Source: an optimization exercise on an open RTL-to-GDS flow (aim: small area, a short achievable clock period and few clock cycles). Production flows keep margins and buffers that such runs may drop.
Where RTL was checked, it was by simulation tests only, not by an equivalence proof against the original.
Some runs may be left out. An edit can pass the tests and still lose a function that they never use.
The RTL of runs 2 to 6 was laid out without a check of its function.
Power and IR drop assume default switching activity.

File: flow/run.sh
#!/bin/bash
# synth_recipe.tcl (not shown) runs the flow's synth.tcl, then flattens the netlist and writes it again
# the make line also repeats each setting of config.mk as NAME=value (left out here)
make -C /OpenROAD-flow-scripts/flow DESIGN_CONFIG=/design/flow/config.mk WORK_HOME=/design/flow/orfs CLKGATE_MAP_FILE= SYNTH_SCRIPT=/design/flow/synth_recipe.tcl finish
File: flow/design.v
`timescale 1ns / 1ps
module conv_layer #(
    parameter INPUT_CHANNELS = 3,
    parameter OUTPUT_CHANNELS = 32,
    parameter KERNEL_SIZE = 3,
    parameter INPUT_WIDTH = 4,
    parameter INPUT_HEIGHT = 4,
    parameter WEIGHT_BITS = 4,
    parameter ACTIVATION_BITS = 8
) (
    input wire clk,
    input wire rst_n,
    input wire [ACTIVATION_BITS-1:0] input_data,
    input wire input_valid,
    output wire input_ready,
    input wire [WEIGHT_BITS*256-1:0] weights_flat,
    input wire [7:0] weight_addr,
    input wire weight_valid,
    output wire [ACTIVATION_BITS-1:0] output_data,
    output wire output_valid,
    input wire output_ready,
    input wire start,
    output wire done,
    input wire [7:0] stride,
    input wire [7:0] padding,
    input wire [255:0] bias_flat
);
localparam TAPS = KERNEL_SIZE * KERNEL_SIZE;                   
localparam MACS = TAPS * INPUT_CHANNELS;                         
localparam NOUT = INPUT_WIDTH * INPUT_HEIGHT * OUTPUT_CHANNELS;  
reg        act;       
reg        wl;        
reg [4:0]  m;         
reg [8:0]  nc;        
reg        fin;       
reg        last1;     
reg        ov;        
reg        done_r;
reg [WEIGHT_BITS-1:0]     wsr [0:TAPS-1];
reg [ACTIVATION_BITS-1:0] in_reg;
reg [15:0]                acc;
reg [ACTIVATION_BITS-1:0] out_reg;
wire wload = act & ~wl & weight_valid;
assign input_ready = act & wl & ~fin & ~(ov & (m == MACS-1));
wire taken = input_valid & input_ready;
wire last_in = taken & (m == MACS-1);
wire [WEIGHT_BITS-1:0] wsel = weights_flat[{weight_addr, 2'b00} +: WEIGHT_BITS];
wire [7:0] bsel = bias_flat[{nc[8:4], 3'b000} +: 8];
wire [15:0] sum = acc + in_reg * wsr[TAPS-1];
always @(posedge clk or negedge rst_n) begin
    if (!rst_n) begin
        act    <= 1'b0;
        wl     <= 1'b0;
        m      <= 5'd0;
        nc     <= 9'd0;
        fin    <= 1'b0;
        last1  <= 1'b0;
        ov     <= 1'b0;
        done_r <= 1'b0;
    end else begin
        last1  <= last_in;
        ov     <= last1 | (ov & ~output_ready);
        done_r <= fin & ov & output_ready;
        if (start)
            act <= 1'b1;
        else if (fin & ov & output_ready)
            act <= 1'b0;
        if (fin & ov & output_ready) begin
            fin <= 1'b0;
            wl  <= 1'b0;
        end else if (last_in & (nc == NOUT-1))
            fin <= 1'b1;
        if (wload | taken) begin
            if (wload & (m == TAPS-1)) begin
                m  <= 5'd0;
                wl <= 1'b1;
            end else if (m == MACS-1)
                m <= 5'd0;
            else
                m <= m + 5'd1;
        end
        if (last_in)
            nc <= nc + 9'd1;
    end
end
integer i;
always @(posedge clk) begin
    if (wload | taken) begin
        for (i = 0; i < TAPS-1; i = i + 1)
            wsr[i] <= wsr[i+1];
        wsr[TAPS-1] <= wl ? wsr[0] : wsel;
    end
    in_reg <= taken ? input_data : {ACTIVATION_BITS{1'b0}};
    if (last1 | ~act)
        acc <= {8'd0, bsel};
    else
        acc <= sum;
    if (last1)
        out_reg <= sum[15] ? {ACTIVATION_BITS{1'b0}} : sum[ACTIVATION_BITS-1:0];
end
assign output_data  = out_reg;
assign output_valid = ov;
assign done         = done_r;
endmodule
File: flow/config.mk
export PLATFORM = sky130hd
export DESIGN_NAME = conv_layer
export DESIGN_NICKNAME = conv_layer
export VERILOG_FILES = /design/flow/design.v
export SDC_FILE = /design/flow/constraint.sdc
export NUM_CORES = 4
export LEC_CHECK = 0
export CAP_MARGIN = 20
export CORE_AREA = 5 5 475 475
export DIE_AREA = 0 0 480 480
export SLEW_MARGIN = 20
File: flow/constraint.sdc
create_clock -name core_clock -period 7.0 [get_ports {clk}]
set_input_delay 1.4000 -clock core_clock [delete_from_list [all_inputs] [get_ports {clk}]]
set_output_delay 1.4000 -clock core_clock [all_outputs]
set_load 0.01 [all_outputs]
run_1/final_all.png
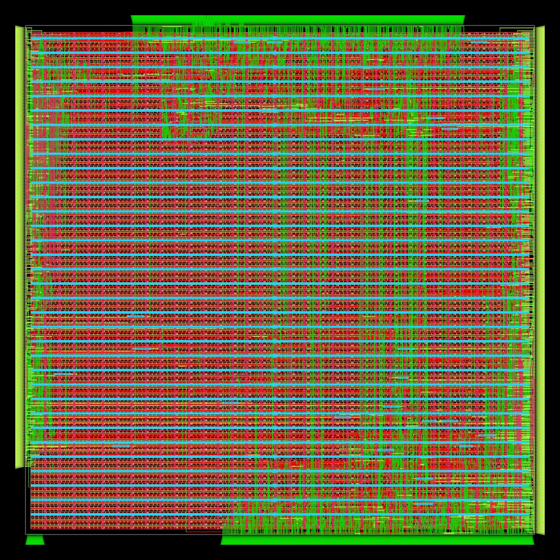
Die Y: 480 um
final instance area: 31700 sq um
final core utilization: 14.43%
Die X: 480 um
drt total wl: 161.4 mm

run_1/registers.png
Scale: 1.5 px per um. Other sequential cells in the stronger gray, the rest of the logic in the fainter gray.
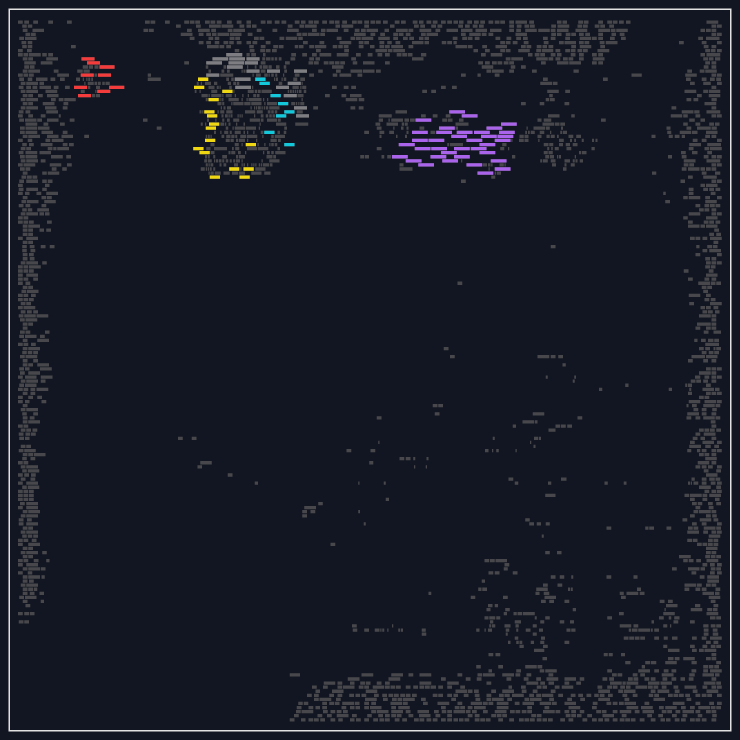
| signal | color | placed flops |
|---|---|---|
| `in_reg` | cyan | 8 |
| `acc` | yellow | 16 |
| `nc` | red | 9 |
| `wsr` | purple | 36 |
not colored: 19

run_1/cell_classes.png
Scale: 1 px per um.
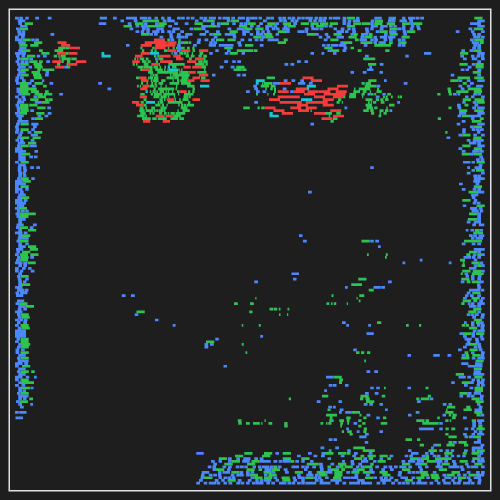
| class | color | cells | share of their area |
|---|---|---|---|
| other buffers and delay cells | blue | 1359 | 48% |
| flip-flops | red | 88 | 8.3% |
| clock drivers and dummy loads | cyan | 16 | 0.97% |
| all other logic | green | 887 | 42% |

run_1/wire_density.png
The die is cut into 24 by 24 equal tiles; dark purple is low, yellow is high, scaled to the fullest tile. Values are wire area over tile area, all layers added.
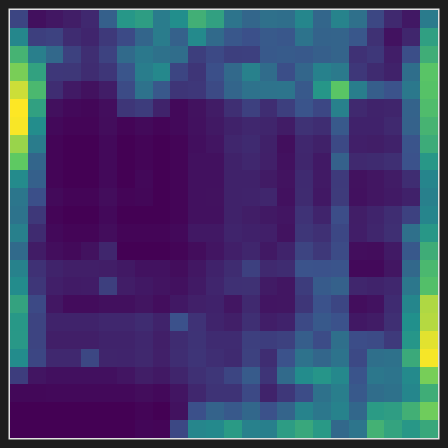
tiles over half the peak: 9.0%
nearly empty tiles: 11%
densest ninth of the die: south-east
mean over tiles: 0.11

==> run notes, run 1 <==
status complete, no violations; clk_skew 9.154 ps; area of the die around 230000 sq um; DRT Pass-1 Iters 5; WHS Path Cells 0; met2 GRT Util around a quarter; CP Launch Type flop; pre-CTS setup slack 1866 ps; Hold/Removal Path Class flop to flop; WL met1 between 50 and 60 mm; clock edge transition at the registers on the reported setup and hold paths approximately 70 ps; vias per std cell about 3.3; total power 0.003747 W; Final period util 68.89%; mapped cell area 14750 sq um; dpl cell area 31370 sq um; Synth top area share between 40% and 50%; DRT antenna net count 0; Lkg Pwr slightly above 10 nW; most common library cell in the layout ignoring fill and taps clkdlybuf4s50_1; yosys warns 2; Area-dominant class buffers; sequential cell area share 7.286%; crit path setup slack, layout between 2000 and 2500 ps; total track usage a little over an eighth; hold path startpoint wsr[1][3]; Ports ~1300; number of synthesized register bits around 90; number of cells on the critical path 14; top_reg_cell synth edfxtp_1; Seq Cell Count slightly below 90; Syn Inst Count roughly 1100; routability cong. 1.001; Clock Latency Late Sink about 360 ps; Adder-Cell Fraction of Synth Area under 10%; Worst Setup EP out_reg[2]; Sw Pwr approximately 0.0014 W; Crit path required time approximately 7200 ps; met2 wire len 85.17 mm; GR Util met3 about 3.4%; HPWL after DPL ~150 mm; setup bufs post-CTS 0; CP max stage cell edfxtp_1; routed length on met3 11.74 mm; non-clock buffer area fraction after layout 42.69%; reg2reg start wsr[8][1]; final hold viol count 0; switching portion of total power between 30% and 40%; crit-path max cell delay between 500 and 600 ps; cts bufs inserted 9; Clock buf/inv share less than 1%; delay-heaviest family, CP adder cells; highest-power group combinational cells; worst-path fanout max 9; RR Endpoint out_reg[2]; count leader, synth mux4_2; tap cells 2958; Inverters, non-clock 57; Comb pwr share ~64%; Async SR Flop Fraction a little under a quarter; RSZ-0062 raised after global routing no; # DRC 0; CP arrival roughly 5100 ps; Initial DRC Count approximately 930; Num Clock Sinks 88; most frequent cells in the layout 1306 x clkdlybuf4s50_1, 326 x mux4_2, 60 x mux2i_1, 57 x inv_1, 49 x o21ai_0; f_max slightly above 200 MHz; EDFF count, synth 44; final setup vio count 0; Avg Synthesized Cell Area between 10 and 15 sq um; Flop+latch power ~0.0009 W; clock buf count 9; area occupied by registers around 2300 sq um; GRT overflow 0; fill count ~25000; most flop-heavy register wsr; WP buf/inv 3; Synth Area in Simple Gates roughly 6%; share of layout cells above drive strength 1 between 10% and 20%; area grow syn2layout 114.9%; PwrDens 118.2 nW/um^2; clock group share of total power 12.4%; antenna violations before repair 113; Layout Nets ~3700; post-synthesis sequential area ratio between 10% and 20%; largest net degree at the start of global routing between 80 and 90; Slew HR 31.11%; Most Crowded Layer GR met2; Synth top cells by count 326 x mux4_2, 60 x mux2i_1, 57 x inv_1; TritonCTS clock tree done; Starting Density 6.715%; Pins Over Slew Limit 0; row count 172; largest family of logic cells by synthesized area multiplexers; vias in the first global route between 15000 and 20000; clock root buffer clkbuf_16; Sum Neg Setup Slack 0 ps; sequential share of power 23.4%; Peak supply drop ~0.00011 V; comb pwr 0.00241 W; post-layout min period between 4000 and 5000 ps; met1 usage between 10% and 20%; internal power between 0.002 and 0.0025 W; Hold EP wsr[0][3]; hold_ws between 400 and 500 ps; mux share of post-synthesis cell area a little under 60%; Max Cap Viol 0; Clk power 0.000464 W; max layer used met5; Inst Count DP around 5300; first-pass GRT wire length 199.4 mm; compound-cell area share of the yosys netlist between 7 and 8%; multi-input gates between 800 and 900; core area 219700 sq um; actual slew at the worst max-slew pin 1030 ps; post-synthesis xor/xnor area fraction between 1 and 1.5%; area of the multi-input gates between 10000 and 15000 sq um; # H-tree levels 3; crit-path cells and2_1, fa_1, fa_1, inv_1, fa_1, inv_1, ha_1, inv_1, o21ai_0, a2111oi_0, o21ai_0, o2111ai_1, xor2_1, and2_1; via count 17400; cts repair resizes 0; Layout Cells excl Fill approximately 5300; fraction of area in multi-input gates between 30 and 40%
Testbench counts for the RTL of run 1, summed over its fixed seeds: cycles 166,038.
--- run 2 (changed files replaced; the others as in run 1) ---
removed: flow/run.sh
==> flow/design.v <==
`timescale 1ns / 1ps
module conv_layer_sel8 (
    input  wire [7:0] d,
    input  wire [7:0] s,
    output wire       y
);
assign y = &(d | s);
endmodule
module conv_layer #(
    parameter INPUT_CHANNELS = 3,
    parameter OUTPUT_CHANNELS = 32,
    parameter KERNEL_SIZE = 3,
    parameter INPUT_WIDTH = 4,
    parameter INPUT_HEIGHT = 4,
    parameter WEIGHT_BITS = 4,
    parameter ACTIVATION_BITS = 8
) (
    input wire clk,
    input wire rst_n,
    input wire [ACTIVATION_BITS-1:0] input_data,
    input wire input_valid,
    output wire input_ready,
    input wire [WEIGHT_BITS*256-1:0] weights_flat,
    input wire [7:0] weight_addr,
    input wire weight_valid,
    output wire [ACTIVATION_BITS-1:0] output_data,
    output wire output_valid,
    input wire output_ready,
    input wire start,
    output wire done,
    input wire [7:0] stride,
    input wire [7:0] padding,
    input wire [255:0] bias_flat
);
localparam TAPS = KERNEL_SIZE * KERNEL_SIZE;                   
localparam MACS = TAPS * INPUT_CHANNELS;                         
localparam NOUT = INPUT_WIDTH * INPUT_HEIGHT * OUTPUT_CHANNELS;  
reg        act;       
reg        wl;        
reg [4:0]  m;         
reg [8:0]  nc;        
reg        fin;       
reg        last1;     
reg        ov;        
reg        rdy;       
reg        done_r;
reg [WEIGHT_BITS-1:0]     wsr [0:TAPS-1];
reg [ACTIVATION_BITS-1:0] in_reg;
reg [15:0]                acc;
reg [ACTIVATION_BITS-1:0] out_reg;
wire wload   = act & ~wl & weight_valid;
wire taken   = input_valid & rdy;
wire last_in = taken & (m == MACS-1);
wire finish  = fin & ov & output_ready;
reg       act_n, wl_n, fin_n, ov_n;
reg [4:0] m_n;
always @(*) begin
    act_n = start | (act & ~finish);
    ov_n  = last1 | (ov & ~output_ready);
    m_n   = m;
    wl_n  = wl;
    if (wload | taken) begin
        if ((wload & (m == TAPS-1)) | (m == MACS-1))
            m_n = 5'd0;
        else
            m_n = m + 5'd1;
    end
    if (wload & (m == TAPS-1))
        wl_n = 1'b1;
    fin_n = fin;
    if (last_in & (nc == NOUT-1))
        fin_n = 1'b1;
    if (finish) begin
        wl_n  = 1'b0;
        fin_n = 1'b0;
    end
end
always @(posedge clk or negedge rst_n) begin
    if (!rst_n) begin
        act    <= 1'b0;
        wl     <= 1'b0;
        m      <= 5'd0;
        nc     <= 9'd0;
        fin    <= 1'b0;
        last1  <= 1'b0;
        ov     <= 1'b0;
        rdy    <= 1'b0;
        done_r <= 1'b0;
    end else begin
        act    <= act_n;
        wl     <= wl_n;
        m      <= m_n;
        fin    <= fin_n;
        last1  <= last_in;
        ov     <= ov_n;
        rdy    <= act_n & wl_n & ~fin_n & ~(ov_n & (m_n == MACS-1));
        done_r <= finish;
        if (last_in)
            nc <= nc + 9'd1;
    end
end
wire [7:0]  wlo = ~(8'd1 << weight_addr[2:0]);
wire [31:0] whi = ~((32'd1 << weight_addr[7:3]) & {32{wload}});
wire [WEIGHT_BITS-1:0] wtree;
genvar b, g, e;
generate
    for (b = 0; b < WEIGHT_BITS; b = b + 1) begin : WB
        wire [31:0] gy;
        wire [3:0]  py;
        for (g = 0; g < 32; g = g + 1) begin : WG
            wire [7:0] gd;
            for (e = 0; e < 8; e = e + 1) begin : WE
                assign gd[e] = weights_flat[WEIGHT_BITS*(8*g+e) + b];
            end
            conv_layer_sel8 u_g (.d(gd), .s(wlo), .y(gy[g]));
        end
        for (g = 0; g < 4; g = g + 1) begin : WP
            conv_layer_sel8 u_p (.d(gy[8*g +: 8]), .s(whi[8*g +: 8]), .y(py[g]));
        end
        assign wtree[b] = &py;
    end
endgenerate
wire wrot  = taken;
wire whold = ~(wload | taken);
wire [WEIGHT_BITS-1:0] w8_n = wtree & (wsr[0] | {WEIGHT_BITS{~wrot}})
                                    & (wsr[TAPS-1] | {WEIGHT_BITS{~whold}});
wire [7:0] blo = ~(8'd1 << nc[6:4]);
wire [3:0] bhi = ~(4'd1 << nc[8:7]);
wire [7:0] bsel;
generate
    for (b = 0; b < 8; b = b + 1) begin : BB
        wire [3:0] gy;
        for (g = 0; g < 4; g = g + 1) begin : BG
            wire [7:0] gd;
            for (e = 0; e < 8; e = e + 1) begin : BE
                assign gd[e] = bias_flat[8*(8*g+e) + b];
            end
            conv_layer_sel8 u_g (.d(gd), .s(blo), .y(gy[g]));
        end
        assign bsel[b] = &(gy | bhi);
    end
endgenerate
wire [15:0] sum = acc + in_reg * wsr[TAPS-1];
integer i;
always @(posedge clk) begin
    if (wload | taken) begin
        for (i = 0; i < TAPS-1; i = i + 1)
            wsr[i] <= wsr[i+1];
    end
    wsr[TAPS-1] <= w8_n;
    in_reg <= taken ? input_data : {ACTIVATION_BITS{1'b0}};
    if (last1 | ~act)
        acc <= {8'd0, bsel};
    else
        acc <= sum;
    if (last1)
        out_reg <= sum[15] ? {ACTIVATION_BITS{1'b0}} : sum[ACTIVATION_BITS-1:0];
end
assign input_ready  = rdy;
assign output_data  = out_reg;
assign output_valid = ov;
assign done         = done_r;
endmodule
==> flow/flow/run.sh <==
#!/bin/bash
# Standard ORFS layout, with every port buffered by the smallest buffer
# instead of the default clkdlybuf4s50_1.
set -euo pipefail
export BUFFER_PORTS_ARGS="-buffer_cell sky130_fd_sc_hd__buf_1"
if [[ -f flow/place_pins_args ]]; then
  export PLACE_PINS_ARGS="$(cat flow/place_pins_args)"
fi
bash standard.sh finish > standard.log 2>&1
==> flow/standard.sh <==
#!/bin/bash
# synth_recipe.tcl (not shown) runs the flow's synth.tcl, then flattens the netlist and writes it again
# the make line also repeats each setting of config.mk as NAME=value (left out here)
make -C /OpenROAD-flow-scripts/flow DESIGN_CONFIG=/design/flow/config.mk WORK_HOME=/design/flow/orfs CLKGATE_MAP_FILE= SYNTH_SCRIPT=/design/flow/synth_recipe.tcl "${@:-finish}"
==> flow/config.mk <==
export PLATFORM = sky130hd
export DESIGN_NAME = conv_layer
export DESIGN_NICKNAME = conv_layer
export VERILOG_FILES = /design/flow/design.v
export SDC_FILE = /design/flow/constraint.sdc
export NUM_CORES = 4
export LEC_CHECK = 0
export CAP_MARGIN = 20
export CORE_AREA = 5 5 475 475
export DIE_AREA = 0 0 480 480
export SLEW_MARGIN = 20
export SYNTH_HIERARCHICAL = 1
run_2/registers.png
Scale: 1.5 px per um. Other sequential cells in the stronger gray, the rest of the logic in the fainter gray.
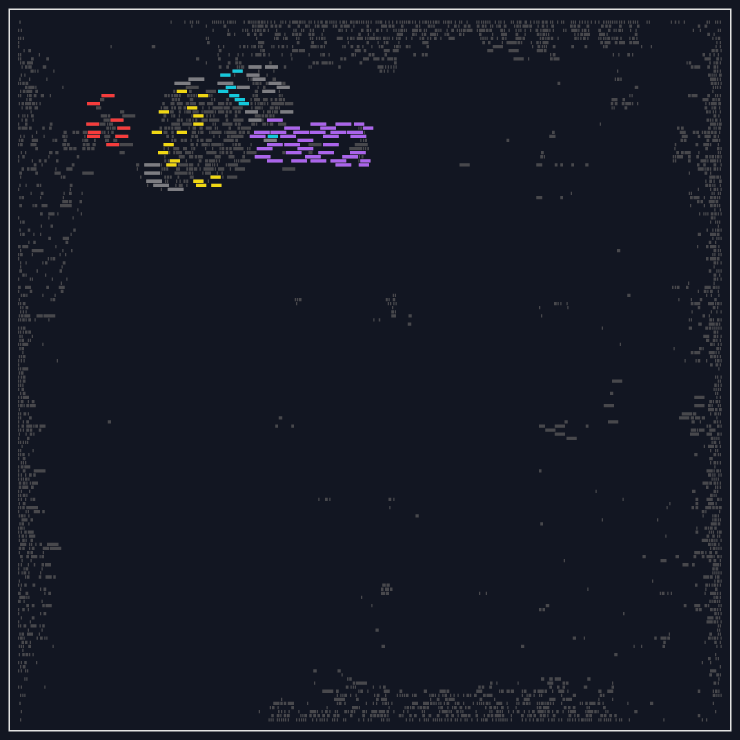
| signal | color | placed flops |
|---|---|---|
| `acc` | yellow | 16 |
| `wsr` | purple | 36 |
| `in_reg` | cyan | 8 |
| `nc` | red | 9 |
not colored: 20

run_2/final_all.png
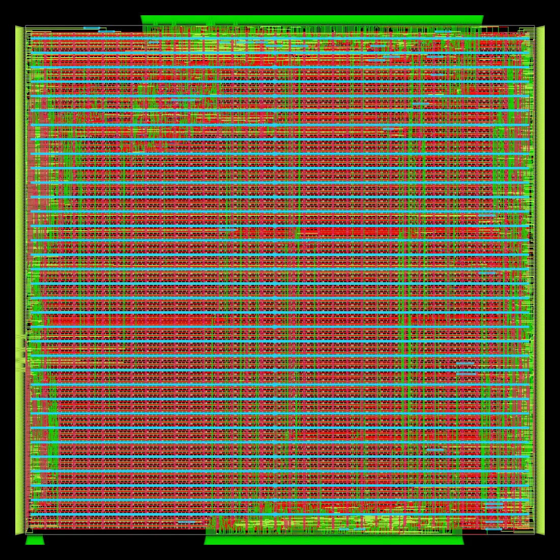
drt total wl: 158.7 mm
area of the die: 230400 sq um
Ports: 1329
Layout Cells excl Fill: 5793
final instance area: 21680 sq um

==> run notes, run 2 <==
status complete, no violations; Lkg Pwr 6.081 nW (-41%); TritonCTS clock tree done; number of synthesized register bits 89 (+1.1%); Hold EP wsr[0][2]; Area-dominant class multi-input combinational cells; tap cells 2958 (unchanged); comb pwr 0.00186 W (-23%); Synth top area share 37.43% (-12 points); DRT antenna net count 0 (unchanged); Initial DRC Count 1451 (+55%); most common library cell in the layout ignoring fill and taps buf_1; Die X 480 um (unchanged); share of layout cells above drive strength 1 11.08% (-7.8 points); Crit path required time 7270 ps (+40 ps); met2 GRT Util 22.27% (-3.0 points); met1 usage 12.93% (-1.4 points); setup bufs post-CTS 0 (unchanged); yosys warns 8 (+6); dpl cell area 21250 sq um (-32%); largest family of logic cells by synthesized area compound AO/OA/AOI/OAI gates; Layout Nets 4142 (+12%); post-synthesis sequential area ratio 19.41% (+3.8 points); final core utilization 9.869% (-4.6 points); GRT overflow 0 (unchanged); clk_skew 12.41 ps (+3.251 ps); count leader, synth o22ai_1; RR Endpoint out_reg[7]; hold_ws 420.8 ps (+2.597 ps); EDFF count, synth 40 (-9.1%); area grow syn2layout 84.04%; Clock Latency Late Sink 360 ps (about the same); WHS Path Cells 0 (unchanged); Sw Pwr 0.001462 W (+3.2%); clock buf count 10 (+1); WL met1 54.37 mm (-6.9%); number of cells on the critical path 10 (-4); Clock buf/inv share 1.391% (+0.54 points); Async SR Flop Fraction 23.60% (+0.87 points); Peak supply drop 0.0001578 V (+44%); total power 0.003231 W (-14%); area of the multi-input gates 9320 sq um (-20%); Clk power 0.000495 W (+6.7%); Final period util 72.33% (+3.4 points); Max Cap Viol 0 (unchanged); worst-path fanout max 26 (+17); actual slew at the worst max-slew pin 1193 ps (+163.8 ps); RSZ-0062 raised after global routing no; mapped cell area 11780 sq um (-20%); clock group share of total power 15.3% (+2.9 points); GR Util met3 5.188% (+1.8 points); routed length on met3 16.60 mm (+41%); crit-path cells buf_1, nor2_1, nand2_4, buf_12, o22ai_1, nor4_2, o22ai_1, nor4_2, nand4_1, nor3_1; Comb pwr share 57.7% (-6.5 points); Inverters, non-clock 51 (-11%); Syn Inst Count 1386 (+27%); Die Y 480 um (unchanged); internal power 0.001769 W (-24%); fraction of area in multi-input gates 42.98% (+6.4 points); highest-power group combinational cells; CP Launch Type input port; CP arrival 5330 ps (+280 ps); final setup vio count 0 (unchanged); via count 20380 (+17%); Starting Density 5.362% (-1.4 points); first-pass GRT wire length 195.1 mm (-2.2%); met2 wire len 77.88 mm (-8.6%); clock edge transition at the registers on the reported setup and hold paths 70 ps (about the same); antenna violations before repair 106 (-6.2%); fill count 25840 (+5.0%); crit path setup slack, layout 1937 ps (-240.6 ps); most flop-heavy register wsr; vias per std cell 3.518 (+7.9%); switching portion of total power 45.24% (+7.4 points); post-synthesis xor/xnor area fraction 1.115% (-0.13 points)
run_2/cell_classes.png
Scale: 1 px per um.
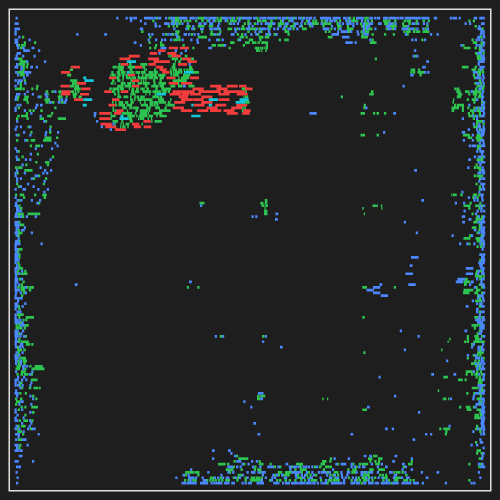

==> run 3, diff against run 2 <==
--- a/flow/config.mk
+++ b/flow/config.mk
@@ -7,6 +7,6 @@
 export LEC_CHECK = 0
 export CAP_MARGIN = 20
-export CORE_AREA = 5 5 475 475
-export DIE_AREA = 0 0 480 480
+export CORE_AREA = 5 5 395 395
+export DIE_AREA = 0 0 400 400
 export SLEW_MARGIN = 20
 export SYNTH_HIERARCHICAL = 1
run_3/cell_classes.png
Scale: 1 px per um.
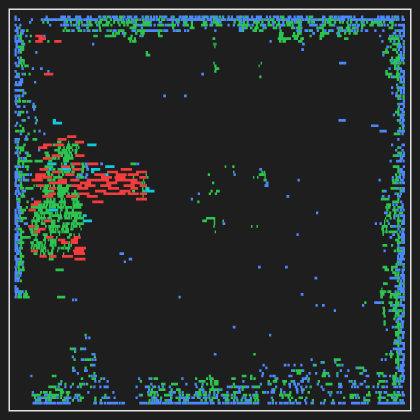
| class | color | cells | share of their area |
|---|---|---|---|
| flip-flops | red | 89 | 13% |
| other buffers and delay cells | blue | 1366 | 31% |
| clock drivers and dummy loads | cyan | 16 | 1.7% |
| all other logic | green | 1281 | 54% |

run_3/registers.png
Scale: 2 px per um. Other sequential cells in the stronger gray, the rest of the logic in the fainter gray.
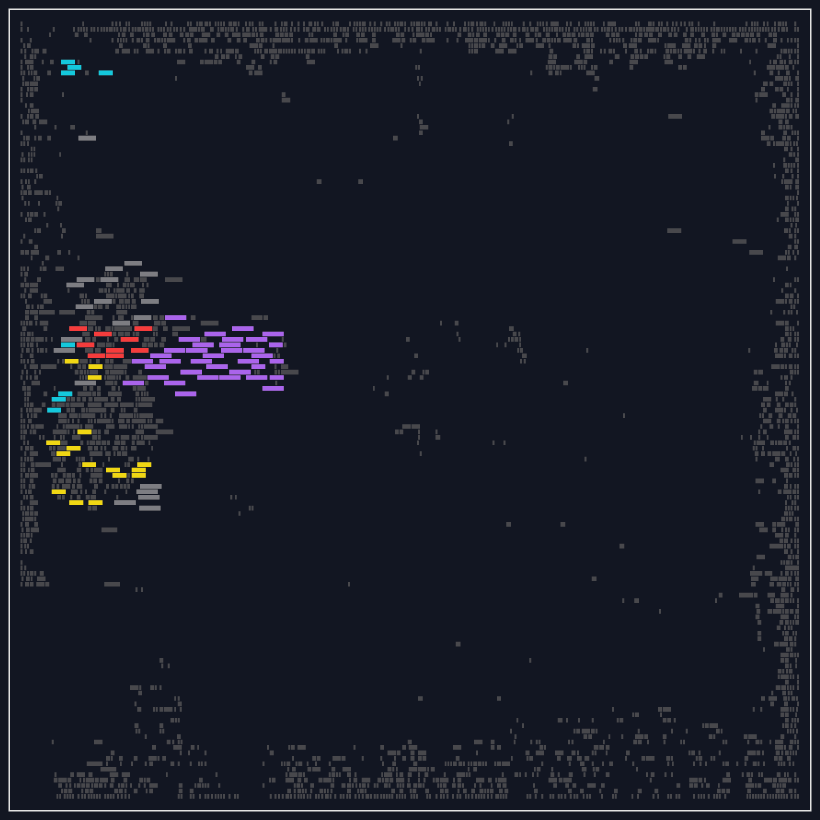
| signal | color | placed flops |
|---|---|---|
| `in_reg` | cyan | 8 |
| `nc` | red | 9 |
| `acc` | yellow | 16 |
| `wsr` | purple | 36 |

==> run notes, run 3 <==
number of cells on the critical path 10 (unchanged); Peak supply drop 0.0001393 V (-12%); yosys warns 8 (unchanged); clock buf count 9 (-1); switching portion of total power 44.83% (-0.41 points); comb pwr 0.00178 W (-4%); Lkg Pwr 5.886 nW (-3.2%); mapped cell area 11780 sq um (unchanged); RR Endpoint out_reg[1]; number of flip-flops in the largest register 36; delay-heaviest family, CP simple AND/OR/NAND/NOR gates; TritonCTS clock tree done; first-pass GRT wire length 156.0 mm (-20%); fraction of area in multi-input gates 46.20% (+3.2 points); area of the die 160000 sq um (-31%); Comb pwr share 56.5% (-1.2 points); Starting Density 7.775% (+2.4 points); crit-path cells buf_1, or3_4, buf_4, o22ai_1, nor4_2, buf_4, o22ai_1, nor4_2, nand4_1, nor3_1; internal power 0.001739 W (-1.7%); count leader, synth o22ai_1; post-synthesis sequential area ratio 19.41% (unchanged); clock group share of total power 15.5% (+0.2 points); RSZ-0062 raised after global routing no; CP endpoint kind flop; actual slew at the worst max-slew pin 967.0 ps (-226.5 ps); fill count 17560 (-32%); Synth top area share 37.43% (unchanged); met2 GRT Util 25.21% (+2.9 points); DRT antenna net count 0 (unchanged); Layout Nets 4113 (-0.70%); largest family of logic cells by synthesized area compound AO/OA/AOI/OAI gates; GR Util met3 3.139% (-2.0 points); total power 0.003152 W (-2.4%); most flop-heavy register wsr; Ports 1329 (unchanged); via count 20700 (+1.6%); area of the multi-input gates 9290 sq um (-0.32%); HPWL after DPL approximately 110 mm; Area-dominant class multi-input combinational cells; CP Launch Type input port; final core utilization 13.27% (+3.4 points); Die X 400 um (-17%); clk_skew 16.27 ps (+3.863 ps); highest-power group combinational cells; vias per std cell 4.296 (+22%); Layout Cells excl Fill 4818 (-17%); met1 usage 16.60% (+3.7 points); crit path setup slack, layout 1823 ps (-113.9 ps); GRT overflow 0 (unchanged); crit-path max cell delay a little under 800 ps; routed length on met3 10.56 mm (-36%); hold_ws 416.2 ps (-4.626 ps); Clock buf/inv share 1.450% (+0.059 points); status complete, no violations; EDFF count, synth 40 (unchanged); worst-path fanout max 52 (+100%); WHS Path Cells 0 (unchanged); Hold EP wsr[0][2]; final setup vio count 0 (unchanged); most common library cell in the layout ignoring fill and taps buf_1; Clk power 0.000489 W (-1%); CP arrival 5460 ps (+130 ps); antenna violations before repair 57 (-46%); Final period util 73.95% (+1.6 points); Sum Neg Setup Slack 0 ps; setup bufs post-CTS 0 (unchanged); drt total wl 126.7 mm (-20%); tap cells 2030 (-31%); multi-input gates 1230; post-synthesis xor/xnor area fraction 1.115% (unchanged); Inverters, non-clock 51 (unchanged); dpl cell area 19720 sq um (-7.2%); met2 wire len 64.18 mm (-18%); area grow syn2layout 70.66%; share of layout cells above drive strength 1 10.07% (-1.0 points); Initial DRC Count 2398 (+65%); Clock Latency Late Sink 370 ps (about the same); Crit path required time 7280 ps (about the same); Max Cap Viol 0 (unchanged)
run_3/final_all.png
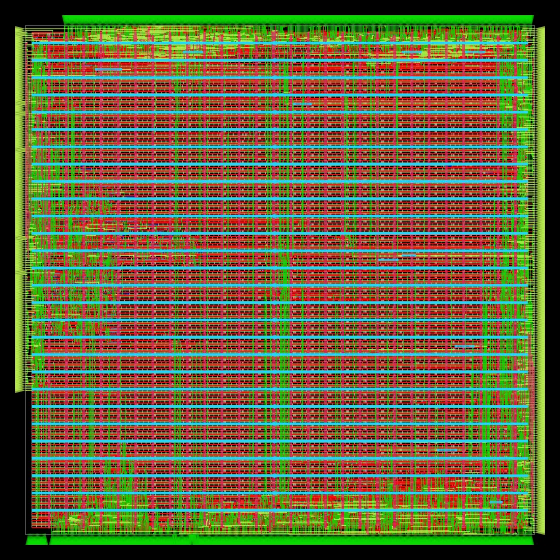

==> run 4, diff against run 3 <==
--- a/flow/design.v
+++ b/flow/design.v
@@ -5,5 +5,5 @@
     output wire       y
 );
-assign y = &(d | s);
+assign y = |(d & s);
 endmodule
 module conv_layer #(
@@ -46,5 +46,5 @@
 reg        done_r;
 reg [WEIGHT_BITS-1:0]     wsr [0:TAPS-1];
-reg [ACTIVATION_BITS-1:0] in_reg;
+reg [ACTIVATION_BITS+WEIGHT_BITS-1:0] prod;   
 reg [15:0]                acc;
 reg [ACTIVATION_BITS-1:0] out_reg;
@@ -100,6 +100,6 @@
     end
 end
-wire [7:0]  wlo = ~(8'd1 << weight_addr[2:0]);
-wire [31:0] whi = ~((32'd1 << weight_addr[7:3]) & {32{wload}});
+wire [7:0]  wlo = 8'd1 << weight_addr[2:0];
+wire [31:0] whi = (32'd1 << weight_addr[7:3]) & {32{wload}};
 wire [WEIGHT_BITS-1:0] wtree;
 genvar b, g, e;
@@ -118,13 +118,13 @@
             conv_layer_sel8 u_p (.d(gy[8*g +: 8]), .s(whi[8*g +: 8]), .y(py[g]));
         end
-        assign wtree[b] = &py;
+        assign wtree[b] = |py;
     end
 endgenerate
 wire wrot  = taken;
 wire whold = ~(wload | taken);
-wire [WEIGHT_BITS-1:0] w8_n = wtree & (wsr[0] | {WEIGHT_BITS{~wrot}})
-                                    & (wsr[TAPS-1] | {WEIGHT_BITS{~whold}});
-wire [7:0] blo = ~(8'd1 << nc[6:4]);
-wire [3:0] bhi = ~(4'd1 << nc[8:7]);
+wire [WEIGHT_BITS-1:0] w8_n = wtree | (wsr[0] & {WEIGHT_BITS{wrot}})
+                                    | (wsr[TAPS-1] & {WEIGHT_BITS{whold}});
+wire [7:0] blo = 8'd1 << nc[6:4];
+wire [3:0] bhi = 4'd1 << nc[8:7];
 wire [7:0] bsel;
 generate
@@ -138,8 +138,8 @@
             conv_layer_sel8 u_g (.d(gd), .s(blo), .y(gy[g]));
         end
-        assign bsel[b] = &(gy | bhi);
+        assign bsel[b] = |(gy & bhi);
     end
 endgenerate
-wire [15:0] sum = acc + in_reg * wsr[TAPS-1];
+wire [15:0] sum = acc + prod;
 integer i;
 always @(posedge clk) begin
@@ -149,5 +149,5 @@
     end
     wsr[TAPS-1] <= w8_n;
-    in_reg <= taken ? input_data : {ACTIVATION_BITS{1'b0}};
+    prod <= taken ? input_data * wsr[0] : {(ACTIVATION_BITS+WEIGHT_BITS){1'b0}};
     if (last1 | ~act)
         acc <= {8'd0, bsel};
run_4/final_all.png
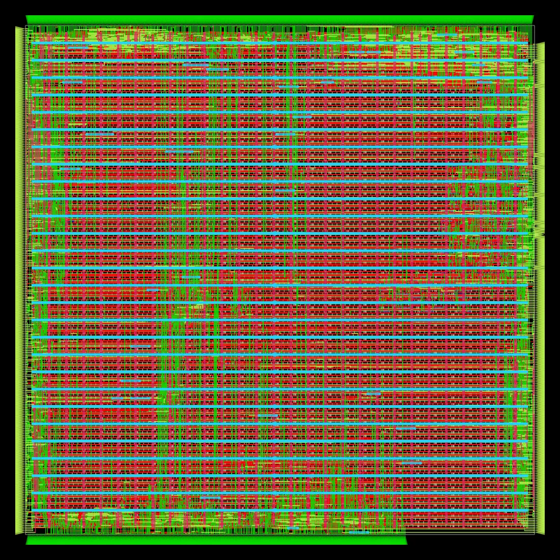
drt total wl: 144.0 mm
Die X: 400 um

run_4/cell_classes.png
Scale: 1 px per um.
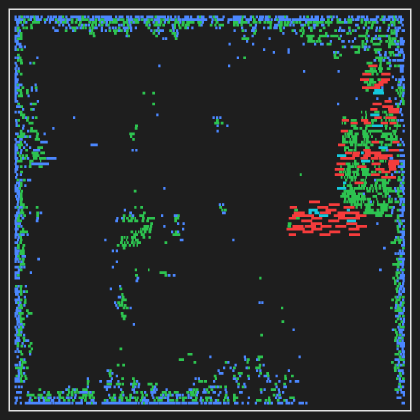
| class | color | cells | share of their area |
|---|---|---|---|
| clock drivers and dummy loads | cyan | 16 | 1.9% |
| flip-flops | red | 93 | 14% |
| other buffers and delay cells | blue | 1345 | 30% |
| all other logic | green | 1278 | 54% |

==> run notes, run 4 <==
CP max stage cell a22oi_1; Avg Synthesized Cell Area 8.456 sq um; EDFF count, synth 40 (unchanged); mapped cell area 11750 sq um (-0.32%); Clock buf/inv share 1.668% (+0.22 points); PwrDens about 160 nW/um^2; number of synthesized register bits between 90 and 100; final core utilization 13.17% (-0.098 points); final setup vio count 0 (unchanged); met2 GRT Util 27.05% (+1.8 points); vias per std cell 4.440 (+3.4%); reg2reg start act; Starting Density 7.750% (-0.025 points); hold_ws 419.3 ps (+3.074 ps); core area roughly 150000 sq um; GRT overflow 0 (unchanged); Synth Area in Simple Gates a little under a fifth; delay-heaviest family, CP simple AND/OR/NAND/NOR gates; Final period util 73.69% (-0.26 points); CP arrival 5390 ps (-70 ps); sequential share of power between 20% and 30%; TritonCTS clock tree done; WP buf/inv 2; Inst Count DP 4746; routed length on met3 16.14 mm (+53%); WHS Path Cells 0 (unchanged); Layout Cells excl Fill 4794 (-0.50%); Comb pwr share 55.0% (-1.5 points); largest net degree at the start of global routing 129; Syn Inst Count between 1000 and 1500; number of cells on the critical path 9 (-1); FF-to-FF path depth 9; dpl cell area 19550 sq um (-0.88%); f_max 193.9 MHz; top_reg_cell synth edfxtp_1; Yosys top cell by area a22oi_1; final instance area ~20000 sq um; cts-stage hold buffer count 0; max layer used met5; vias in the first global route 19110; clock group share of total power 16.6% (+1.1 points); tap cells 2030 (unchanged); internal power 0.001826 W (+5.0%); switching portion of total power 43.10% (-1.7 points); actual slew at the worst max-slew pin 1176 ps (+209.0 ps); post-synthesis xor/xnor area fraction 1.481% (+0.37 points); Sw Pwr 0.001383 W; most common library cell in the layout ignoring fill and taps buf_1; worst-path fanout max 67 (+29%); row count about 140; total track usage ~16%; area grow syn2layout 69.94%; Flop+latch power just over 0.0009 W; met2 wire len 67.30 mm (+4.9%); Worst Setup EP wsr[8][1]; kind of critical path input port to flop; sequential cell area share about an eighth; cts bufs inserted 9; Peak supply drop 0.0001308 V (-6.1%); crit-path cells buf_1, and3b_4, buf_4, a22oi_1, nand4_1, a22oi_1, nand4_1, or4_1, a221o_1; Most Crowded Layer GR met2; clock edge transition at the registers on the reported setup and hold paths approximately 60 ps; Non-clock buffers approximately 1300; first-pass GRT wire length 173.5 mm (+11%); Syn Nets approximately 2800; Lkg Pwr 5.616 nW (-4.6%); DRT Pass-1 Iters 8; crit-path max cell delay 660 ps (-120 ps); CP endpoint kind flop; Hold EP wsr[6][1]; top flop regs wsr: 36 flops, acc: 16 flops, prod: 12 flops; Slew HR 21.60%; share of layout cells above drive strength 1 3.404% (-6.7 points); area of the multi-input gates 9289 sq um (about the same); crit path setup slack, layout 1842 ps (+18.27 ps); synth unique cells between 60 and 70; most flop-heavy register wsr; Synth top area share 45.00% (+7.6 points); clock root buffer clkbuf_16; CP Launch Type input port; post-layout min period 5158 ps; GR Util met3 5.527% (+2.4 points); Initial DRC Count 2561 (+6.8%); Async SR Flop Fraction between 20% and 30%; pre-CTS setup slack between 1000 and 1500 ps; fraction of area in multi-input gates 46.54% (+0.34 points); Max Cap Viol 0 (unchanged); total power 0.003209 W (+1.8%); Crit path required time 7230 ps (-50 ps); DRT antenna net count 0 (unchanged); Num Clock Sinks 93; clk_skew 6.804 ps (-9.466 ps); hold path startpoint wsr[7][1]; Adder-Cell Fraction of Synth Area 5.731%; via count 21290 (+2.8%); multi-input gates 1251 (+1.7%); area of the die 160000 sq um (unchanged); Seq Cell Count 93; Clock Latency Late Sink 340 ps (-30 ps); compound-cell area share of the yosys netlist between 50% and 60%; antenna violations before repair 120 (+110%); met1 usage 19.65% (+3.1 points); largest family of logic cells by synthesized area compound AO/OA/AOI/OAI gates; Ant. Diodes 32; WL met1 54.97 mm; HPWL after DPL 125.0 mm (+14%); yosys warns 8 (unchanged); fill count 17690 (+0.79%); RR Endpoint wsr[8][0]; number of flip-flops in the largest register 36 (unchanged); Ports 1329 (unchanged); most frequent cells in the layout 1312 x buf_1, 704 x a22oi_1, 182 x nand4_1, 41 x nand2_1, 41 x nor2_1; Port Buffers 1312; highest-power group combinational cells; Worst R2R Setup Slack between 3000 and 4000 ps; area occupied by registers between 2000 and 2500 sq um; Pins Over Slew Limit 0; Inverters, non-clock 27 (-47%); post-synthesis sequential area ratio 20.16% (+0.74 points); Synth top cells by count 704 x a22oi_1, 182 x nand4_1, 43 x nor2_1; mux share of post-synthesis cell area about 2.1%; WL/cell between 30 and 40 um; non-clock buffer area fraction after layout 26.29%; RSZ-0062 raised after global routing no; status complete, no violations; setup bufs post-CTS 0 (unchanged); comb pwr 0.00177 W (about the same); # DRC 0; Clk power 0.000532 W (+8.8%); clock buf count 10 (+1); # H-tree levels 3; synth top area cells a22oi_1 45%, edfxtp_1 10%, nand4_1 9.7%; Sum Neg Setup Slack 0 ps (unchanged); final hold viol count 0; Area-dominant class multi-input combinational cells; clock tree buffer depth 2; Layout Nets 4091 (-0.53%); routability cong. 0.9751; count leader, synth a22oi_1
run_4/wire_density.png
Scale: 1 px per um. The die is cut into 40 by 40 equal tiles; dark purple is low, yellow is high, scaled to the fullest tile. Values are wire area over tile area, all layers added.
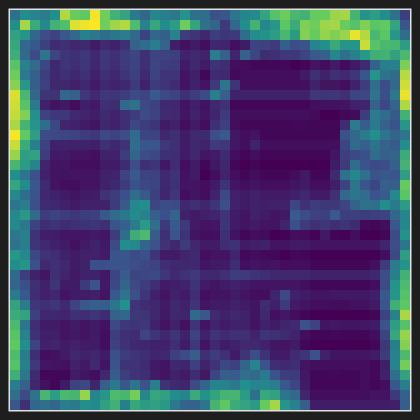

==> run 5, diff against run 4 <==
--- a/flow/config.mk
+++ b/flow/config.mk
@@ -9,4 +9,5 @@
 export CORE_AREA = 5 5 395 395
 export DIE_AREA = 0 0 400 400
+export SETUP_SLACK_MARGIN = 3.6
 export SLEW_MARGIN = 20
 export SYNTH_HIERARCHICAL = 1
run_5/wire_density.png
Scale: 1 px per um. The die is cut into 40 by 40 equal tiles; dark purple is low, yellow is high, scaled to the fullest tile. Values are wire area over tile area, all layers added.
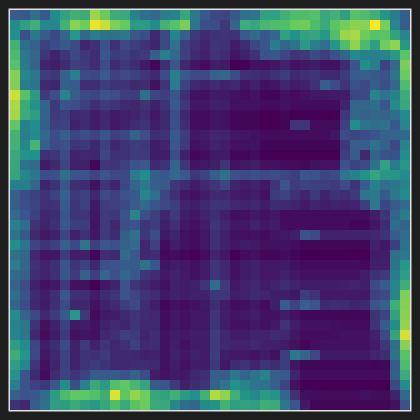
nearly empty tiles: 6.2%
mean over tiles: 0.18
fullest tile: 0.82

==> run notes, run 5 <==
status complete, no violations; number of flip-flops in the largest register 36 (unchanged); cts bufs inserted 9 (unchanged); Seq Cell Count 93 (unchanged); Pins Over Slew Limit 0 (unchanged); setup bufs post-CTS 42 (+42); EDFF count, synth 40 (unchanged); fraction of area in multi-input gates 43.98% (-2.6 points); Async SR Flop Fraction 22.58% (unchanged); most frequent cells in the layout 1301 x buf_1, 671 x a22oi_1, 182 x nand4_1, 55 x buf_4, 40 x edfxtp_1; Clk power 0.000569 W (+7.0%); count leader, synth a22oi_1; Layout Cells excl Fill 4910 (+2.4%); Flop+latch power 0.000916 W (+0.5%); # DRC 0 (unchanged); # H-tree levels 3 (unchanged); clk_skew 8.404 ps (+1.600 ps); final instance area 22130 sq um (+11%); pre-CTS setup slack 936.7 ps (-312.7 ps); Synth top area share 45.00% (unchanged); top_reg_cell synth edfxtp_1; first-pass GRT wire length 196.1 mm (+13%); synth top area cells a22oi_1 45%, edfxtp_1 10%, nand4_1 9.7%; crit-path max cell delay 710 ps (+50 ps); met2 wire len 73.78 mm (+9.6%); Starting Density 7.750% (unchanged); CP max stage cell or4_4; Die Y approximately 400 um; cts repair resizes 113; post-synthesis sequential area ratio 20.16% (unchanged); Peak supply drop 0.0001339 V (+2.3%); reg2reg start act; Worst Setup EP wsr[8][3]; final setup vio count 0 (unchanged); WL met1 62.18 mm (+13%); Layout Nets 4180 (+2.2%); Adder-Cell Fraction of Synth Area 5.731% (unchanged); Hold EP wsr[5][2]; Syn Inst Count 1389 (unchanged); HPWL after DPL 130.1 mm (+4.1%); routed length on met3 20.26 mm (+26%); switching portion of total power 42.97% (-0.13 points); mapped cell area 11750 sq um (unchanged); Worst R2R Setup Slack 3530 ps (+220 ps); RSZ-0062 raised after global routing yes; FF-to-FF path depth 7 (-2); Lkg Pwr 6.510 nW (+16%); Final period util 60.13% (-14 points); Comb pwr share 60.1% (+5.1 points); largest family of logic cells by synthesized area compound AO/OA/AOI/OAI gates; tap cells 2030 (unchanged); Inverters, non-clock 27 (unchanged); cts-stage hold buffer count 0 (unchanged); Area-dominant class multi-input combinational cells; Synth top cells by count 704 x a22oi_1, 182 x nand4_1, 43 x nor2_1; dpl cell area 19710 sq um (+0.85%); Setup crit start weight_addr[1]; fill count 17540 (-0.85%); WL/cell 33.54 um (+12%); CP arrival 4450 ps (-940 ps); top flop regs wsr: 36 flops, acc: 16 flops, prod: 12 flops; clock tree buffer depth 2 (unchanged); core area 151500 sq um (unchanged); delay-heaviest family, CP simple AND/OR/NAND/NOR gates; GRT overflow 0 (unchanged); Clock Latency Late Sink 340 ps (about the same); Clock buf/inv share 1.561% (-0.11 points); Max Cap Viol 0 (unchanged); area of the multi-input gates 9731 sq um (+4.8%); Initial DRC Count 2970 (+16%); clock edge transition at the registers on the reported setup and hold paths 70 ps (about the same); CP Launch Type input port; clock group share of total power 15.3% (-1.3 points); kind of critical path input port to flop; RR Endpoint wsr[8][3]; met1 usage 21.78% (+2.1 points); actual slew at the worst max-slew pin 897.6 ps (-278.5 ps); final hold viol count 0 (unchanged); yosys warns 8 (unchanged); Crit path required time 7240 ps (about the same); area grow syn2layout 88.39%; antenna violations before repair 116 (-3.3%); comb pwr 0.00224 W (+27%); GR Util met3 8.227% (+2.7 points); Sum Neg Setup Slack 0 ps (unchanged); sequential share of power 24.6% (-3.8 points); met2 GRT Util 29.75% (+2.7 points); most common library cell in the layout ignoring fill and taps buf_1; mux share of post-synthesis cell area 2.077% (unchanged); compound-cell area share of the yosys netlist 50.45% (unchanged); final core utilization 14.60% (+1.4 points); area of the die 160000 sq um (unchanged); hold_ws 421.2 ps (+1.908 ps); post-synthesis xor/xnor area fraction 1.481% (unchanged); drt total wl 164.7 mm (+14%); clock buf count 9 (-1); Yosys top cell by area a22oi_1; Num Clock Sinks 93 (unchanged); total track usage 18.61% (+2.4 points); CP endpoint kind flop; clock root buffer clkbuf_16; Slew HR 39.94% (+18 points); number of synthesized register bits 93 (unchanged); Sw Pwr 0.001601 W (+16%); Ant. Diodes 59 (+84%); TritonCTS clock tree done; DRT Pass-1 Iters 6 (-2); area occupied by registers 2367 sq um (unchanged); Hold/Removal Path Class flop to flop; max layer used met5; WHS Path Cells 0 (unchanged); multi-input gates 1254 (+0.24%); Syn Nets 2753 (unchanged); via count 22370 (+5.1%); vias per std cell 4.556 (+2.6%); Most Crowded Layer GR met2; synth unique cells 67 (unchanged); hold path startpoint wsr[6][2]; largest net degree at the start of global routing 54 (-58%); most flop-heavy register wsr; DRT antenna net count 0 (unchanged); worst-path fanout max 8 (-88%); non-clock buffer area fraction after layout 31.15% (+4.9 points); row count 143 (unchanged); number of cells on the critical path 10 (+1); routability cong. 0.9974 (+2.3%); Synth Area in Simple Gates 18.51% (unchanged); vias in the first global route 20850 (+9.1%); Ports 1329 (unchanged); Non-clock buffers 1431 (+6.4%); sequential cell area share 10.70% (-1.2 points); Die X 400 um (unchanged); PwrDens 168.4 nW/um^2 (+4.7%); crit-path cells buf_16, nor3b_4, buf_12, buf_16, a22oi_1, nand4_1, a22oi_2, nand4_1, or4_4, a221o_1; internal power 0.002125 W (+16%); total power 0.003727 W (+16%); crit path setup slack, layout 2791 ps (+949.7 ps); f_max 237.6 MHz (+23%); post-layout min period 4209 ps (-949.7 ps); Port Buffers 1312 (unchanged); share of layout cells above drive strength 1 9.536% (+6.1 points); Inst Count DP 4758 (+0.25%); highest-power group combinational cells; WP buf/inv 3 (+1); Avg Synthesized Cell Area 8.456 sq um (unchanged)
run_5/registers.png
Scale: 2 px per um. Other sequential cells in the stronger gray, the rest of the logic in the fainter gray.
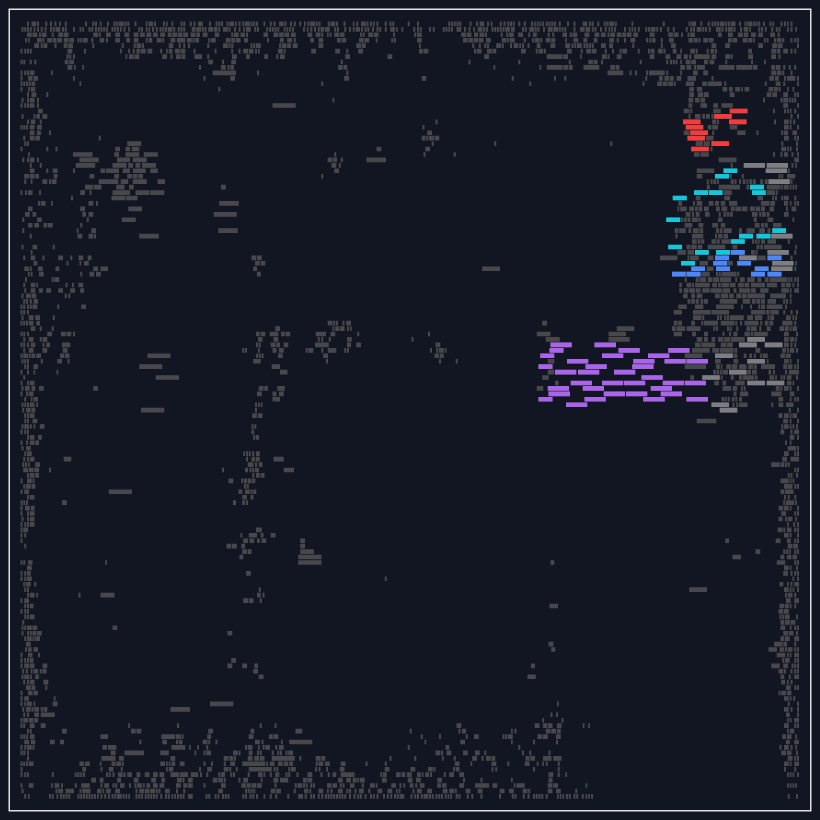
| signal | color | placed flops |
|---|---|---|
| `wsr` | purple | 36 |
| `prod` | blue | 12 |
| `acc` | cyan | 16 |
| `nc` | red | 9 |

run_5/cell_classes.png
Scale: 1 px per um.
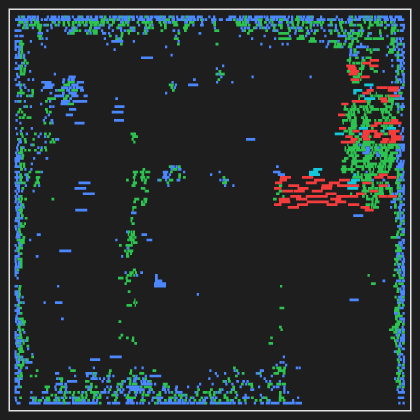

==> run 6, diff against run 5 <==
--- a/flow/config.mk
+++ b/flow/config.mk
@@ -9,5 +9,5 @@
 export CORE_AREA = 5 5 395 395
 export DIE_AREA = 0 0 400 400
-export SETUP_SLACK_MARGIN = 3.6
+export SETUP_SLACK_MARGIN = 3.0
 export SLEW_MARGIN = 20
 export SYNTH_HIERARCHICAL = 1
run_6/cell_classes.png
Scale: 1 px per um.
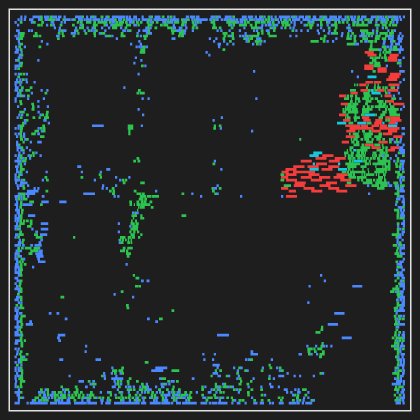
| class | color | cells | share of their area |
|---|---|---|---|
| all other logic | green | 1282 | 52% |
| clock drivers and dummy loads | cyan | 16 | 1.7% |
| other buffers and delay cells | blue | 1390 | 33% |
| flip-flops | red | 93 | 13% |

run_6/final_all.png
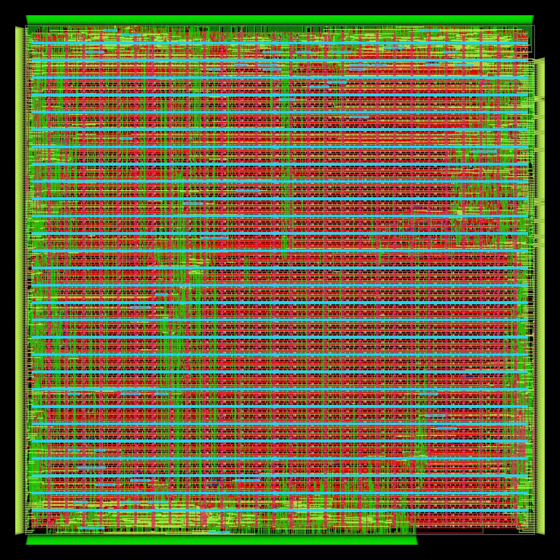
final instance area: 21060 sq um
final core utilization: 13.90%
Die Y: 400 um

==> run notes, run 6 <==
status complete, no violations; cts repair resizes 70 (-38%); Avg Synthesized Cell Area 8.456 sq um (unchanged); worst-path fanout max 45 (+37); yosys warns 8 (unchanged); Layout Cells excl Fill 4869 (-0.84%); GR Util met3 7.248% (-0.98 points); core area 151500 sq um (unchanged); crit path setup slack, layout 2717 ps (-74.19 ps); Final period util 61.18% (+1.1 points); crit-path max cell delay 620 ps (-90 ps); WL/cell 32.94 um (-1.8%); vias in the first global route 20310 (-2.6%); Ant. Diodes 58 (-1.7%); Starting Density 7.750% (unchanged); Port Buffers 1312 (unchanged); total track usage 18.29% (-0.32 points); met2 wire len 73.29 mm (-0.66%); row count 143 (unchanged); Async SR Flop Fraction 22.58% (unchanged); mux share of post-synthesis cell area 2.077% (unchanged); crit-path cells buf_16, buf_12, nor3_4, buf_12, buf_4, buf_4, a22oi_1, nand4_1, a22oi_2, nand4_1, or4_4, a221o_1; Clk power 0.000514 W (-9.7%); drt total wl 160.4 mm (-2.6%); Max Cap Viol 0 (unchanged); clock edge transition at the registers on the reported setup and hold paths 70 ps (about the same); cts bufs inserted 9 (unchanged); synth top area cells a22oi_1 45%, edfxtp_1 10%, nand4_1 9.7%; cts-stage hold buffer count 0 (unchanged); vias per std cell 4.497 (-1.3%); # DRC 0 (unchanged); CP max stage cell or4_4; routed length on met3 18.26 mm (-9.9%); WHS Path Cells 0 (unchanged); antenna violations before repair 153 (+32%); Adder-Cell Fraction of Synth Area 5.731% (unchanged); setup bufs post-CTS 29 (-31%); clock tree buffer depth 2 (unchanged); Yosys top cell by area a22oi_1; Synth Area in Simple Gates 18.51% (unchanged); post-synthesis xor/xnor area fraction 1.481% (unchanged); count leader, synth a22oi_1; Sum Neg Setup Slack 0 ps (unchanged); Slew HR 38.13% (-1.8 points); DRT antenna net count 0 (unchanged); HPWL after DPL 131.0 mm (+0.73%); hold_ws 419.3 ps (-1.856 ps); pre-CTS setup slack 1104 ps (+167.5 ps); kind of critical path input port to flop; WL met1 63.81 mm (+2.6%); Syn Nets 2753 (unchanged); met1 usage 22.53% (+0.75 points); non-clock buffer area fraction after layout 28.74% (-2.4 points); Comb pwr share 57.6% (-2.5 points); Worst Setup EP wsr[8][0]; mapped cell area 11750 sq um (unchanged); most frequent cells in the layout 1308 x buf_1, 673 x a22oi_1, 182 x nand4_1, 45 x buf_4; clock group share of total power 15.3% (about the same); total power 0.003354 W (-10%); Inst Count DP 4752 (-0.13%); max layer used met5; # H-tree levels 3 (unchanged); internal power 0.001872 W (-12%); clock root buffer clkbuf_16; EDFF count, synth 40 (unchanged); Lkg Pwr 6.047 nW (-7.1%); area grow syn2layout 79.34%; synth unique cells 67 (unchanged); fill count 17620 (+0.46%); delay-heaviest family, CP simple AND/OR/NAND/NOR gates; met2 GRT Util 29.73% (about the same); sequential share of power 27.1% (+2.5 points); switching portion of total power 44.19% (+1.2 points); area of the die 160000 sq um (unchanged); hold path startpoint wsr[7][2]; Syn Inst Count 1389 (unchanged); Area-dominant class multi-input combinational cells; via count 21900 (-2.1%); Flop+latch power 0.000909 W (-0.8%); most common library cell in the layout ignoring fill and taps buf_1; TritonCTS clock tree done; tap cells 2030 (unchanged); highest-power group combinational cells; multi-input gates 1255 (+0.080%); number of flip-flops in the largest register 36 (unchanged); number of synthesized register bits 93 (unchanged); Pins Over Slew Limit 0 (unchanged); top_reg_cell synth edfxtp_1; Clock Latency Late Sink 340 ps (about the same); routability cong. 0.9335 (-6.4%); most flop-heavy register wsr; final setup vio count 0 (unchanged); post-layout min period 4283 ps (+74.19 ps); largest family of logic cells by synthesized area compound AO/OA/AOI/OAI gates; dpl cell area 19580 sq um (-0.66%); Seq Cell Count 93 (unchanged); area of the multi-input gates 9545 sq um (-1.9%); Most Crowded Layer GR met2; GRT overflow 0 (unchanged); Sw Pwr 0.001482 W (-7.5%); compound-cell area share of the yosys netlist 50.45% (unchanged); Synth top cells by count 704 x a22oi_1, 182 x nand4_1, 43 x nor2_1; Worst R2R Setup Slack 3640 ps (+110 ps); Hold/Removal Path Class flop to flop; fraction of area in multi-input gates 45.32% (+1.3 points); FF-to-FF path depth 9 (+2); comb pwr 0.00193 W (-14%); largest net degree at the start of global routing 73 (+35%); sequential cell area share 11.24% (+0.54 points); CP Launch Type input port; Inverters, non-clock 27 (unchanged); final hold viol count 0 (unchanged); Setup crit start weight_addr[2]; actual slew at the worst max-slew pin 928.0 ps (+30.43 ps); DRT Pass-1 Iters 6 (unchanged); RSZ-0062 raised after global routing yes; Non-clock buffers 1390 (-2.9%); Hold EP wsr[6][2]; Clock buf/inv share 1.473% (-0.088 points); Num Clock Sinks 93 (unchanged); Layout Nets 4140 (-0.96%); clock buf count 12 (+3); post-synthesis sequential area ratio 20.16% (unchanged); WP buf/inv 5 (+2); Crit path required time 7240 ps (about the same); CP arrival 4520 ps (+70 ps); first-pass GRT wire length 192.6 mm (-1.8%); Die X 400 um (unchanged); Ports 1329 (unchanged); Peak supply drop 0.0001531 V (+14%); Initial DRC Count 2645 (-11%); top flop regs wsr: 36 flops, acc: 16 flops, prod: 12 flops; CP endpoint kind flop; number of cells on the critical path 12 (+2); Synth top area share 45.00% (unchanged); f_max 233.5 MHz (-1.7%); area occupied by registers 2367 sq um (unchanged); PwrDens 159.2 nW/um^2 (-5.5%); RR Endpoint wsr[8][3]; share of layout cells above drive strength 1 6.724% (-2.8 points); reg2reg start act; clk_skew 9.855 ps (+1.451 ps)
run_6/wire_density.png
Scale: 1 px per um. The die is cut into 40 by 40 equal tiles; dark purple is low, yellow is high, scaled to the fullest tile. Values are wire area over tile area, all layers added.
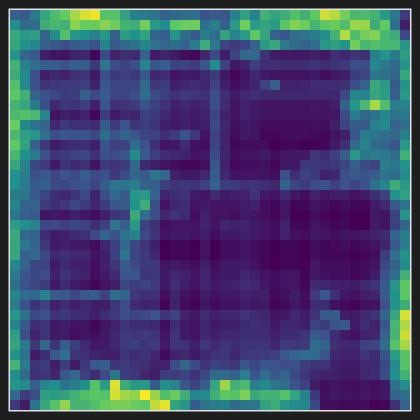

==> run 7: a larger rewrite; changed files in full <==
==> flow/design.v <==
`timescale 1ns / 1ps
module conv_layer_sel8 (
    input  wire [7:0] d,
    input  wire [7:0] s,
    output wire       y
);
assign y = |(d & s);
endmodule
module conv_layer_nor2 (input wire a, input wire b, output wire y);
assign y = ~(a | b);
endmodule
module conv_layer_nand3 (input wire a, input wire b, input wire c, output wire y);
assign y = ~(a & b & c);
endmodule
module conv_layer_ready (
    input  wire       act, wl, fin, ov, l2,
    input  wire [4:0] m,
    input  wire [8:0] nc,
    input  wire       rdy, start, weight_valid, input_valid, output_ready,
    output wire       rdy_n
);
wire taken  = input_valid & rdy;
wire wload  = act & ~wl & weight_valid;
wire finish = fin & ov & output_ready;
wire act_n  = start | (act & ~finish);
wire wl_n   = (wl | (wload & (m == 5'd8))) & ~finish;
wire fin_n  = (fin | (taken & (m == 5'd26) & (nc == 9'd511))) & ~finish;
wire ov_n   = l2 | (ov & ~output_ready);
wire m26_n  = wl & ((taken & (m == 5'd25)) | (~taken & (m == 5'd26)));
assign rdy_n = act_n & wl_n & ~fin_n & ~(ov_n & m26_n);
endmodule
module conv_layer #(
    parameter INPUT_CHANNELS = 3,
    parameter OUTPUT_CHANNELS = 32,
    parameter KERNEL_SIZE = 3,
    parameter INPUT_WIDTH = 4,
    parameter INPUT_HEIGHT = 4,
    parameter WEIGHT_BITS = 4,
    parameter ACTIVATION_BITS = 8
) (
    input wire clk,
    input wire rst_n,
    input wire [ACTIVATION_BITS-1:0] input_data,
    input wire input_valid,
    output wire input_ready,
    input wire [WEIGHT_BITS*256-1:0] weights_flat,
    input wire [7:0] weight_addr,
    input wire weight_valid,
    output wire [ACTIVATION_BITS-1:0] output_data,
    output wire output_valid,
    input wire output_ready,
    input wire start,
    output wire done,
    input wire [7:0] stride,
    input wire [7:0] padding,
    input wire [255:0] bias_flat
);
localparam TAPS = KERNEL_SIZE * KERNEL_SIZE;                   
localparam MACS = TAPS * INPUT_CHANNELS;                         
localparam NOUT = INPUT_WIDTH * INPUT_HEIGHT * OUTPUT_CHANNELS;  
reg        act;       
reg        wl;        
reg [4:0]  m;         
reg [8:0]  nc;        
reg        fin;       
reg        p1;        
reg        l1;        
reg        l2;        
reg        ov;        
reg        rdy;       
reg        done_r;
reg [WEIGHT_BITS-1:0]                 wsr [0:TAPS-1];
reg [ACTIVATION_BITS-1:0]             in_reg;
reg [ACTIVATION_BITS+WEIGHT_BITS-1:0] prod;
reg [15:0]                            acc;
reg [ACTIVATION_BITS-1:0]             out_reg;
wire wload   = act & ~wl & weight_valid;
wire taken   = input_valid & rdy;
wire last_in = taken & (m == MACS-1);
wire finish  = fin & ov & output_ready;
wire rdy_n;
conv_layer_ready u_ready (
    .act(act), .wl(wl), .fin(fin), .ov(ov), .l2(l2), .m(m), .nc(nc),
    .rdy(rdy), .start(start), .weight_valid(weight_valid),
    .input_valid(input_valid), .output_ready(output_ready), .rdy_n(rdy_n)
);
always @(posedge clk or negedge rst_n) begin
    if (!rst_n) begin
        act    <= 1'b0;
        wl     <= 1'b0;
        m      <= 5'd0;
        nc     <= 9'd0;
        fin    <= 1'b0;
        p1     <= 1'b0;
        l1     <= 1'b0;
        l2     <= 1'b0;
        ov     <= 1'b0;
        rdy    <= 1'b0;
        done_r <= 1'b0;
    end else begin
        act    <= start | (act & ~finish);
        p1     <= taken;
        l1     <= last_in;
        l2     <= l1;
        ov     <= l2 | (ov & ~output_ready);
        rdy    <= rdy_n;
        done_r <= finish;
        if (wload | taken) begin
            if ((wload & (m == TAPS-1)) | (m == MACS-1))
                m <= 5'd0;
            else
                m <= m + 5'd1;
        end
        if (finish)
            wl <= 1'b0;
        else if (wload & (m == TAPS-1))
            wl <= 1'b1;
        if (finish)
            fin <= 1'b0;
        else if (last_in & (nc == NOUT-1))
            fin <= 1'b1;
        if (last_in)
            nc <= nc + 9'd1;
    end
end
wire [7:0]  wlo = 8'd1 << weight_addr[2:0];
wire [31:0] whi = (32'd1 << weight_addr[7:3]) & {32{wload}};
wire wrot  = taken;
wire whold = ~(wload | taken);
wire [WEIGHT_BITS-1:0] w8_n;
genvar b, g, e;
generate
    for (b = 0; b < WEIGHT_BITS; b = b + 1) begin : WB
        wire [31:0] gy;
        wire [3:0]  py;
        for (g = 0; g < 32; g = g + 1) begin : WG
            wire [7:0] gd;
            for (e = 0; e < 8; e = e + 1) begin : WE
                assign gd[e] = weights_flat[WEIGHT_BITS*(8*g+e) + b];
            end
            conv_layer_sel8 u_g (.d(gd), .s(wlo), .y(gy[g]));
        end
        for (g = 0; g < 4; g = g + 1) begin : WP
            conv_layer_sel8 u_p (.d(gy[8*g +: 8]), .s(whi[8*g +: 8]), .y(py[g]));
        end
        wire n01, n23;
        wire q = ~((wsr[0][b] & wrot) | (wsr[TAPS-1][b] & whold));
        conv_layer_nor2  u_n01 (.a(py[0]), .b(py[1]), .y(n01));
        conv_layer_nor2  u_n23 (.a(py[2]), .b(py[3]), .y(n23));
        conv_layer_nand3 u_w8  (.a(n01), .b(n23), .c(q), .y(w8_n[b]));
    end
endgenerate
wire [7:0] blo = 8'd1 << nc[6:4];
wire [3:0] bhi = 4'd1 << nc[8:7];
wire [7:0] bsel;
generate
    for (b = 0; b < 8; b = b + 1) begin : BB
        wire [3:0] gy;
        for (g = 0; g < 4; g = g + 1) begin : BG
            wire [7:0] gd;
            for (e = 0; e < 8; e = e + 1) begin : BE
                assign gd[e] = bias_flat[8*(8*g+e) + b];
            end
            conv_layer_sel8 u_g (.d(gd), .s(blo), .y(gy[g]));
        end
        assign bsel[b] = |(gy & bhi);
    end
endgenerate
wire [15:0] sum = acc + prod;
integer i;
always @(posedge clk) begin
    if (wload | taken) begin
        for (i = 0; i < TAPS-1; i = i + 1)
            wsr[i] <= wsr[i+1];
    end
    wsr[TAPS-1] <= w8_n;
    in_reg <= input_data;
    prod <= p1 ? in_reg * wsr[TAPS-1] : {(ACTIVATION_BITS+WEIGHT_BITS){1'b0}};
    if (l2 | ~act)
        acc <= {8'd0, bsel};
    else
        acc <= sum;
    if (l2)
        out_reg <= sum[15] ? {ACTIVATION_BITS{1'b0}} : sum[ACTIVATION_BITS-1:0];
end
assign input_ready  = rdy;
assign output_data  = out_reg;
assign output_valid = ov;
assign done         = done_r;
endmodule
run_7/wire_density.png
Scale: 1 px per um. The die is cut into 40 by 40 equal tiles; dark purple is low, yellow is high, scaled to the fullest tile. Values are wire area over tile area, all layers added.
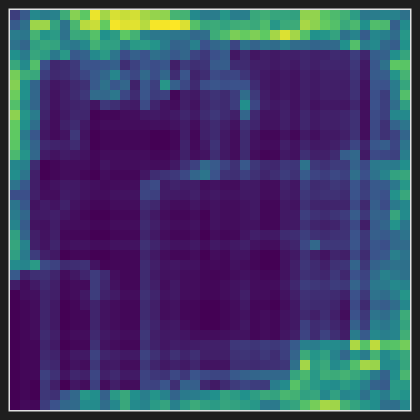
emptiest ninth of the die: center
tiles over half the peak: 13%
nearly empty tiles: 12%

==> run notes, run 7 <==
status complete, no violations; mapped cell area 12100 sq um (+3.0%); sequential cell area share 12.51% (+1.3 points); # H-tree levels 3 (unchanged); sequential share of power 29.5% (+2.4 points); cts repair resizes 18 (-74%); area of the die 160000 sq um (unchanged); highest-power group combinational cells; clock edge transition at the registers on the reported setup and hold paths 80 ps (about the same); Async SR Flop Fraction 22.33% (-0.25 points); hold path startpoint l1; WP buf/inv 3 (-2); WL/cell 31.92 um (-3.1%); Worst R2R Setup Slack 3400 ps (-240 ps); Yosys top cell by area a22oi_1; Synth Area in Simple Gates 19.16% (+0.64 points); Clock buf/inv share 1.415% (-0.058 points); via count 22350 (+2.1%); top flop regs wsr: 36 flops, acc: 16 flops, prod: 12 flops; WL met1 59.41 mm (-6.9%); # DRC 0 (unchanged); CP arrival 4240 ps (-280 ps); Worst Setup EP wsr[8][0]; clock buf count 10 (-2); Synth top cells by count 708 x a22oi_1, 183 x nand4_1, 64 x nor2_1; post-layout min period 4017 ps (-266.1 ps); cts-stage hold buffer count 0 (unchanged); delay-heaviest family, CP simple AND/OR/NAND/NOR gates; PwrDens 159.7 nW/um^2 (+0.33%); Max Cap Viol 0 (unchanged); Syn Inst Count 1438 (+3.5%); TritonCTS clock tree done; f_max 249.0 MHz (+6.6%); Setup crit start weight_addr[2]; Hold/Removal Path Class flop to flop; count leader, synth a22oi_1; Sum Neg Setup Slack 0 ps (unchanged); Adder-Cell Fraction of Synth Area 5.565% (-0.17 points); Syn Nets 2802 (+1.8%); pre-CTS setup slack 1808 ps (+703.7 ps); Ant. Diodes 55 (-5.2%); worst-path fanout max 36 (-20%); core area 151500 sq um (unchanged); Layout Nets 4167 (+0.65%); final hold viol count 0 (unchanged); FF-to-FF path depth 10 (+1); Final period util 57.38% (-3.8 points); WHS Path Cells 0 (unchanged); final setup vio count 0 (unchanged); yosys warns 8 (unchanged); Avg Synthesized Cell Area 8.412 sq um (-0.52%); Starting Density 7.982% (+0.23 points); area occupied by registers 2577 sq um (+8.9%); met2 GRT Util 28.99% (-0.74 points); area grow syn2layout 70.28%; Slew HR 38.09% (-0.047 points); max layer used met5; fraction of area in multi-input gates 46.18% (+0.87 points); CP Launch Type input port; antenna violations before repair 145 (-5.2%); clock tree buffer depth 2 (unchanged); Most Crowded Layer GR met2; Initial DRC Count 2940 (+11%); DRT antenna net count 0 (unchanged); Sw Pwr 0.001490 W (+0.52%); Ports 1329 (unchanged); synth top area cells a22oi_1 44%, edfxtp_1 9.9%, nand4_1 9.5%; post-synthesis xor/xnor area fraction 1.303% (-0.18 points); total track usage 17.45% (-0.84 points); non-clock buffer area fraction after layout 26.25% (-2.5 points); routed length on met3 15.31 mm (-16%); internal power 0.001801 W (-3.8%); Lkg Pwr 5.905 nW (-2.3%); crit-path cells buf_4, nor3_4, buf_4, buf_4, a22oi_1, nand4_1, a22oi_1, nand4_1, nor2_4, nand3_1; vias per std cell 4.568 (+1.6%); top_reg_cell synth edfxtp_1; kind of critical path input port to flop; hold_ws 355.0 ps (-64.31 ps); total power 0.003290 W (-1.9%); EDFF count, synth 40 (unchanged); most common library cell in the layout ignoring fill and taps buf_1; most flop-heavy register wsr; number of flip-flops in the largest register 36 (unchanged); Hold EP l2; actual slew at the worst max-slew pin 926.5 ps (-1.498 ps); post-synthesis sequential area ratio 21.31% (+1.2 points); synth unique cells 67 (unchanged); clock group share of total power 15.0% (-0.3 points); Num Clock Sinks 103 (+11%); RR Endpoint prod[10]; mux share of post-synthesis cell area 1.841% (-0.24 points); Non-clock buffers 1364 (-1.9%); met1 usage 20.66% (-1.9 points); HPWL after DPL 134.1 mm (+2.3%); GR Util met3 5.108% (-2.1 points); clk_skew 10.93 ps (+1.072 ps); clock root buffer clkbuf_16; most frequent cells in the layout 1309 x buf_1, 705 x a22oi_1, 183 x nand4_1, 57 x nor2_1, 48 x nand2_1; Inverters, non-clock 35 (+30%); Clk power 0.000493 W (-4.1%); row count 143 (unchanged); cts bufs inserted 9 (unchanged); area of the multi-input gates 9513 sq um (-0.34%); Area-dominant class multi-input combinational cells; dpl cell area 19980 sq um (+2.0%); Layout Cells excl Fill 4893 (+0.49%); number of synthesized register bits 103 (+11%); fill count 17670 (+0.27%); Synth top area share 43.94% (-1.1 points); Clock Latency Late Sink 360 ps (+20 ps); comb pwr 0.00183 W (-5%); largest family of logic cells by synthesized area compound AO/OA/AOI/OAI gates; number of cells on the critical path 10 (-2); Flop+latch power 0.000972 W (+6.9%); tap cells 2030 (unchanged); Inst Count DP 4811 (+1.2%)
Testbench counts for the RTL of run 7, summed over its fixed seeds: cycles 166,050.
run_7/final_all.png
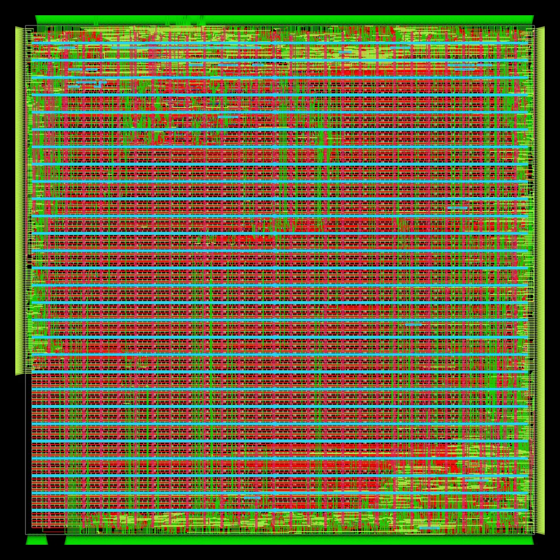
final instance area: 20600 sq um
final core utilization: 13.59%

run_7/cell_classes.png
Scale: 1 px per um.
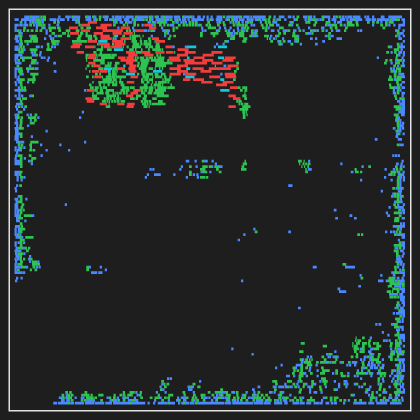

==> run 8, diff against run 7 <==
--- a/flow/config.mk
+++ b/flow/config.mk
@@ -9,5 +9,5 @@
 export CORE_AREA = 5 5 395 395
 export DIE_AREA = 0 0 400 400
-export SETUP_SLACK_MARGIN = 3.0
+export SETUP_SLACK_MARGIN = 4.2
 export SLEW_MARGIN = 20
 export SYNTH_HIERARCHICAL = 1
run_8/cell_classes.png
Scale: 1 px per um.
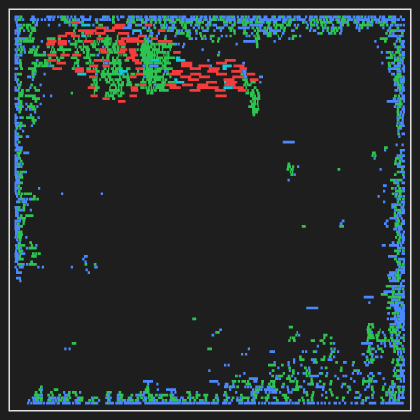
| class | color | cells | share of their area |
|---|---|---|---|
| all other logic | green | 1331 | 52% |
| other buffers and delay cells | blue | 1405 | 33% |
| clock drivers and dummy loads | cyan | 16 | 1.5% |
| flip-flops | red | 103 | 13% |

run_8/registers.png
Scale: 2 px per um. Other sequential cells in the stronger gray, the rest of the logic in the fainter gray.
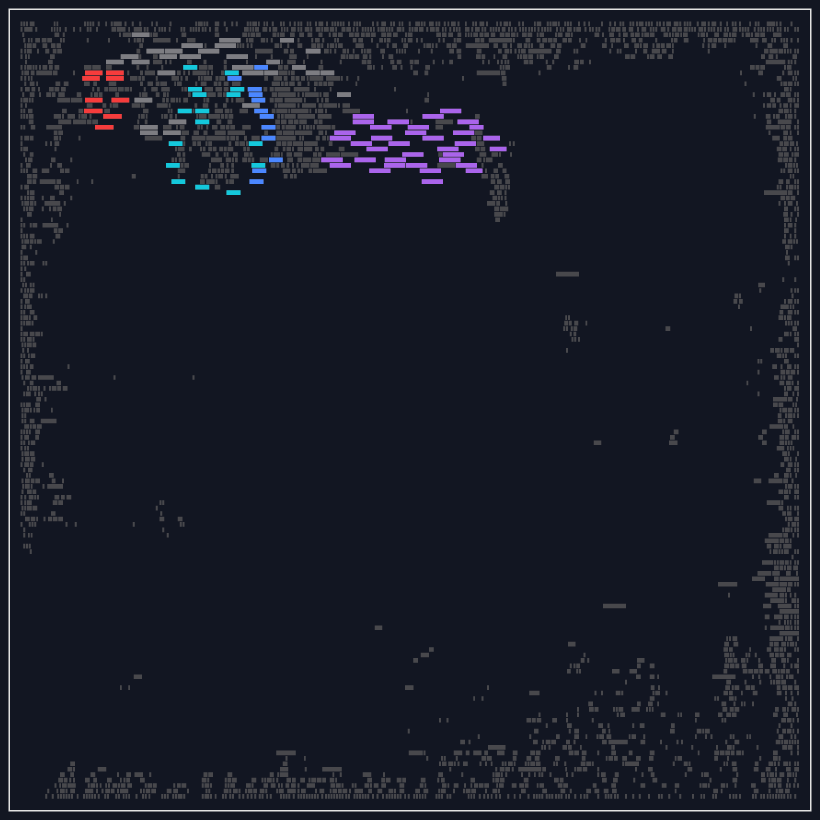
| signal | color | placed flops |
|---|---|---|
| `wsr` | purple | 36 |
| `acc` | cyan | 16 |
| `nc` | red | 9 |
| `prod` | blue | 12 |

==> run notes, run 8 <==
Worst R2R Setup Slack 4040 ps (+640 ps); Final period util 52.05% (-5.3 points); post-layout min period 3643 ps (-373.4 ps); synth top area cells a22oi_1 44%, edfxtp_1 9.9%, nand4_1 9.5%; Most Crowded Layer GR met2; cts-stage hold buffer count 0 (unchanged); cts bufs inserted 9 (unchanged); number of flip-flops in the largest register 36 (unchanged); Inverters, non-clock 35 (unchanged); FF-to-FF path depth 11 (+1); yosys warns 8 (unchanged); Num Clock Sinks 103 (unchanged); Non-clock buffers 1405 (+3.0%); delay-heaviest family, CP simple AND/OR/NAND/NOR gates; Hold EP l2; vias per std cell 4.573 (about the same); most flop-heavy register wsr; worst-path fanout max 14 (-61%); Starting Density 7.982% (unchanged); final hold viol count 0 (unchanged); largest family of logic cells by synthesized area compound AO/OA/AOI/OAI gates; # H-tree levels 3 (unchanged); Synth Area in Simple Gates 19.16% (unchanged); total power 0.003724 W (+13%); WL met1 60.12 mm (+1.2%); Clock Latency Late Sink 370 ps (about the same); area grow syn2layout 80.97%; Syn Nets 2802 (unchanged); Slew HR 24.70% (-13 points); total track usage 17.82% (+0.37 points); HPWL after DPL 126.9 mm (-5.4%); clock tree buffer depth 2 (unchanged); tap cells 2030 (unchanged); highest-power group combinational cells; Adder-Cell Fraction of Synth Area 5.565% (unchanged); antenna violations before repair 112 (-23%); hold path startpoint l1; synth unique cells 67 (unchanged); fill count 17440 (-1.3%); cts repair resizes 126 (+108); PwrDens 170.1 nW/um^2 (+6.5%); area of the multi-input gates 9956 sq um (+4.7%); Worst Setup EP wsr[8][2]; number of synthesized register bits 103 (unchanged); f_max 274.5 MHz (+10%); Setup crit start weight_addr[0]; TritonCTS clock tree done; via count 22530 (+0.77%); Sum Neg Setup Slack 0 ps (unchanged); mux share of post-synthesis cell area 1.841% (unchanged); Syn Inst Count 1438 (unchanged); crit-path max cell delay 620 ps; clock group share of total power 13.5% (-1.5 points); Yosys top cell by area a22oi_1; Clock buf/inv share 1.320% (-0.095 points); row count 143 (unchanged); EDFF count, synth 40 (unchanged); final core utilization 14.45% (+0.85 points); RR Endpoint prod[11]; hold_ws 350.2 ps (-4.780 ps); Layout Cells excl Fill 4926 (+0.67%); Inst Count DP 4803 (-0.17%); Synth top cells by count 708 x a22oi_1, 183 x nand4_1, 64 x nor2_1; WL/cell 32.14 um (+0.68%); clock root buffer clkbuf_16; Initial DRC Count 3190 (+8.5%); comb pwr 0.00225 W (+23%); internal power 0.002053 W (+14%); Flop+latch power 0.000975 W (about the same); number of cells on the critical path 9 (-1); Sw Pwr 0.001670 W (+12%); WP buf/inv 2 (-1); CP Launch Type input port; final instance area 21890 sq um (+6.3%); clk_skew 10.87 ps (-0.05810 ps); fraction of area in multi-input gates 45.48% (-0.70 points); top flop regs wsr: 36 flops, acc: 16 flops, prod: 12 flops; status complete, no violations; non-clock buffer area fraction after layout 28.68% (+2.4 points); clock buf count 10 (unchanged); met2 GRT Util 29.81% (+0.82 points); Layout Nets 4214 (+1.1%); most frequent cells in the layout 1309 x buf_1, 676 x a22oi_1, 183 x nand4_1, 52 x buf_4, 51 x nor2_1; Synth top area share 43.94% (unchanged); post-synthesis sequential area ratio 21.31% (unchanged); clock edge transition at the registers on the reported setup and hold paths 70 ps (about the same); most common library cell in the layout ignoring fill and taps buf_1; # DRC 0 (unchanged); Ports 1329 (unchanged); area occupied by registers 2594 sq um (+0.63%); Hold/Removal Path Class flop to flop; count leader, synth a22oi_1; Async SR Flop Fraction 22.33% (unchanged); sequential share of power 26.2% (-3.3 points); CP arrival 3880 ps (-360 ps); actual slew at the worst max-slew pin 1130 ps (+203.0 ps)
run_8/final_all.png
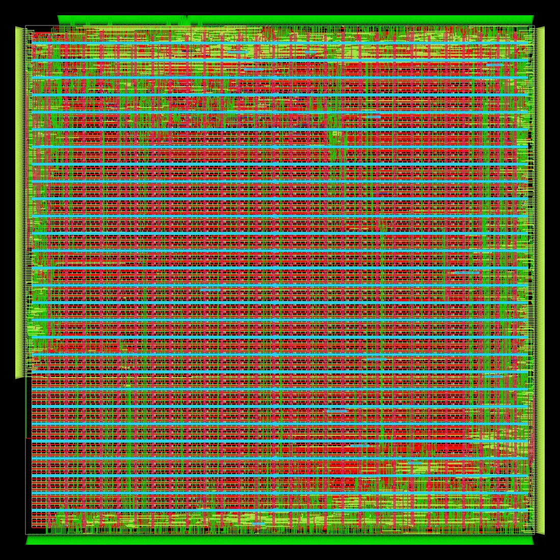

==> run 9, diff against run 8 <==
--- a/flow/config.mk
+++ b/flow/config.mk
@@ -9,5 +9,5 @@
 export CORE_AREA = 5 5 395 395
 export DIE_AREA = 0 0 400 400
-export SETUP_SLACK_MARGIN = 4.2
+export SETUP_SLACK_MARGIN = 3.6
 export SLEW_MARGIN = 20
 export SYNTH_HIERARCHICAL = 1
run_9/final_all.png
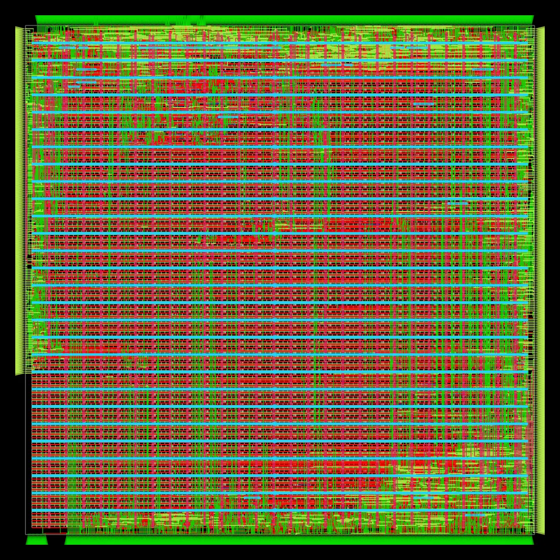
final core utilization: 14.43%
area of the die: 160000 sq um
drt total wl: 162.7 mm
row count: 143
Layout Cells excl Fill: 4945

==> run notes, run 9 <==
most common library cell in the layout ignoring fill and taps buf_1; cts repair resizes 97 (-23%); # DRC 0 (unchanged); met2 GRT Util 30.25% (+0.44 points); Syn Nets 2802 (unchanged); Peak supply drop 0.0001458 V; Clock Latency Late Sink 360 ps (about the same); final instance area 21870 sq um (-0.11%); WL met1 62.00 mm (+3.1%); first-pass GRT wire length 196.1 mm; # H-tree levels 3 (unchanged); highest-power group combinational cells; Synth top area share 43.94% (unchanged); clock tree buffer depth 2 (unchanged); Most Crowded Layer GR met2; FF-to-FF path depth 10 (-1); Hold EP l2; WL/cell 32.90 um (+2.4%); Adder-Cell Fraction of Synth Area 5.565% (unchanged); yosys warns 8 (unchanged); count leader, synth a22oi_1; Hold/Removal Path Class flop to flop; Lkg Pwr approximately 6.4 nW; Synth Area in Simple Gates 19.16% (unchanged); final hold viol count 0 (unchanged); vias in the first global route 20720; clock group share of total power 14.5% (+1.0 points); Port Buffers 1312; tap cells 2030 (unchanged); vias per std cell 4.599 (+0.57%); Ant. Diodes slightly above 60; area grow syn2layout 80.77%; Non-clock buffers 1405 (unchanged); Syn Inst Count 1438 (unchanged); total track usage 18.46% (+0.63 points); Worst R2R Setup Slack 3710 ps (-330 ps); most flop-heavy register wsr; post-synthesis xor/xnor area fraction ~1.3%; total power 0.003395 W (-8.8%); status complete, no violations; Sum Neg Setup Slack 0 ps (unchanged); met2 wire len about 78 mm; routability cong. approximately 0.96; Setup crit start weight_addr[2]; area occupied by registers 2581 sq um (-0.48%); GR Util met3 around 4.8%; compound-cell area share of the yosys netlist between 40% and 50%; hold path startpoint l1; synth top area cells a22oi_1 44%, edfxtp_1 9.9%, nand4_1 9.5%; hold_ws 354.0 ps (+3.785 ps); WHS Path Cells 0; antenna violations before repair 152 (+36%); mapped cell area ~12000 sq um; pre-CTS setup slack about 1800 ps; Ports 1329 (unchanged); Layout Nets 4212 (-0.047%); Final period util 51.57% (-0.48 points); actual slew at the worst max-slew pin 929.2 ps (-200.3 ps); cts-stage hold buffer count 0 (unchanged); Clock buf/inv share 1.333% (+0.013 points); routed length on met3 approximately 16 mm; synth unique cells 67 (unchanged); top flop regs wsr: 36 flops, acc: 16 flops, prod: 12 flops; clock edge transition at the registers on the reported setup and hold paths 80 ps (about the same); dpl cell area around 20000 sq um; number of cells on the critical path 10 (+1); RR Endpoint prod[10]; HPWL after DPL 134.1 mm (+5.7%); Die X 400 um; kind of critical path input port to flop; GRT overflow 0; TritonCTS clock tree done; PwrDens 155.3 nW/um^2 (-8.7%); clock root buffer clkbuf_16; delay-heaviest family, CP simple AND/OR/NAND/NOR gates; Worst Setup EP wsr[8][0]; via count 22740 (+0.96%); max layer used met5; CP arrival 3840 ps (-40 ps); top_reg_cell synth edfxtp_1; fraction of area in multi-input gates 44.61% (-0.87 points); fill count 17570 (+0.72%); share of layout cells above drive strength 1 7.431%; setup bufs post-CTS 27; crit-path cells buf_16, and3b_4, buf_4, buf_6, a22oi_1, nand4_1, a22oi_1, nand4_1, nor2_1, nand3_2; Area-dominant class multi-input combinational cells; Slew HR 38.05% (+13 points); WP buf/inv 3 (+1); number of synthesized register bits 103 (unchanged); CP endpoint kind flop; cts bufs inserted 9 (unchanged); comb pwr 0.00193 W (-14%); Comb pwr share about 57%; switching portion of total power around 45%; internal power 0.001864 W (-9.2%); most frequent cells in the layout 1309 x buf_1, 674 x a22oi_1, 183 x nand4_1, 55 x nor2_1, 47 x nand2_1; Max Cap Viol 0; Initial DRC Count 3278 (+2.8%); f_max 277.0 MHz (+0.93%); reg2reg start wsr[8][3]; Pins Over Slew Limit 0; non-clock buffer area fraction after layout 29.33% (+0.65 points); clk_skew 12.38 ps (+1.511 ps); post-synthesis sequential area ratio 21.31% (unchanged); Die Y roughly 400 um; CP max stage cell a22oi_1; sequential share of power 28.7% (+2.5 points); Flop+latch power 0.000975 W (about the same); Clk power between 0.0004 and 0.0005 W; DRT antenna net count 0; Starting Density 7.982% (unchanged); post-layout min period 3610 ps (-33.60 ps); Num Clock Sinks 103 (unchanged); crit-path max cell delay 630 ps (about the same); Yosys top cell by area a22oi_1; met1 usage about 22%; final setup vio count 0; number of flip-flops in the largest register 36 (unchanged); core area around 150000 sq um; clock buf count 10 (unchanged); DRT Pass-1 Iters 6; crit path setup slack, layout roughly 3400 ps; Crit path required time 7230 ps; CP Launch Type input port; area of the multi-input gates 9754 sq um (-2.0%); Seq Cell Count about 100; multi-input gates around 1300; Avg Synthesized Cell Area roughly 8.4 sq um; sequential cell area share between 10% and 20%; largest family of logic cells by synthesized area compound AO/OA/AOI/OAI gates; worst-path fanout max 35 (+21); largest net degree at the start of global routing 54; Inverters, non-clock 35 (unchanged); Async SR Flop Fraction 22.33% (unchanged); Inst Count DP 4811 (+0.17%); Sw Pwr 0.001531 W (-8.3%); EDFF count, synth 40 (unchanged); RSZ-0062 raised after global routing yes; mux share of post-synthesis cell area 1.841% (unchanged); Synth top cells by count 708 x a22oi_1, 183 x nand4_1, 64 x nor2_1
run_9/cell_classes.png
Scale: 1 px per um.
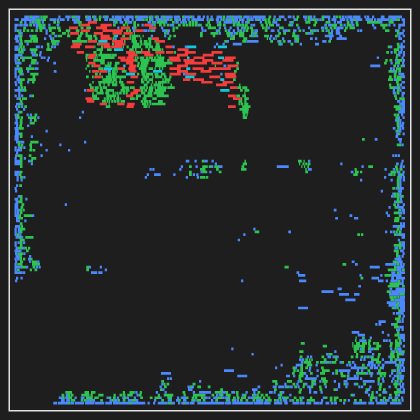
| class | color | cells | share of their area |
|---|---|---|---|
| all other logic | green | 1329 | 52% |
| clock drivers and dummy loads | cyan | 16 | 1.5% |
| other buffers and delay cells | blue | 1405 | 33% |
| flip-flops | red | 103 | 13% |

run_9/registers.png
Scale: 2 px per um. Other sequential cells in the stronger gray, the rest of the logic in the fainter gray.
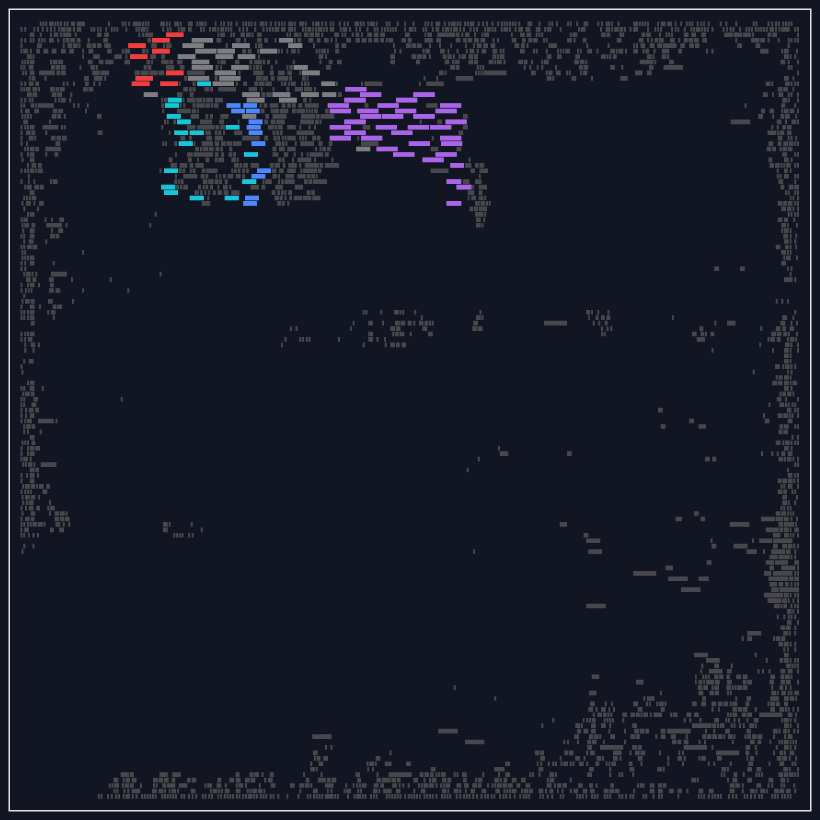

==> run 10, diff against run 9 <==
--- a/flow/design.v
+++ b/flow/design.v
@@ -14,5 +14,5 @@
 endmodule
 module conv_layer_ready (
-    input  wire       act, wl, fin, ov, l2,
+    input  wire       act, wl, wld, fin, ov, l2,
     input  wire [4:0] m,
     input  wire [8:0] nc,
@@ -21,8 +21,7 @@
 );
 wire taken  = input_valid & rdy;
-wire wload  = act & ~wl & weight_valid;
 wire finish = fin & ov & output_ready;
 wire act_n  = start | (act & ~finish);
-wire wl_n   = (wl | (wload & (m == 5'd8))) & ~finish;
+wire wl_n   = (wl | (wld & (m == 5'd8))) & ~finish;
 wire fin_n  = (fin | (taken & (m == 5'd26) & (nc == 9'd511))) & ~finish;
 wire ov_n   = l2 | (ov & ~output_ready);
@@ -61,4 +60,5 @@
 reg        act;       
 reg        wl;        
+reg        wld;       
 reg [4:0]  m;         
 reg [8:0]  nc;        
@@ -75,5 +75,5 @@
 reg [15:0]                            acc;
 reg [ACTIVATION_BITS-1:0]             out_reg;
-wire wload   = act & ~wl & weight_valid;
+wire wload   = act & ~wl & ~(wld & (m == TAPS-1)) & weight_valid;
 wire taken   = input_valid & rdy;
 wire last_in = taken & (m == MACS-1);
@@ -81,5 +81,5 @@
 wire rdy_n;
 conv_layer_ready u_ready (
-    .act(act), .wl(wl), .fin(fin), .ov(ov), .l2(l2), .m(m), .nc(nc),
+    .act(act), .wl(wl), .wld(wld), .fin(fin), .ov(ov), .l2(l2), .m(m), .nc(nc),
     .rdy(rdy), .start(start), .weight_valid(weight_valid),
     .input_valid(input_valid), .output_ready(output_ready), .rdy_n(rdy_n)
@@ -89,4 +89,5 @@
         act    <= 1'b0;
         wl     <= 1'b0;
+        wld    <= 1'b0;
         m      <= 5'd0;
         nc     <= 9'd0;
@@ -100,4 +101,5 @@
     end else begin
         act    <= start | (act & ~finish);
+        wld    <= wload;
         p1     <= taken;
         l1     <= last_in;
@@ -106,6 +108,6 @@
         rdy    <= rdy_n;
         done_r <= finish;
-        if (wload | taken) begin
-            if ((wload & (m == TAPS-1)) | (m == MACS-1))
+        if (wld | taken) begin
+            if ((wld & (m == TAPS-1)) | (m == MACS-1))
                 m <= 5'd0;
             else
@@ -114,5 +116,5 @@
         if (finish)
             wl <= 1'b0;
-        else if (wload & (m == TAPS-1))
+        else if (wld & (m == TAPS-1))
             wl <= 1'b1;
         if (finish)
@@ -127,6 +129,7 @@
 wire [31:0] whi = (32'd1 << weight_addr[7:3]) & {32{wload}};
 wire wrot  = taken;
-wire whold = ~(wload | taken);
+wire whold = ~(wld | taken);
 wire [WEIGHT_BITS-1:0] w8_n;
+reg  [4*WEIGHT_BITS-1:0] wpr;    
 genvar b, g, e;
 generate
@@ -134,4 +137,6 @@
         wire [31:0] gy;
         wire [3:0]  py;
+        always @(posedge clk)
+            wpr[4*b +: 4] <= py;
         for (g = 0; g < 32; g = g + 1) begin : WG
             wire [7:0] gd;
@@ -146,6 +151,6 @@
         wire n01, n23;
         wire q = ~((wsr[0][b] & wrot) | (wsr[TAPS-1][b] & whold));
-        conv_layer_nor2  u_n01 (.a(py[0]), .b(py[1]), .y(n01));
-        conv_layer_nor2  u_n23 (.a(py[2]), .b(py[3]), .y(n23));
+        conv_layer_nor2  u_n01 (.a(wpr[4*b]),   .b(wpr[4*b+1]), .y(n01));
+        conv_layer_nor2  u_n23 (.a(wpr[4*b+2]), .b(wpr[4*b+3]), .y(n23));
         conv_layer_nand3 u_w8  (.a(n01), .b(n23), .c(q), .y(w8_n[b]));
     end
@@ -170,5 +175,5 @@
 integer i;
 always @(posedge clk) begin
-    if (wload | taken) begin
+    if (wld | taken) begin
         for (i = 0; i < TAPS-1; i = i + 1)
             wsr[i] <= wsr[i+1];
run_10/registers.png
Scale: 2 px per um. Other sequential cells in the stronger gray, the rest of the logic in the fainter gray.
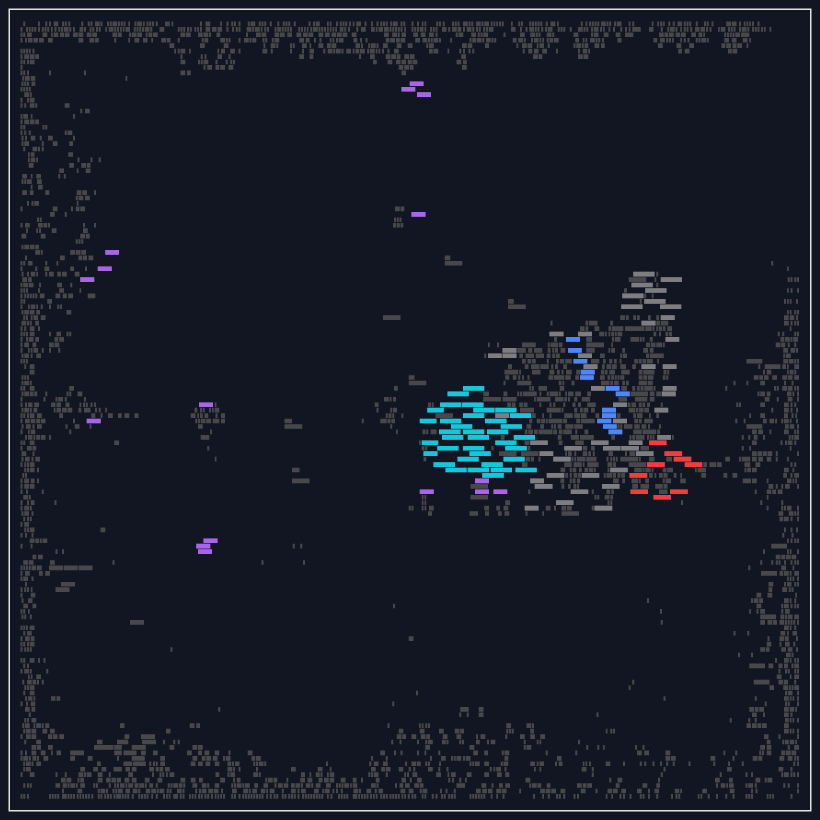
| signal | color | placed flops |
|---|---|---|
| `wsr` | cyan | 36 |
| `prod` | blue | 12 |
| `nc` | red | 9 |
| `wpr` | purple | 16 |

==> run notes, run 10 <==
core area 151500 sq um (unchanged); mux share of post-synthesis cell area 1.874% (+0.033 points); WP buf/inv 2 (-1); Lkg Pwr 6.123 nW (-4.7%); FF-to-FF path depth 11 (+1); synth unique cells 64 (-4.5%); clock buf count 19 (+9); largest net degree at the start of global routing 110 (+100%); WL met1 52.02 mm (-16%); final setup vio count 0 (unchanged); area of the die 160000 sq um (unchanged); post-layout min period 3511 ps (-99.06 ps); EDFF count, synth 40 (unchanged); first-pass GRT wire length 176.2 mm (-10%); pre-CTS setup slack 2369 ps (+560.7 ps); row count 143 (unchanged); Synth top area share 42.33% (-1.6 points); reg2reg start wsr[8][3]; Ant. Diodes 55 (-11%); multi-input gates 1294 (unchanged); clock root buffer clkbuf_16; Yosys top cell by area a22oi_1; Most Crowded Layer GR met2; Synth Area in Simple Gates 19.08% (-0.074 points); max layer used met5; Starting Density 8.238% (+0.26 points); mapped cell area 12480 sq um (+3.2%); # DRC 0 (unchanged); area grow syn2layout 70.79%; area of the multi-input gates 9542 sq um (-2.2%); hold path startpoint l1; Hold EP l2; CP max stage cell nand4_1; Initial DRC Count 2606 (-21%); non-clock buffer area fraction after layout 25.67% (-3.7 points); Worst R2R Setup Slack 3710 ps (about the same); Sum Neg Setup Slack 0 ps (unchanged); Layout Nets 4196 (-0.38%); HPWL after DPL 125.3 mm (-6.5%); Port Buffers 1312 (unchanged); CP arrival 3810 ps (-30 ps); Clock Latency Late Sink 470 ps (+110 ps); antenna violations before repair 122 (-20%); Clock buf/inv share 2.641% (+1.3 points); worst-path fanout max 77 (+120%); Worst Setup EP wpr[7]; setup bufs post-CTS 8 (-70%); met1 usage 18.43% (-3.7 points); status complete, no violations; Clk power 0.000885 W (+80%); RR Endpoint prod[11]; clock tree buffer depth 2 (unchanged); Non-clock buffers 1364 (-2.9%); dpl cell area 20380 sq um (+2.0%); Setup crit start weight_addr[1]; top_reg_cell synth dfxtp_1; GRT overflow 0 (unchanged); clk_skew 31.13 ps (+18.75 ps); internal power 0.002153 W (+15%); Inverters, non-clock 35 (unchanged); cts-stage hold buffer count 0 (unchanged); compound-cell area share of the yosys netlist 47.72% (-1.6 points); comb pwr 0.00183 W (-5%); largest family of logic cells by synthesized area compound AO/OA/AOI/OAI gates; vias per std cell 4.472 (-2.8%); TritonCTS clock tree done; Flop+latch power 0.00108 W (+11%); CP endpoint kind flop; fill count 17580 (+0.085%); Die Y 400 um (unchanged); f_max 284.8 MHz (+2.8%); crit path setup slack, layout 3489 ps (+99.06 ps); Avg Synthesized Cell Area 8.545 sq um (+1.6%); Hold/Removal Path Class flop to flop; Die X 400 um (unchanged); routed length on met3 13.08 mm (-17%); routability cong. 1.004 (+5.0%); highest-power group combinational cells; Syn Inst Count 1461 (+1.6%); delay-heaviest family, CP simple AND/OR/NAND/NOR gates; met2 GRT Util 27.44% (-2.8 points); WL/cell 29.13 um (-11%); Max Cap Viol 0 (unchanged); kind of critical path input port to flop; area occupied by registers 2934 sq um (+14%); count leader, synth a22oi_1; hold_ws 360.2 ps (+6.135 ps); Crit path required time 7300 ps (+70 ps); Async SR Flop Fraction 20.00% (-2.3 points); number of cells on the critical path 7 (-3); CP Launch Type input port; post-synthesis xor/xnor area fraction 1.052% (-0.25 points); DRT antenna net count 0 (unchanged); crit-path max cell delay 600 ps (-30 ps); Pins Over Slew Limit 0 (unchanged); crit-path cells buf_2, and3_4, buf_12, a22oi_1, nand4_1, a22oi_1, nand4_1; sequential share of power 28.5% (-0.2 points); GR Util met3 4.613% (-0.15 points); number of flip-flops in the largest register 36 (unchanged); tap cells 2030 (unchanged); Peak supply drop 0.0001319 V (-9.5%); cts bufs inserted 17 (+8); Area-dominant class multi-input combinational cells; Synth top cells by count 704 x a22oi_1, 182 x nand4_1, 56 x dfxtp_1; via count 22050 (-3.1%); Ports 1329 (unchanged); yosys warns 8 (unchanged); total track usage 16.33% (-2.1 points); sequential cell area share 13.76% (+2.0 points); RSZ-0062 raised after global routing yes; Inst Count DP 4828 (+0.35%); Adder-Cell Fraction of Synth Area 5.392% (-0.17 points); total power 0.003800 W (+12%); top flop regs wsr: 36 flops, acc: 16 flops, wpr: 16 flops; clock edge transition at the registers on the reported setup and hold paths 70 ps (about the same); post-synthesis sequential area ratio 23.41% (+2.1 points); switching portion of total power 43.35% (-1.7 points)
Testbench counts for the RTL of run 10, summed over its fixed seeds: cycles 166,062.
run_10/final_all.png
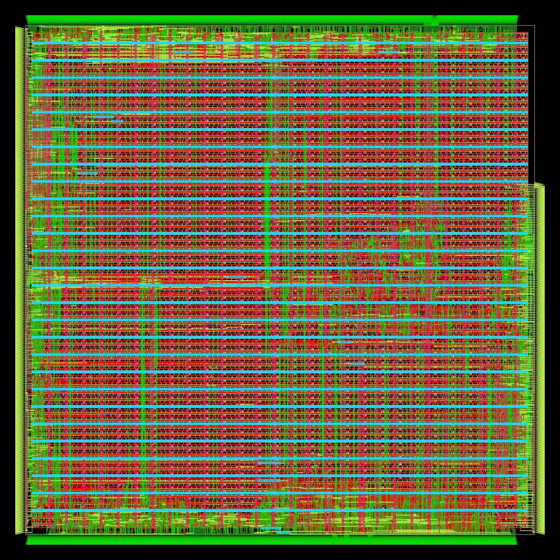
Layout Cells excl Fill: 4930
drt total wl: 143.6 mm
final core utilization: 14.07%
final instance area: 21320 sq um

run_10/cell_classes.png
Scale: 1 px per um.
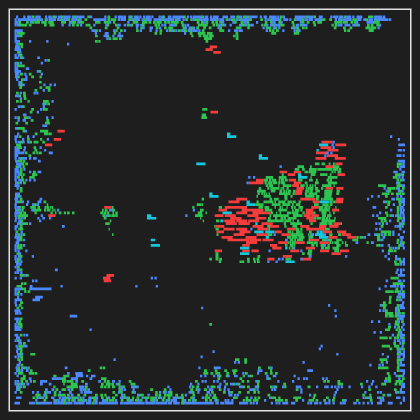

==> run 11, diff against run 10 <==
--- a/flow/config.mk
+++ b/flow/config.mk
@@ -9,5 +9,5 @@
 export CORE_AREA = 5 5 395 395
 export DIE_AREA = 0 0 400 400
-export SETUP_SLACK_MARGIN = 3.6
+export SETUP_SLACK_MARGIN = 4.0
 export SLEW_MARGIN = 20
 export SYNTH_HIERARCHICAL = 1
run_11/cell_classes.png
Scale: 1 px per um.
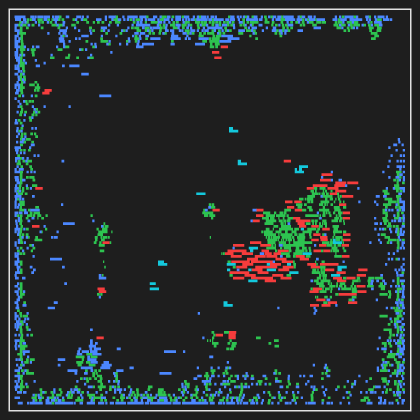
| class | color | cells | share of their area |
|---|---|---|---|
| clock drivers and dummy loads | cyan | 32 | 2.9% |
| all other logic | green | 1329 | 50% |
| flip-flops | red | 120 | 15% |
| other buffers and delay cells | blue | 1426 | 33% |

run_11/final_all.png
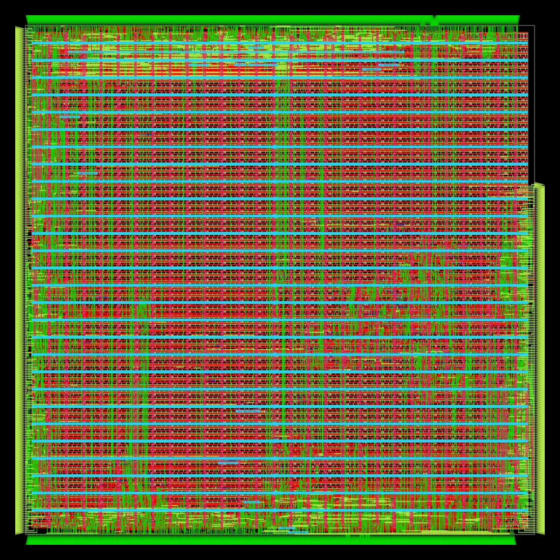
final core utilization: 15.04%
Layout Cells excl Fill: 4978
final instance area: 22790 sq um
drt total wl: 157.6 mm

==> run notes, run 11 <==
worst-path fanout max 7 (-91%); Hold EP l2; DRT Pass-1 Iters 8; top_reg_cell synth dfxtp_1; total track usage 18.05% (+1.7 points); clock edge transition at the registers on the reported setup and hold paths 80 ps (about the same); met1 usage 20.65% (+2.2 points); Worst Setup EP wpr[14]; # H-tree levels 4; GRT overflow 0 (unchanged); number of synthesized register bits between 100 and 150; met2 GRT Util 31.47% (+4.0 points); tap cells 2030 (unchanged); TritonCTS clock tree done; status complete, no violations; post-layout min period 3120 ps (-390.9 ps); Comb pwr share 50.7%; mapped cell area 12480 sq um (unchanged); area of the die 160000 sq um (unchanged); CP max stage cell nand4_1; PwrDens about 180 nW/um^2; post-synthesis sequential area ratio 23.41% (unchanged); pre-CTS setup slack 2562 ps (+193.4 ps); comb pwr 0.00206 W (+13%); Clock buf/inv share 2.536% (-0.10 points); Clock Latency Late Sink 480 ps (about the same); clock group share of total power between 20% and 30%; Initial DRC Count 2807 (+7.7%); Inverters, non-clock 35 (unchanged); Most Crowded Layer GR met2; core area 151500 sq um (unchanged); HPWL after DPL 127.8 mm (+2.0%); fill count 17580 (+0.017%); Non-clock buffers 1426 (+4.5%); reg2reg start wsr[8][2]; multi-input gates 1294 (unchanged); Area-dominant class multi-input combinational cells; Ant. Diodes 41 (-25%); crit path setup slack, layout 3880 ps (+390.9 ps); synth unique cells 64 (unchanged); WL met1 58.76 mm (+13%); GR Util met3 5.588% (+0.97 points); final setup vio count 0 (unchanged); Clk power 0.000925 W (+4.5%); top flop regs wsr: 36 flops, acc: 16 flops, wpr: 16 flops; routed length on met3 14.16 mm (+8.2%); largest family of logic cells by synthesized area compound AO/OA/AOI/OAI gates; row count 143 (unchanged); clock buf count 17 (-2); largest net degree at the start of global routing 44 (-60%); Sw Pwr about 0.0018 W; routability cong. 0.9976 (-0.65%); WL/cell 31.66 um (+8.7%); yosys warns 8 (unchanged); Layout Nets 4258 (+1.5%); Max Cap Viol 0 (unchanged); Hold/Removal Path Class flop to flop; post-synthesis xor/xnor area fraction 1.052% (unchanged); area occupied by registers 2933 sq um (about the same); synth top area cells a22oi_1 42%, edfxtp_1 9.6%, nand4_1 9.1%; Synth top cells by count 704 x a22oi_1, 182 x nand4_1, 56 x dfxtp_1; internal power 0.002270 W (+5.5%); cts bufs inserted 17 (unchanged); clk_skew 30.49 ps (-0.6382 ps); Lkg Pwr 6.699 nW (+9.4%); Ports 1329 (unchanged); hold path startpoint l1; first-pass GRT wire length 192.2 mm (+9.1%); cts-stage hold buffer count 0 (unchanged); # DRC 0 (unchanged); Num Clock Sinks 120; kind of critical path input port to flop; number of cells on the critical path 9 (+2); Die X 400 um (unchanged); CP arrival 3450 ps (-360 ps); sequential cell area share 12.87% (-0.89 points); compound-cell area share of the yosys netlist 47.72% (unchanged); Die Y 400 um (unchanged); RR Endpoint prod[11]; Seq Cell Count 120; final hold viol count 0; non-clock buffer area fraction after layout 28.80% (+3.1 points); Synth top area share 42.33% (unchanged); via count 22420 (+1.7%); number of flip-flops in the largest register 36 (unchanged); Inst Count DP 4837 (+0.19%); Syn Nets roughly 2800; mux share of post-synthesis cell area 1.874% (unchanged); f_max 320.5 MHz (+13%); EDFF count, synth 40 (unchanged); CP Launch Type input port; switching portion of total power 44.22% (+0.87 points); Flop+latch power 0.00108 W (about the same); clock tree buffer depth 2 (unchanged); Sum Neg Setup Slack 0 ps (unchanged); Async SR Flop Fraction 20.00% (unchanged); Syn Inst Count 1461 (unchanged); Pins Over Slew Limit 0 (unchanged); sequential share of power 26.5% (-2.0 points); Adder-Cell Fraction of Synth Area 5.392% (unchanged); setup bufs post-CTS 40 (+32); WP buf/inv 4 (+2); vias per std cell 4.503 (+0.69%); antenna violations before repair 110 (-9.8%); Avg Synthesized Cell Area 8.545 sq um (unchanged); Worst R2R Setup Slack 4010 ps (+300 ps); Setup crit start weight_addr[0]; count leader, synth a22oi_1; RSZ-0062 raised after global routing yes; crit-path cells buf_16, and3b_4, buf_8, buf_8, buf_8, a22oi_2, nand4_1, a22oi_1, nand4_1; crit-path max cell delay 470 ps (-130 ps); Synth Area in Simple Gates 19.08% (unchanged); area grow syn2layout 82.56%; Slew HR 40.95%; met2 wire len between 70 and 80 mm; Peak supply drop 0.0001320 V (about the same); hold_ws 355.0 ps (-5.205 ps); Yosys top cell by area a22oi_1; CP endpoint kind flop; total power 0.004070 W (+7.1%); Crit path required time 7330 ps (+30 ps); area of the multi-input gates 9942 sq um (+4.2%); delay-heaviest family, CP simple AND/OR/NAND/NOR gates; max layer used met5; clock root buffer clkbuf_16; Starting Density 8.238% (unchanged); FF-to-FF path depth 11 (unchanged); highest-power group combinational cells; DRT antenna net count 0 (unchanged); dpl cell area 20440 sq um (+0.28%); Port Buffers 1312 (unchanged); fraction of area in multi-input gates between 40% and 50%
run_11/wire_density.png
Scale: 1 px per um. The die is cut into 40 by 40 equal tiles; dark purple is low, yellow is high, scaled to the fullest tile. Values are wire area over tile area, all layers added.
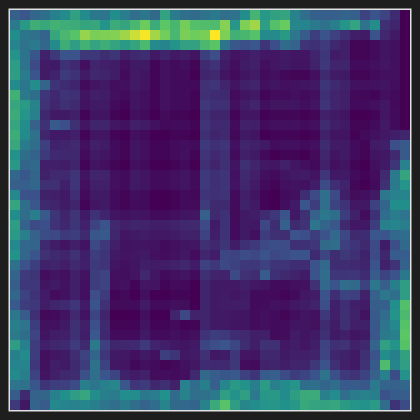

==> run 12, diff against run 11 <==
--- a/flow/design.v
+++ b/flow/design.v
@@ -12,20 +12,4 @@
 module conv_layer_nand3 (input wire a, input wire b, input wire c, output wire y);
 assign y = ~(a & b & c);
-endmodule
-module conv_layer_ready (
-    input  wire       act, wl, wld, fin, ov, l2,
-    input  wire [4:0] m,
-    input  wire [8:0] nc,
-    input  wire       rdy, start, weight_valid, input_valid, output_ready,
-    output wire       rdy_n
-);
-wire taken  = input_valid & rdy;
-wire finish = fin & ov & output_ready;
-wire act_n  = start | (act & ~finish);
-wire wl_n   = (wl | (wld & (m == 5'd8))) & ~finish;
-wire fin_n  = (fin | (taken & (m == 5'd26) & (nc == 9'd511))) & ~finish;
-wire ov_n   = l2 | (ov & ~output_ready);
-wire m26_n  = wl & ((taken & (m == 5'd25)) | (~taken & (m == 5'd26)));
-assign rdy_n = act_n & wl_n & ~fin_n & ~(ov_n & m26_n);
 endmodule
 module conv_layer #(
@@ -68,5 +52,4 @@
 reg        l2;        
 reg        ov;        
-reg        rdy;       
 reg        done_r;
 reg [WEIGHT_BITS-1:0]                 wsr [0:TAPS-1];
@@ -76,13 +59,8 @@
 reg [ACTIVATION_BITS-1:0]             out_reg;
 wire wload   = act & ~wl & ~(wld & (m == TAPS-1)) & weight_valid;
-wire taken   = input_valid & rdy;
+assign input_ready = act & wl & ~fin & ~(ov & (m == MACS-1));
+wire taken   = input_valid & input_ready;
 wire last_in = taken & (m == MACS-1);
 wire finish  = fin & ov & output_ready;
-wire rdy_n;
-conv_layer_ready u_ready (
-    .act(act), .wl(wl), .wld(wld), .fin(fin), .ov(ov), .l2(l2), .m(m), .nc(nc),
-    .rdy(rdy), .start(start), .weight_valid(weight_valid),
-    .input_valid(input_valid), .output_ready(output_ready), .rdy_n(rdy_n)
-);
 always @(posedge clk or negedge rst_n) begin
     if (!rst_n) begin
@@ -97,5 +75,4 @@
         l2     <= 1'b0;
         ov     <= 1'b0;
-        rdy    <= 1'b0;
         done_r <= 1'b0;
     end else begin
@@ -106,5 +83,4 @@
         l2     <= l1;
         ov     <= l2 | (ov & ~output_ready);
-        rdy    <= rdy_n;
         done_r <= finish;
         if (wld | taken) begin
@@ -180,6 +156,6 @@
     end
     wsr[TAPS-1] <= w8_n;
-    in_reg <= input_data;
-    prod <= p1 ? in_reg * wsr[TAPS-1] : {(ACTIVATION_BITS+WEIGHT_BITS){1'b0}};
+    in_reg <= taken ? input_data : {ACTIVATION_BITS{1'b0}};
+    prod <= in_reg * (wsr[TAPS-1] & {WEIGHT_BITS{p1}});
     if (l2 | ~act)
         acc <= {8'd0, bsel};
@@ -189,5 +165,4 @@
         out_reg <= sum[15] ? {ACTIVATION_BITS{1'b0}} : sum[ACTIVATION_BITS-1:0];
 end
-assign input_ready  = rdy;
 assign output_data  = out_reg;
 assign output_valid = ov;
--- a/flow/config.mk
+++ b/flow/config.mk
@@ -9,5 +9,5 @@
 export CORE_AREA = 5 5 395 395
 export DIE_AREA = 0 0 400 400
-export SETUP_SLACK_MARGIN = 4.0
+export SETUP_SLACK_MARGIN = 3.6
 export SLEW_MARGIN = 20
 export SYNTH_HIERARCHICAL = 1
run_12/wire_density.png
Scale: 1 px per um. The die is cut into 40 by 40 equal tiles; dark purple is low, yellow is high, scaled to the fullest tile. Values are wire area over tile area, all layers added.
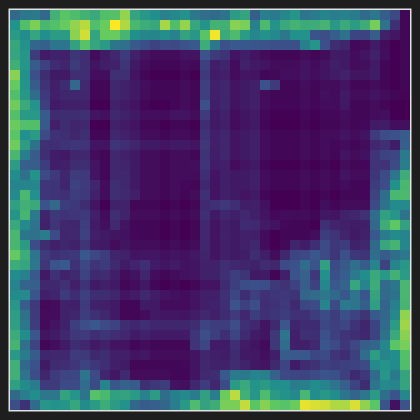
emptiest ninth of the die: center
nearly empty tiles: 14%
fullest tile: 0.73
mean over tiles: 0.15
densest ninth of the die: south-east

==> run notes, run 12 <==
yosys warns 8 (unchanged); WL met1 51.09 mm (-13%); number of cells on the critical path 9 (unchanged); HPWL after DPL 119.3 mm (-6.6%); # DRC 0 (unchanged); internal power 0.001745 W (-23%); # H-tree levels 4 (unchanged); setup bufs post-CTS 4 (-90%); Syn Inst Count 1433 (-1.9%); crit-path cells buf_8, nand2_1, nor2_4, buf_12, buf_4, a22oi_1, nand4_1, a22oi_1, nand4_1; count leader, synth a22oi_1; RSZ-0062 raised after global routing no; clock buf count 17 (unchanged); Adder-Cell Fraction of Synth Area 5.484% (+0.092 points); status complete, no violations; crit-path max cell delay 560 ps (+90 ps); hold path startpoint l1; Non-clock buffers 1350 (-5.3%); Setup crit start weight_addr[0]; top flop regs wsr: 36 flops, acc: 16 flops, wpr: 16 flops; clk_skew 38.59 ps (+8.097 ps); largest net degree at the start of global routing 106 (+140%); Slew HR 38.04% (-2.9 points); Lkg Pwr 6.112 nW (-8.8%); highest-power group combinational cells; met2 GRT Util 28.08% (-3.4 points); area of the die 160000 sq um (unchanged); final core utilization 13.93% (-1.1 points); Worst R2R Setup Slack 3640 ps (-370 ps); Clk power 0.000968 W (+4.6%); number of synthesized register bits 119 (-0.83%); comb pwr 0.00114 W (-45%); Max Cap Viol 0 (unchanged); DRT Pass-1 Iters 6 (-2); tap cells 2030 (unchanged); Sw Pwr 0.001238 W (-31%); total track usage 16.20% (-1.8 points); Syn Nets 2797 (-0.99%); PwrDens 141.3 nW/um^2 (-21%); Layout Cells excl Fill 4879 (-2.0%); Seq Cell Count 119 (-0.83%); Inverters, non-clock 28 (-20%); vias per std cell 4.417 (-1.9%); cts-stage hold buffer count 0 (unchanged); clock tree buffer depth 2 (unchanged); mux share of post-synthesis cell area 1.977% (+0.10 points); Crit path required time 7350 ps (+20 ps); sequential cell area share 13.75% (+0.88 points); total power 0.002983 W (-27%); Synth Area in Simple Gates 18.75% (-0.33 points); FF-to-FF path depth 12 (+1); CP endpoint kind flop; pre-CTS setup slack 2542 ps (-19.88 ps); post-synthesis xor/xnor area fraction 1.356% (+0.30 points); routed length on met3 13.48 mm (-4.7%); WP buf/inv 3 (-1); RR Endpoint prod[11]; core area 151500 sq um (unchanged); Most Crowded Layer GR met2; Layout Nets 4148 (-2.6%); max layer used met5; sequential share of power 29.2% (+2.7 points); clock group share of total power 32.4% (+9.7 points); Worst Setup EP wpr[6]; drt total wl 142.4 mm (-9.6%); final setup vio count 0 (unchanged); number of flip-flops in the largest register 36 (unchanged); via count 21550 (-3.9%); Area-dominant class multi-input combinational cells; delay-heaviest family, CP compound AO/OA/AOI/OAI gates; Pins Over Slew Limit 0 (unchanged); f_max 288.9 MHz (-9.9%); TritonCTS clock tree done; Yosys top cell by area a22oi_1; EDFF count, synth 40 (unchanged); Sum Neg Setup Slack 0 ps (unchanged); final hold viol count 0 (unchanged); CP max stage cell a22oi_1; antenna violations before repair 113 (+2.7%)
Testbench counts for the RTL of run 12, summed over its fixed seeds: cycles 166,062.
run_12/cell_classes.png
Scale: 1 px per um.
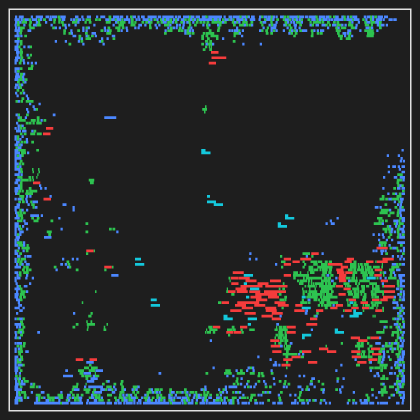
| class | color | cells | share of their area |
|---|---|---|---|
| clock drivers and dummy loads | cyan | 32 | 3.1% |
| other buffers and delay cells | blue | 1350 | 29% |
| all other logic | green | 1296 | 52% |
| flip-flops | red | 119 | 16% |


==> gallery <==
Wiring heat map.
Plate I
Scale: 1 px per um. The die is cut into 40 by 40 equal tiles; dark purple is low, yellow is high, scaled to the fullest tile. Values are wire area over tile area, all layers added.
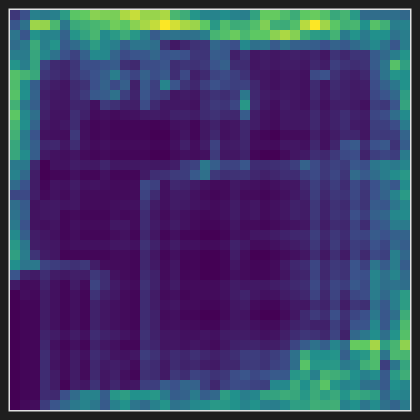
Plate II
Scale: 1 px per um. The die is cut into 40 by 40 equal tiles; dark purple is low, yellow is high, scaled to the fullest tile. Values are wire area over tile area, all layers added.
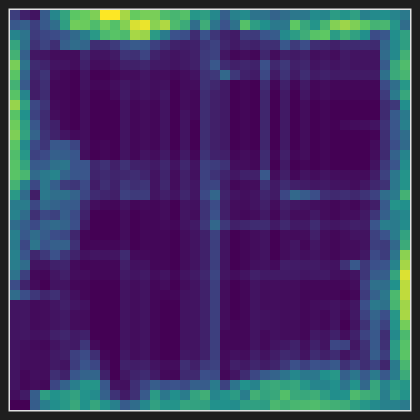
Plate III
The die is cut into 24 by 24 equal tiles; dark purple is low, yellow is high, scaled to the fullest tile. Values are wire area over tile area, all layers added.
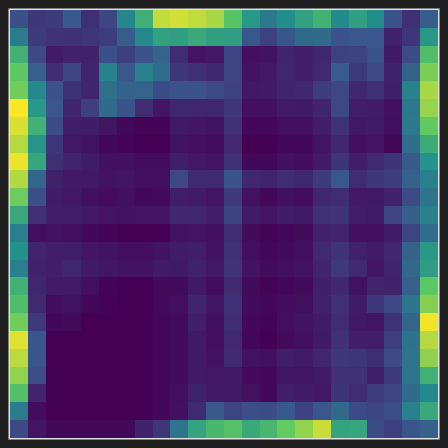
Plate IV
Scale: 1 px per um. The die is cut into 40 by 40 equal tiles; dark purple is low, yellow is high, scaled to the fullest tile. Values are wire area over tile area, all layers added.
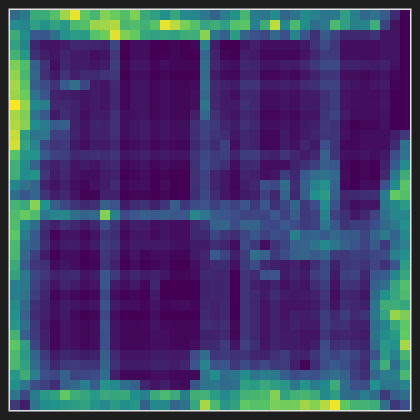
run 2 -> Plate III
run 3 -> Plate II
run 9 -> Plate I
run 10 -> Plate IV

Key to Plate I:
tiles over half the peak: 11%
densest ninth of the die: south-east
nearly empty tiles: 9.8%
emptiest ninth of the die: center

-- re-timing with driven ports --
In the flow no input, the clock included, has a driving cell. The finished layouts below were timed again as built, in two steps.
Step 1, drivers: a clkbuf_16 drives clk and a buf_2 each remaining input, both assumed.
Step 2 adds t to the input delays and takes it off the output delays; t is the mean of the earliest and latest rising clock arrival at the registers after step 1. Input paths then give back, and output paths get back, about the clock's delay inside the block.
Three values: ideal, step 1, step 2; two values: the first two.
run	t (ns)	slack for setup (ns)	clock arrival spread, ns
run 1	0.403	2.178 / 2.178 / 1.950	0.009 / 0.009
run 2	0.391	1.937 / 1.813 / 1.422	0.014 / 0.014
run 3	0.414	1.823 / 1.835 / 1.421	0.019 / 0.019
run 4	0.378	1.842 / 1.821 / 1.443	0.007 / 0.007
run 5	0.381	2.791 / 2.634 / 2.253	0.011 / 0.012
run 6	0.385	2.717 / 2.612 / 2.227	0.013 / 0.013
run 7	0.392	2.983 / 2.957 / 2.565	0.015 / 0.015
run 8	0.410	3.357 / 3.236 / 2.826	0.013 / 0.013
run 9	0.392	3.390 / 3.270 / 2.878	0.016 / 0.016
run 10	0.516	3.489 / 3.497 / 2.982	0.033 / 0.033
run 11	0.518	3.880 / 3.779 / 3.261	0.031 / 0.031
run 12	0.530	3.539 / 3.533 / 3.004	0.041 / 0.041
After both steps setup and hold are still met in every run listed. The setup slack of run 11, which loses most, moves by -0.101 ns with the drivers and by -0.619 ns with both steps.
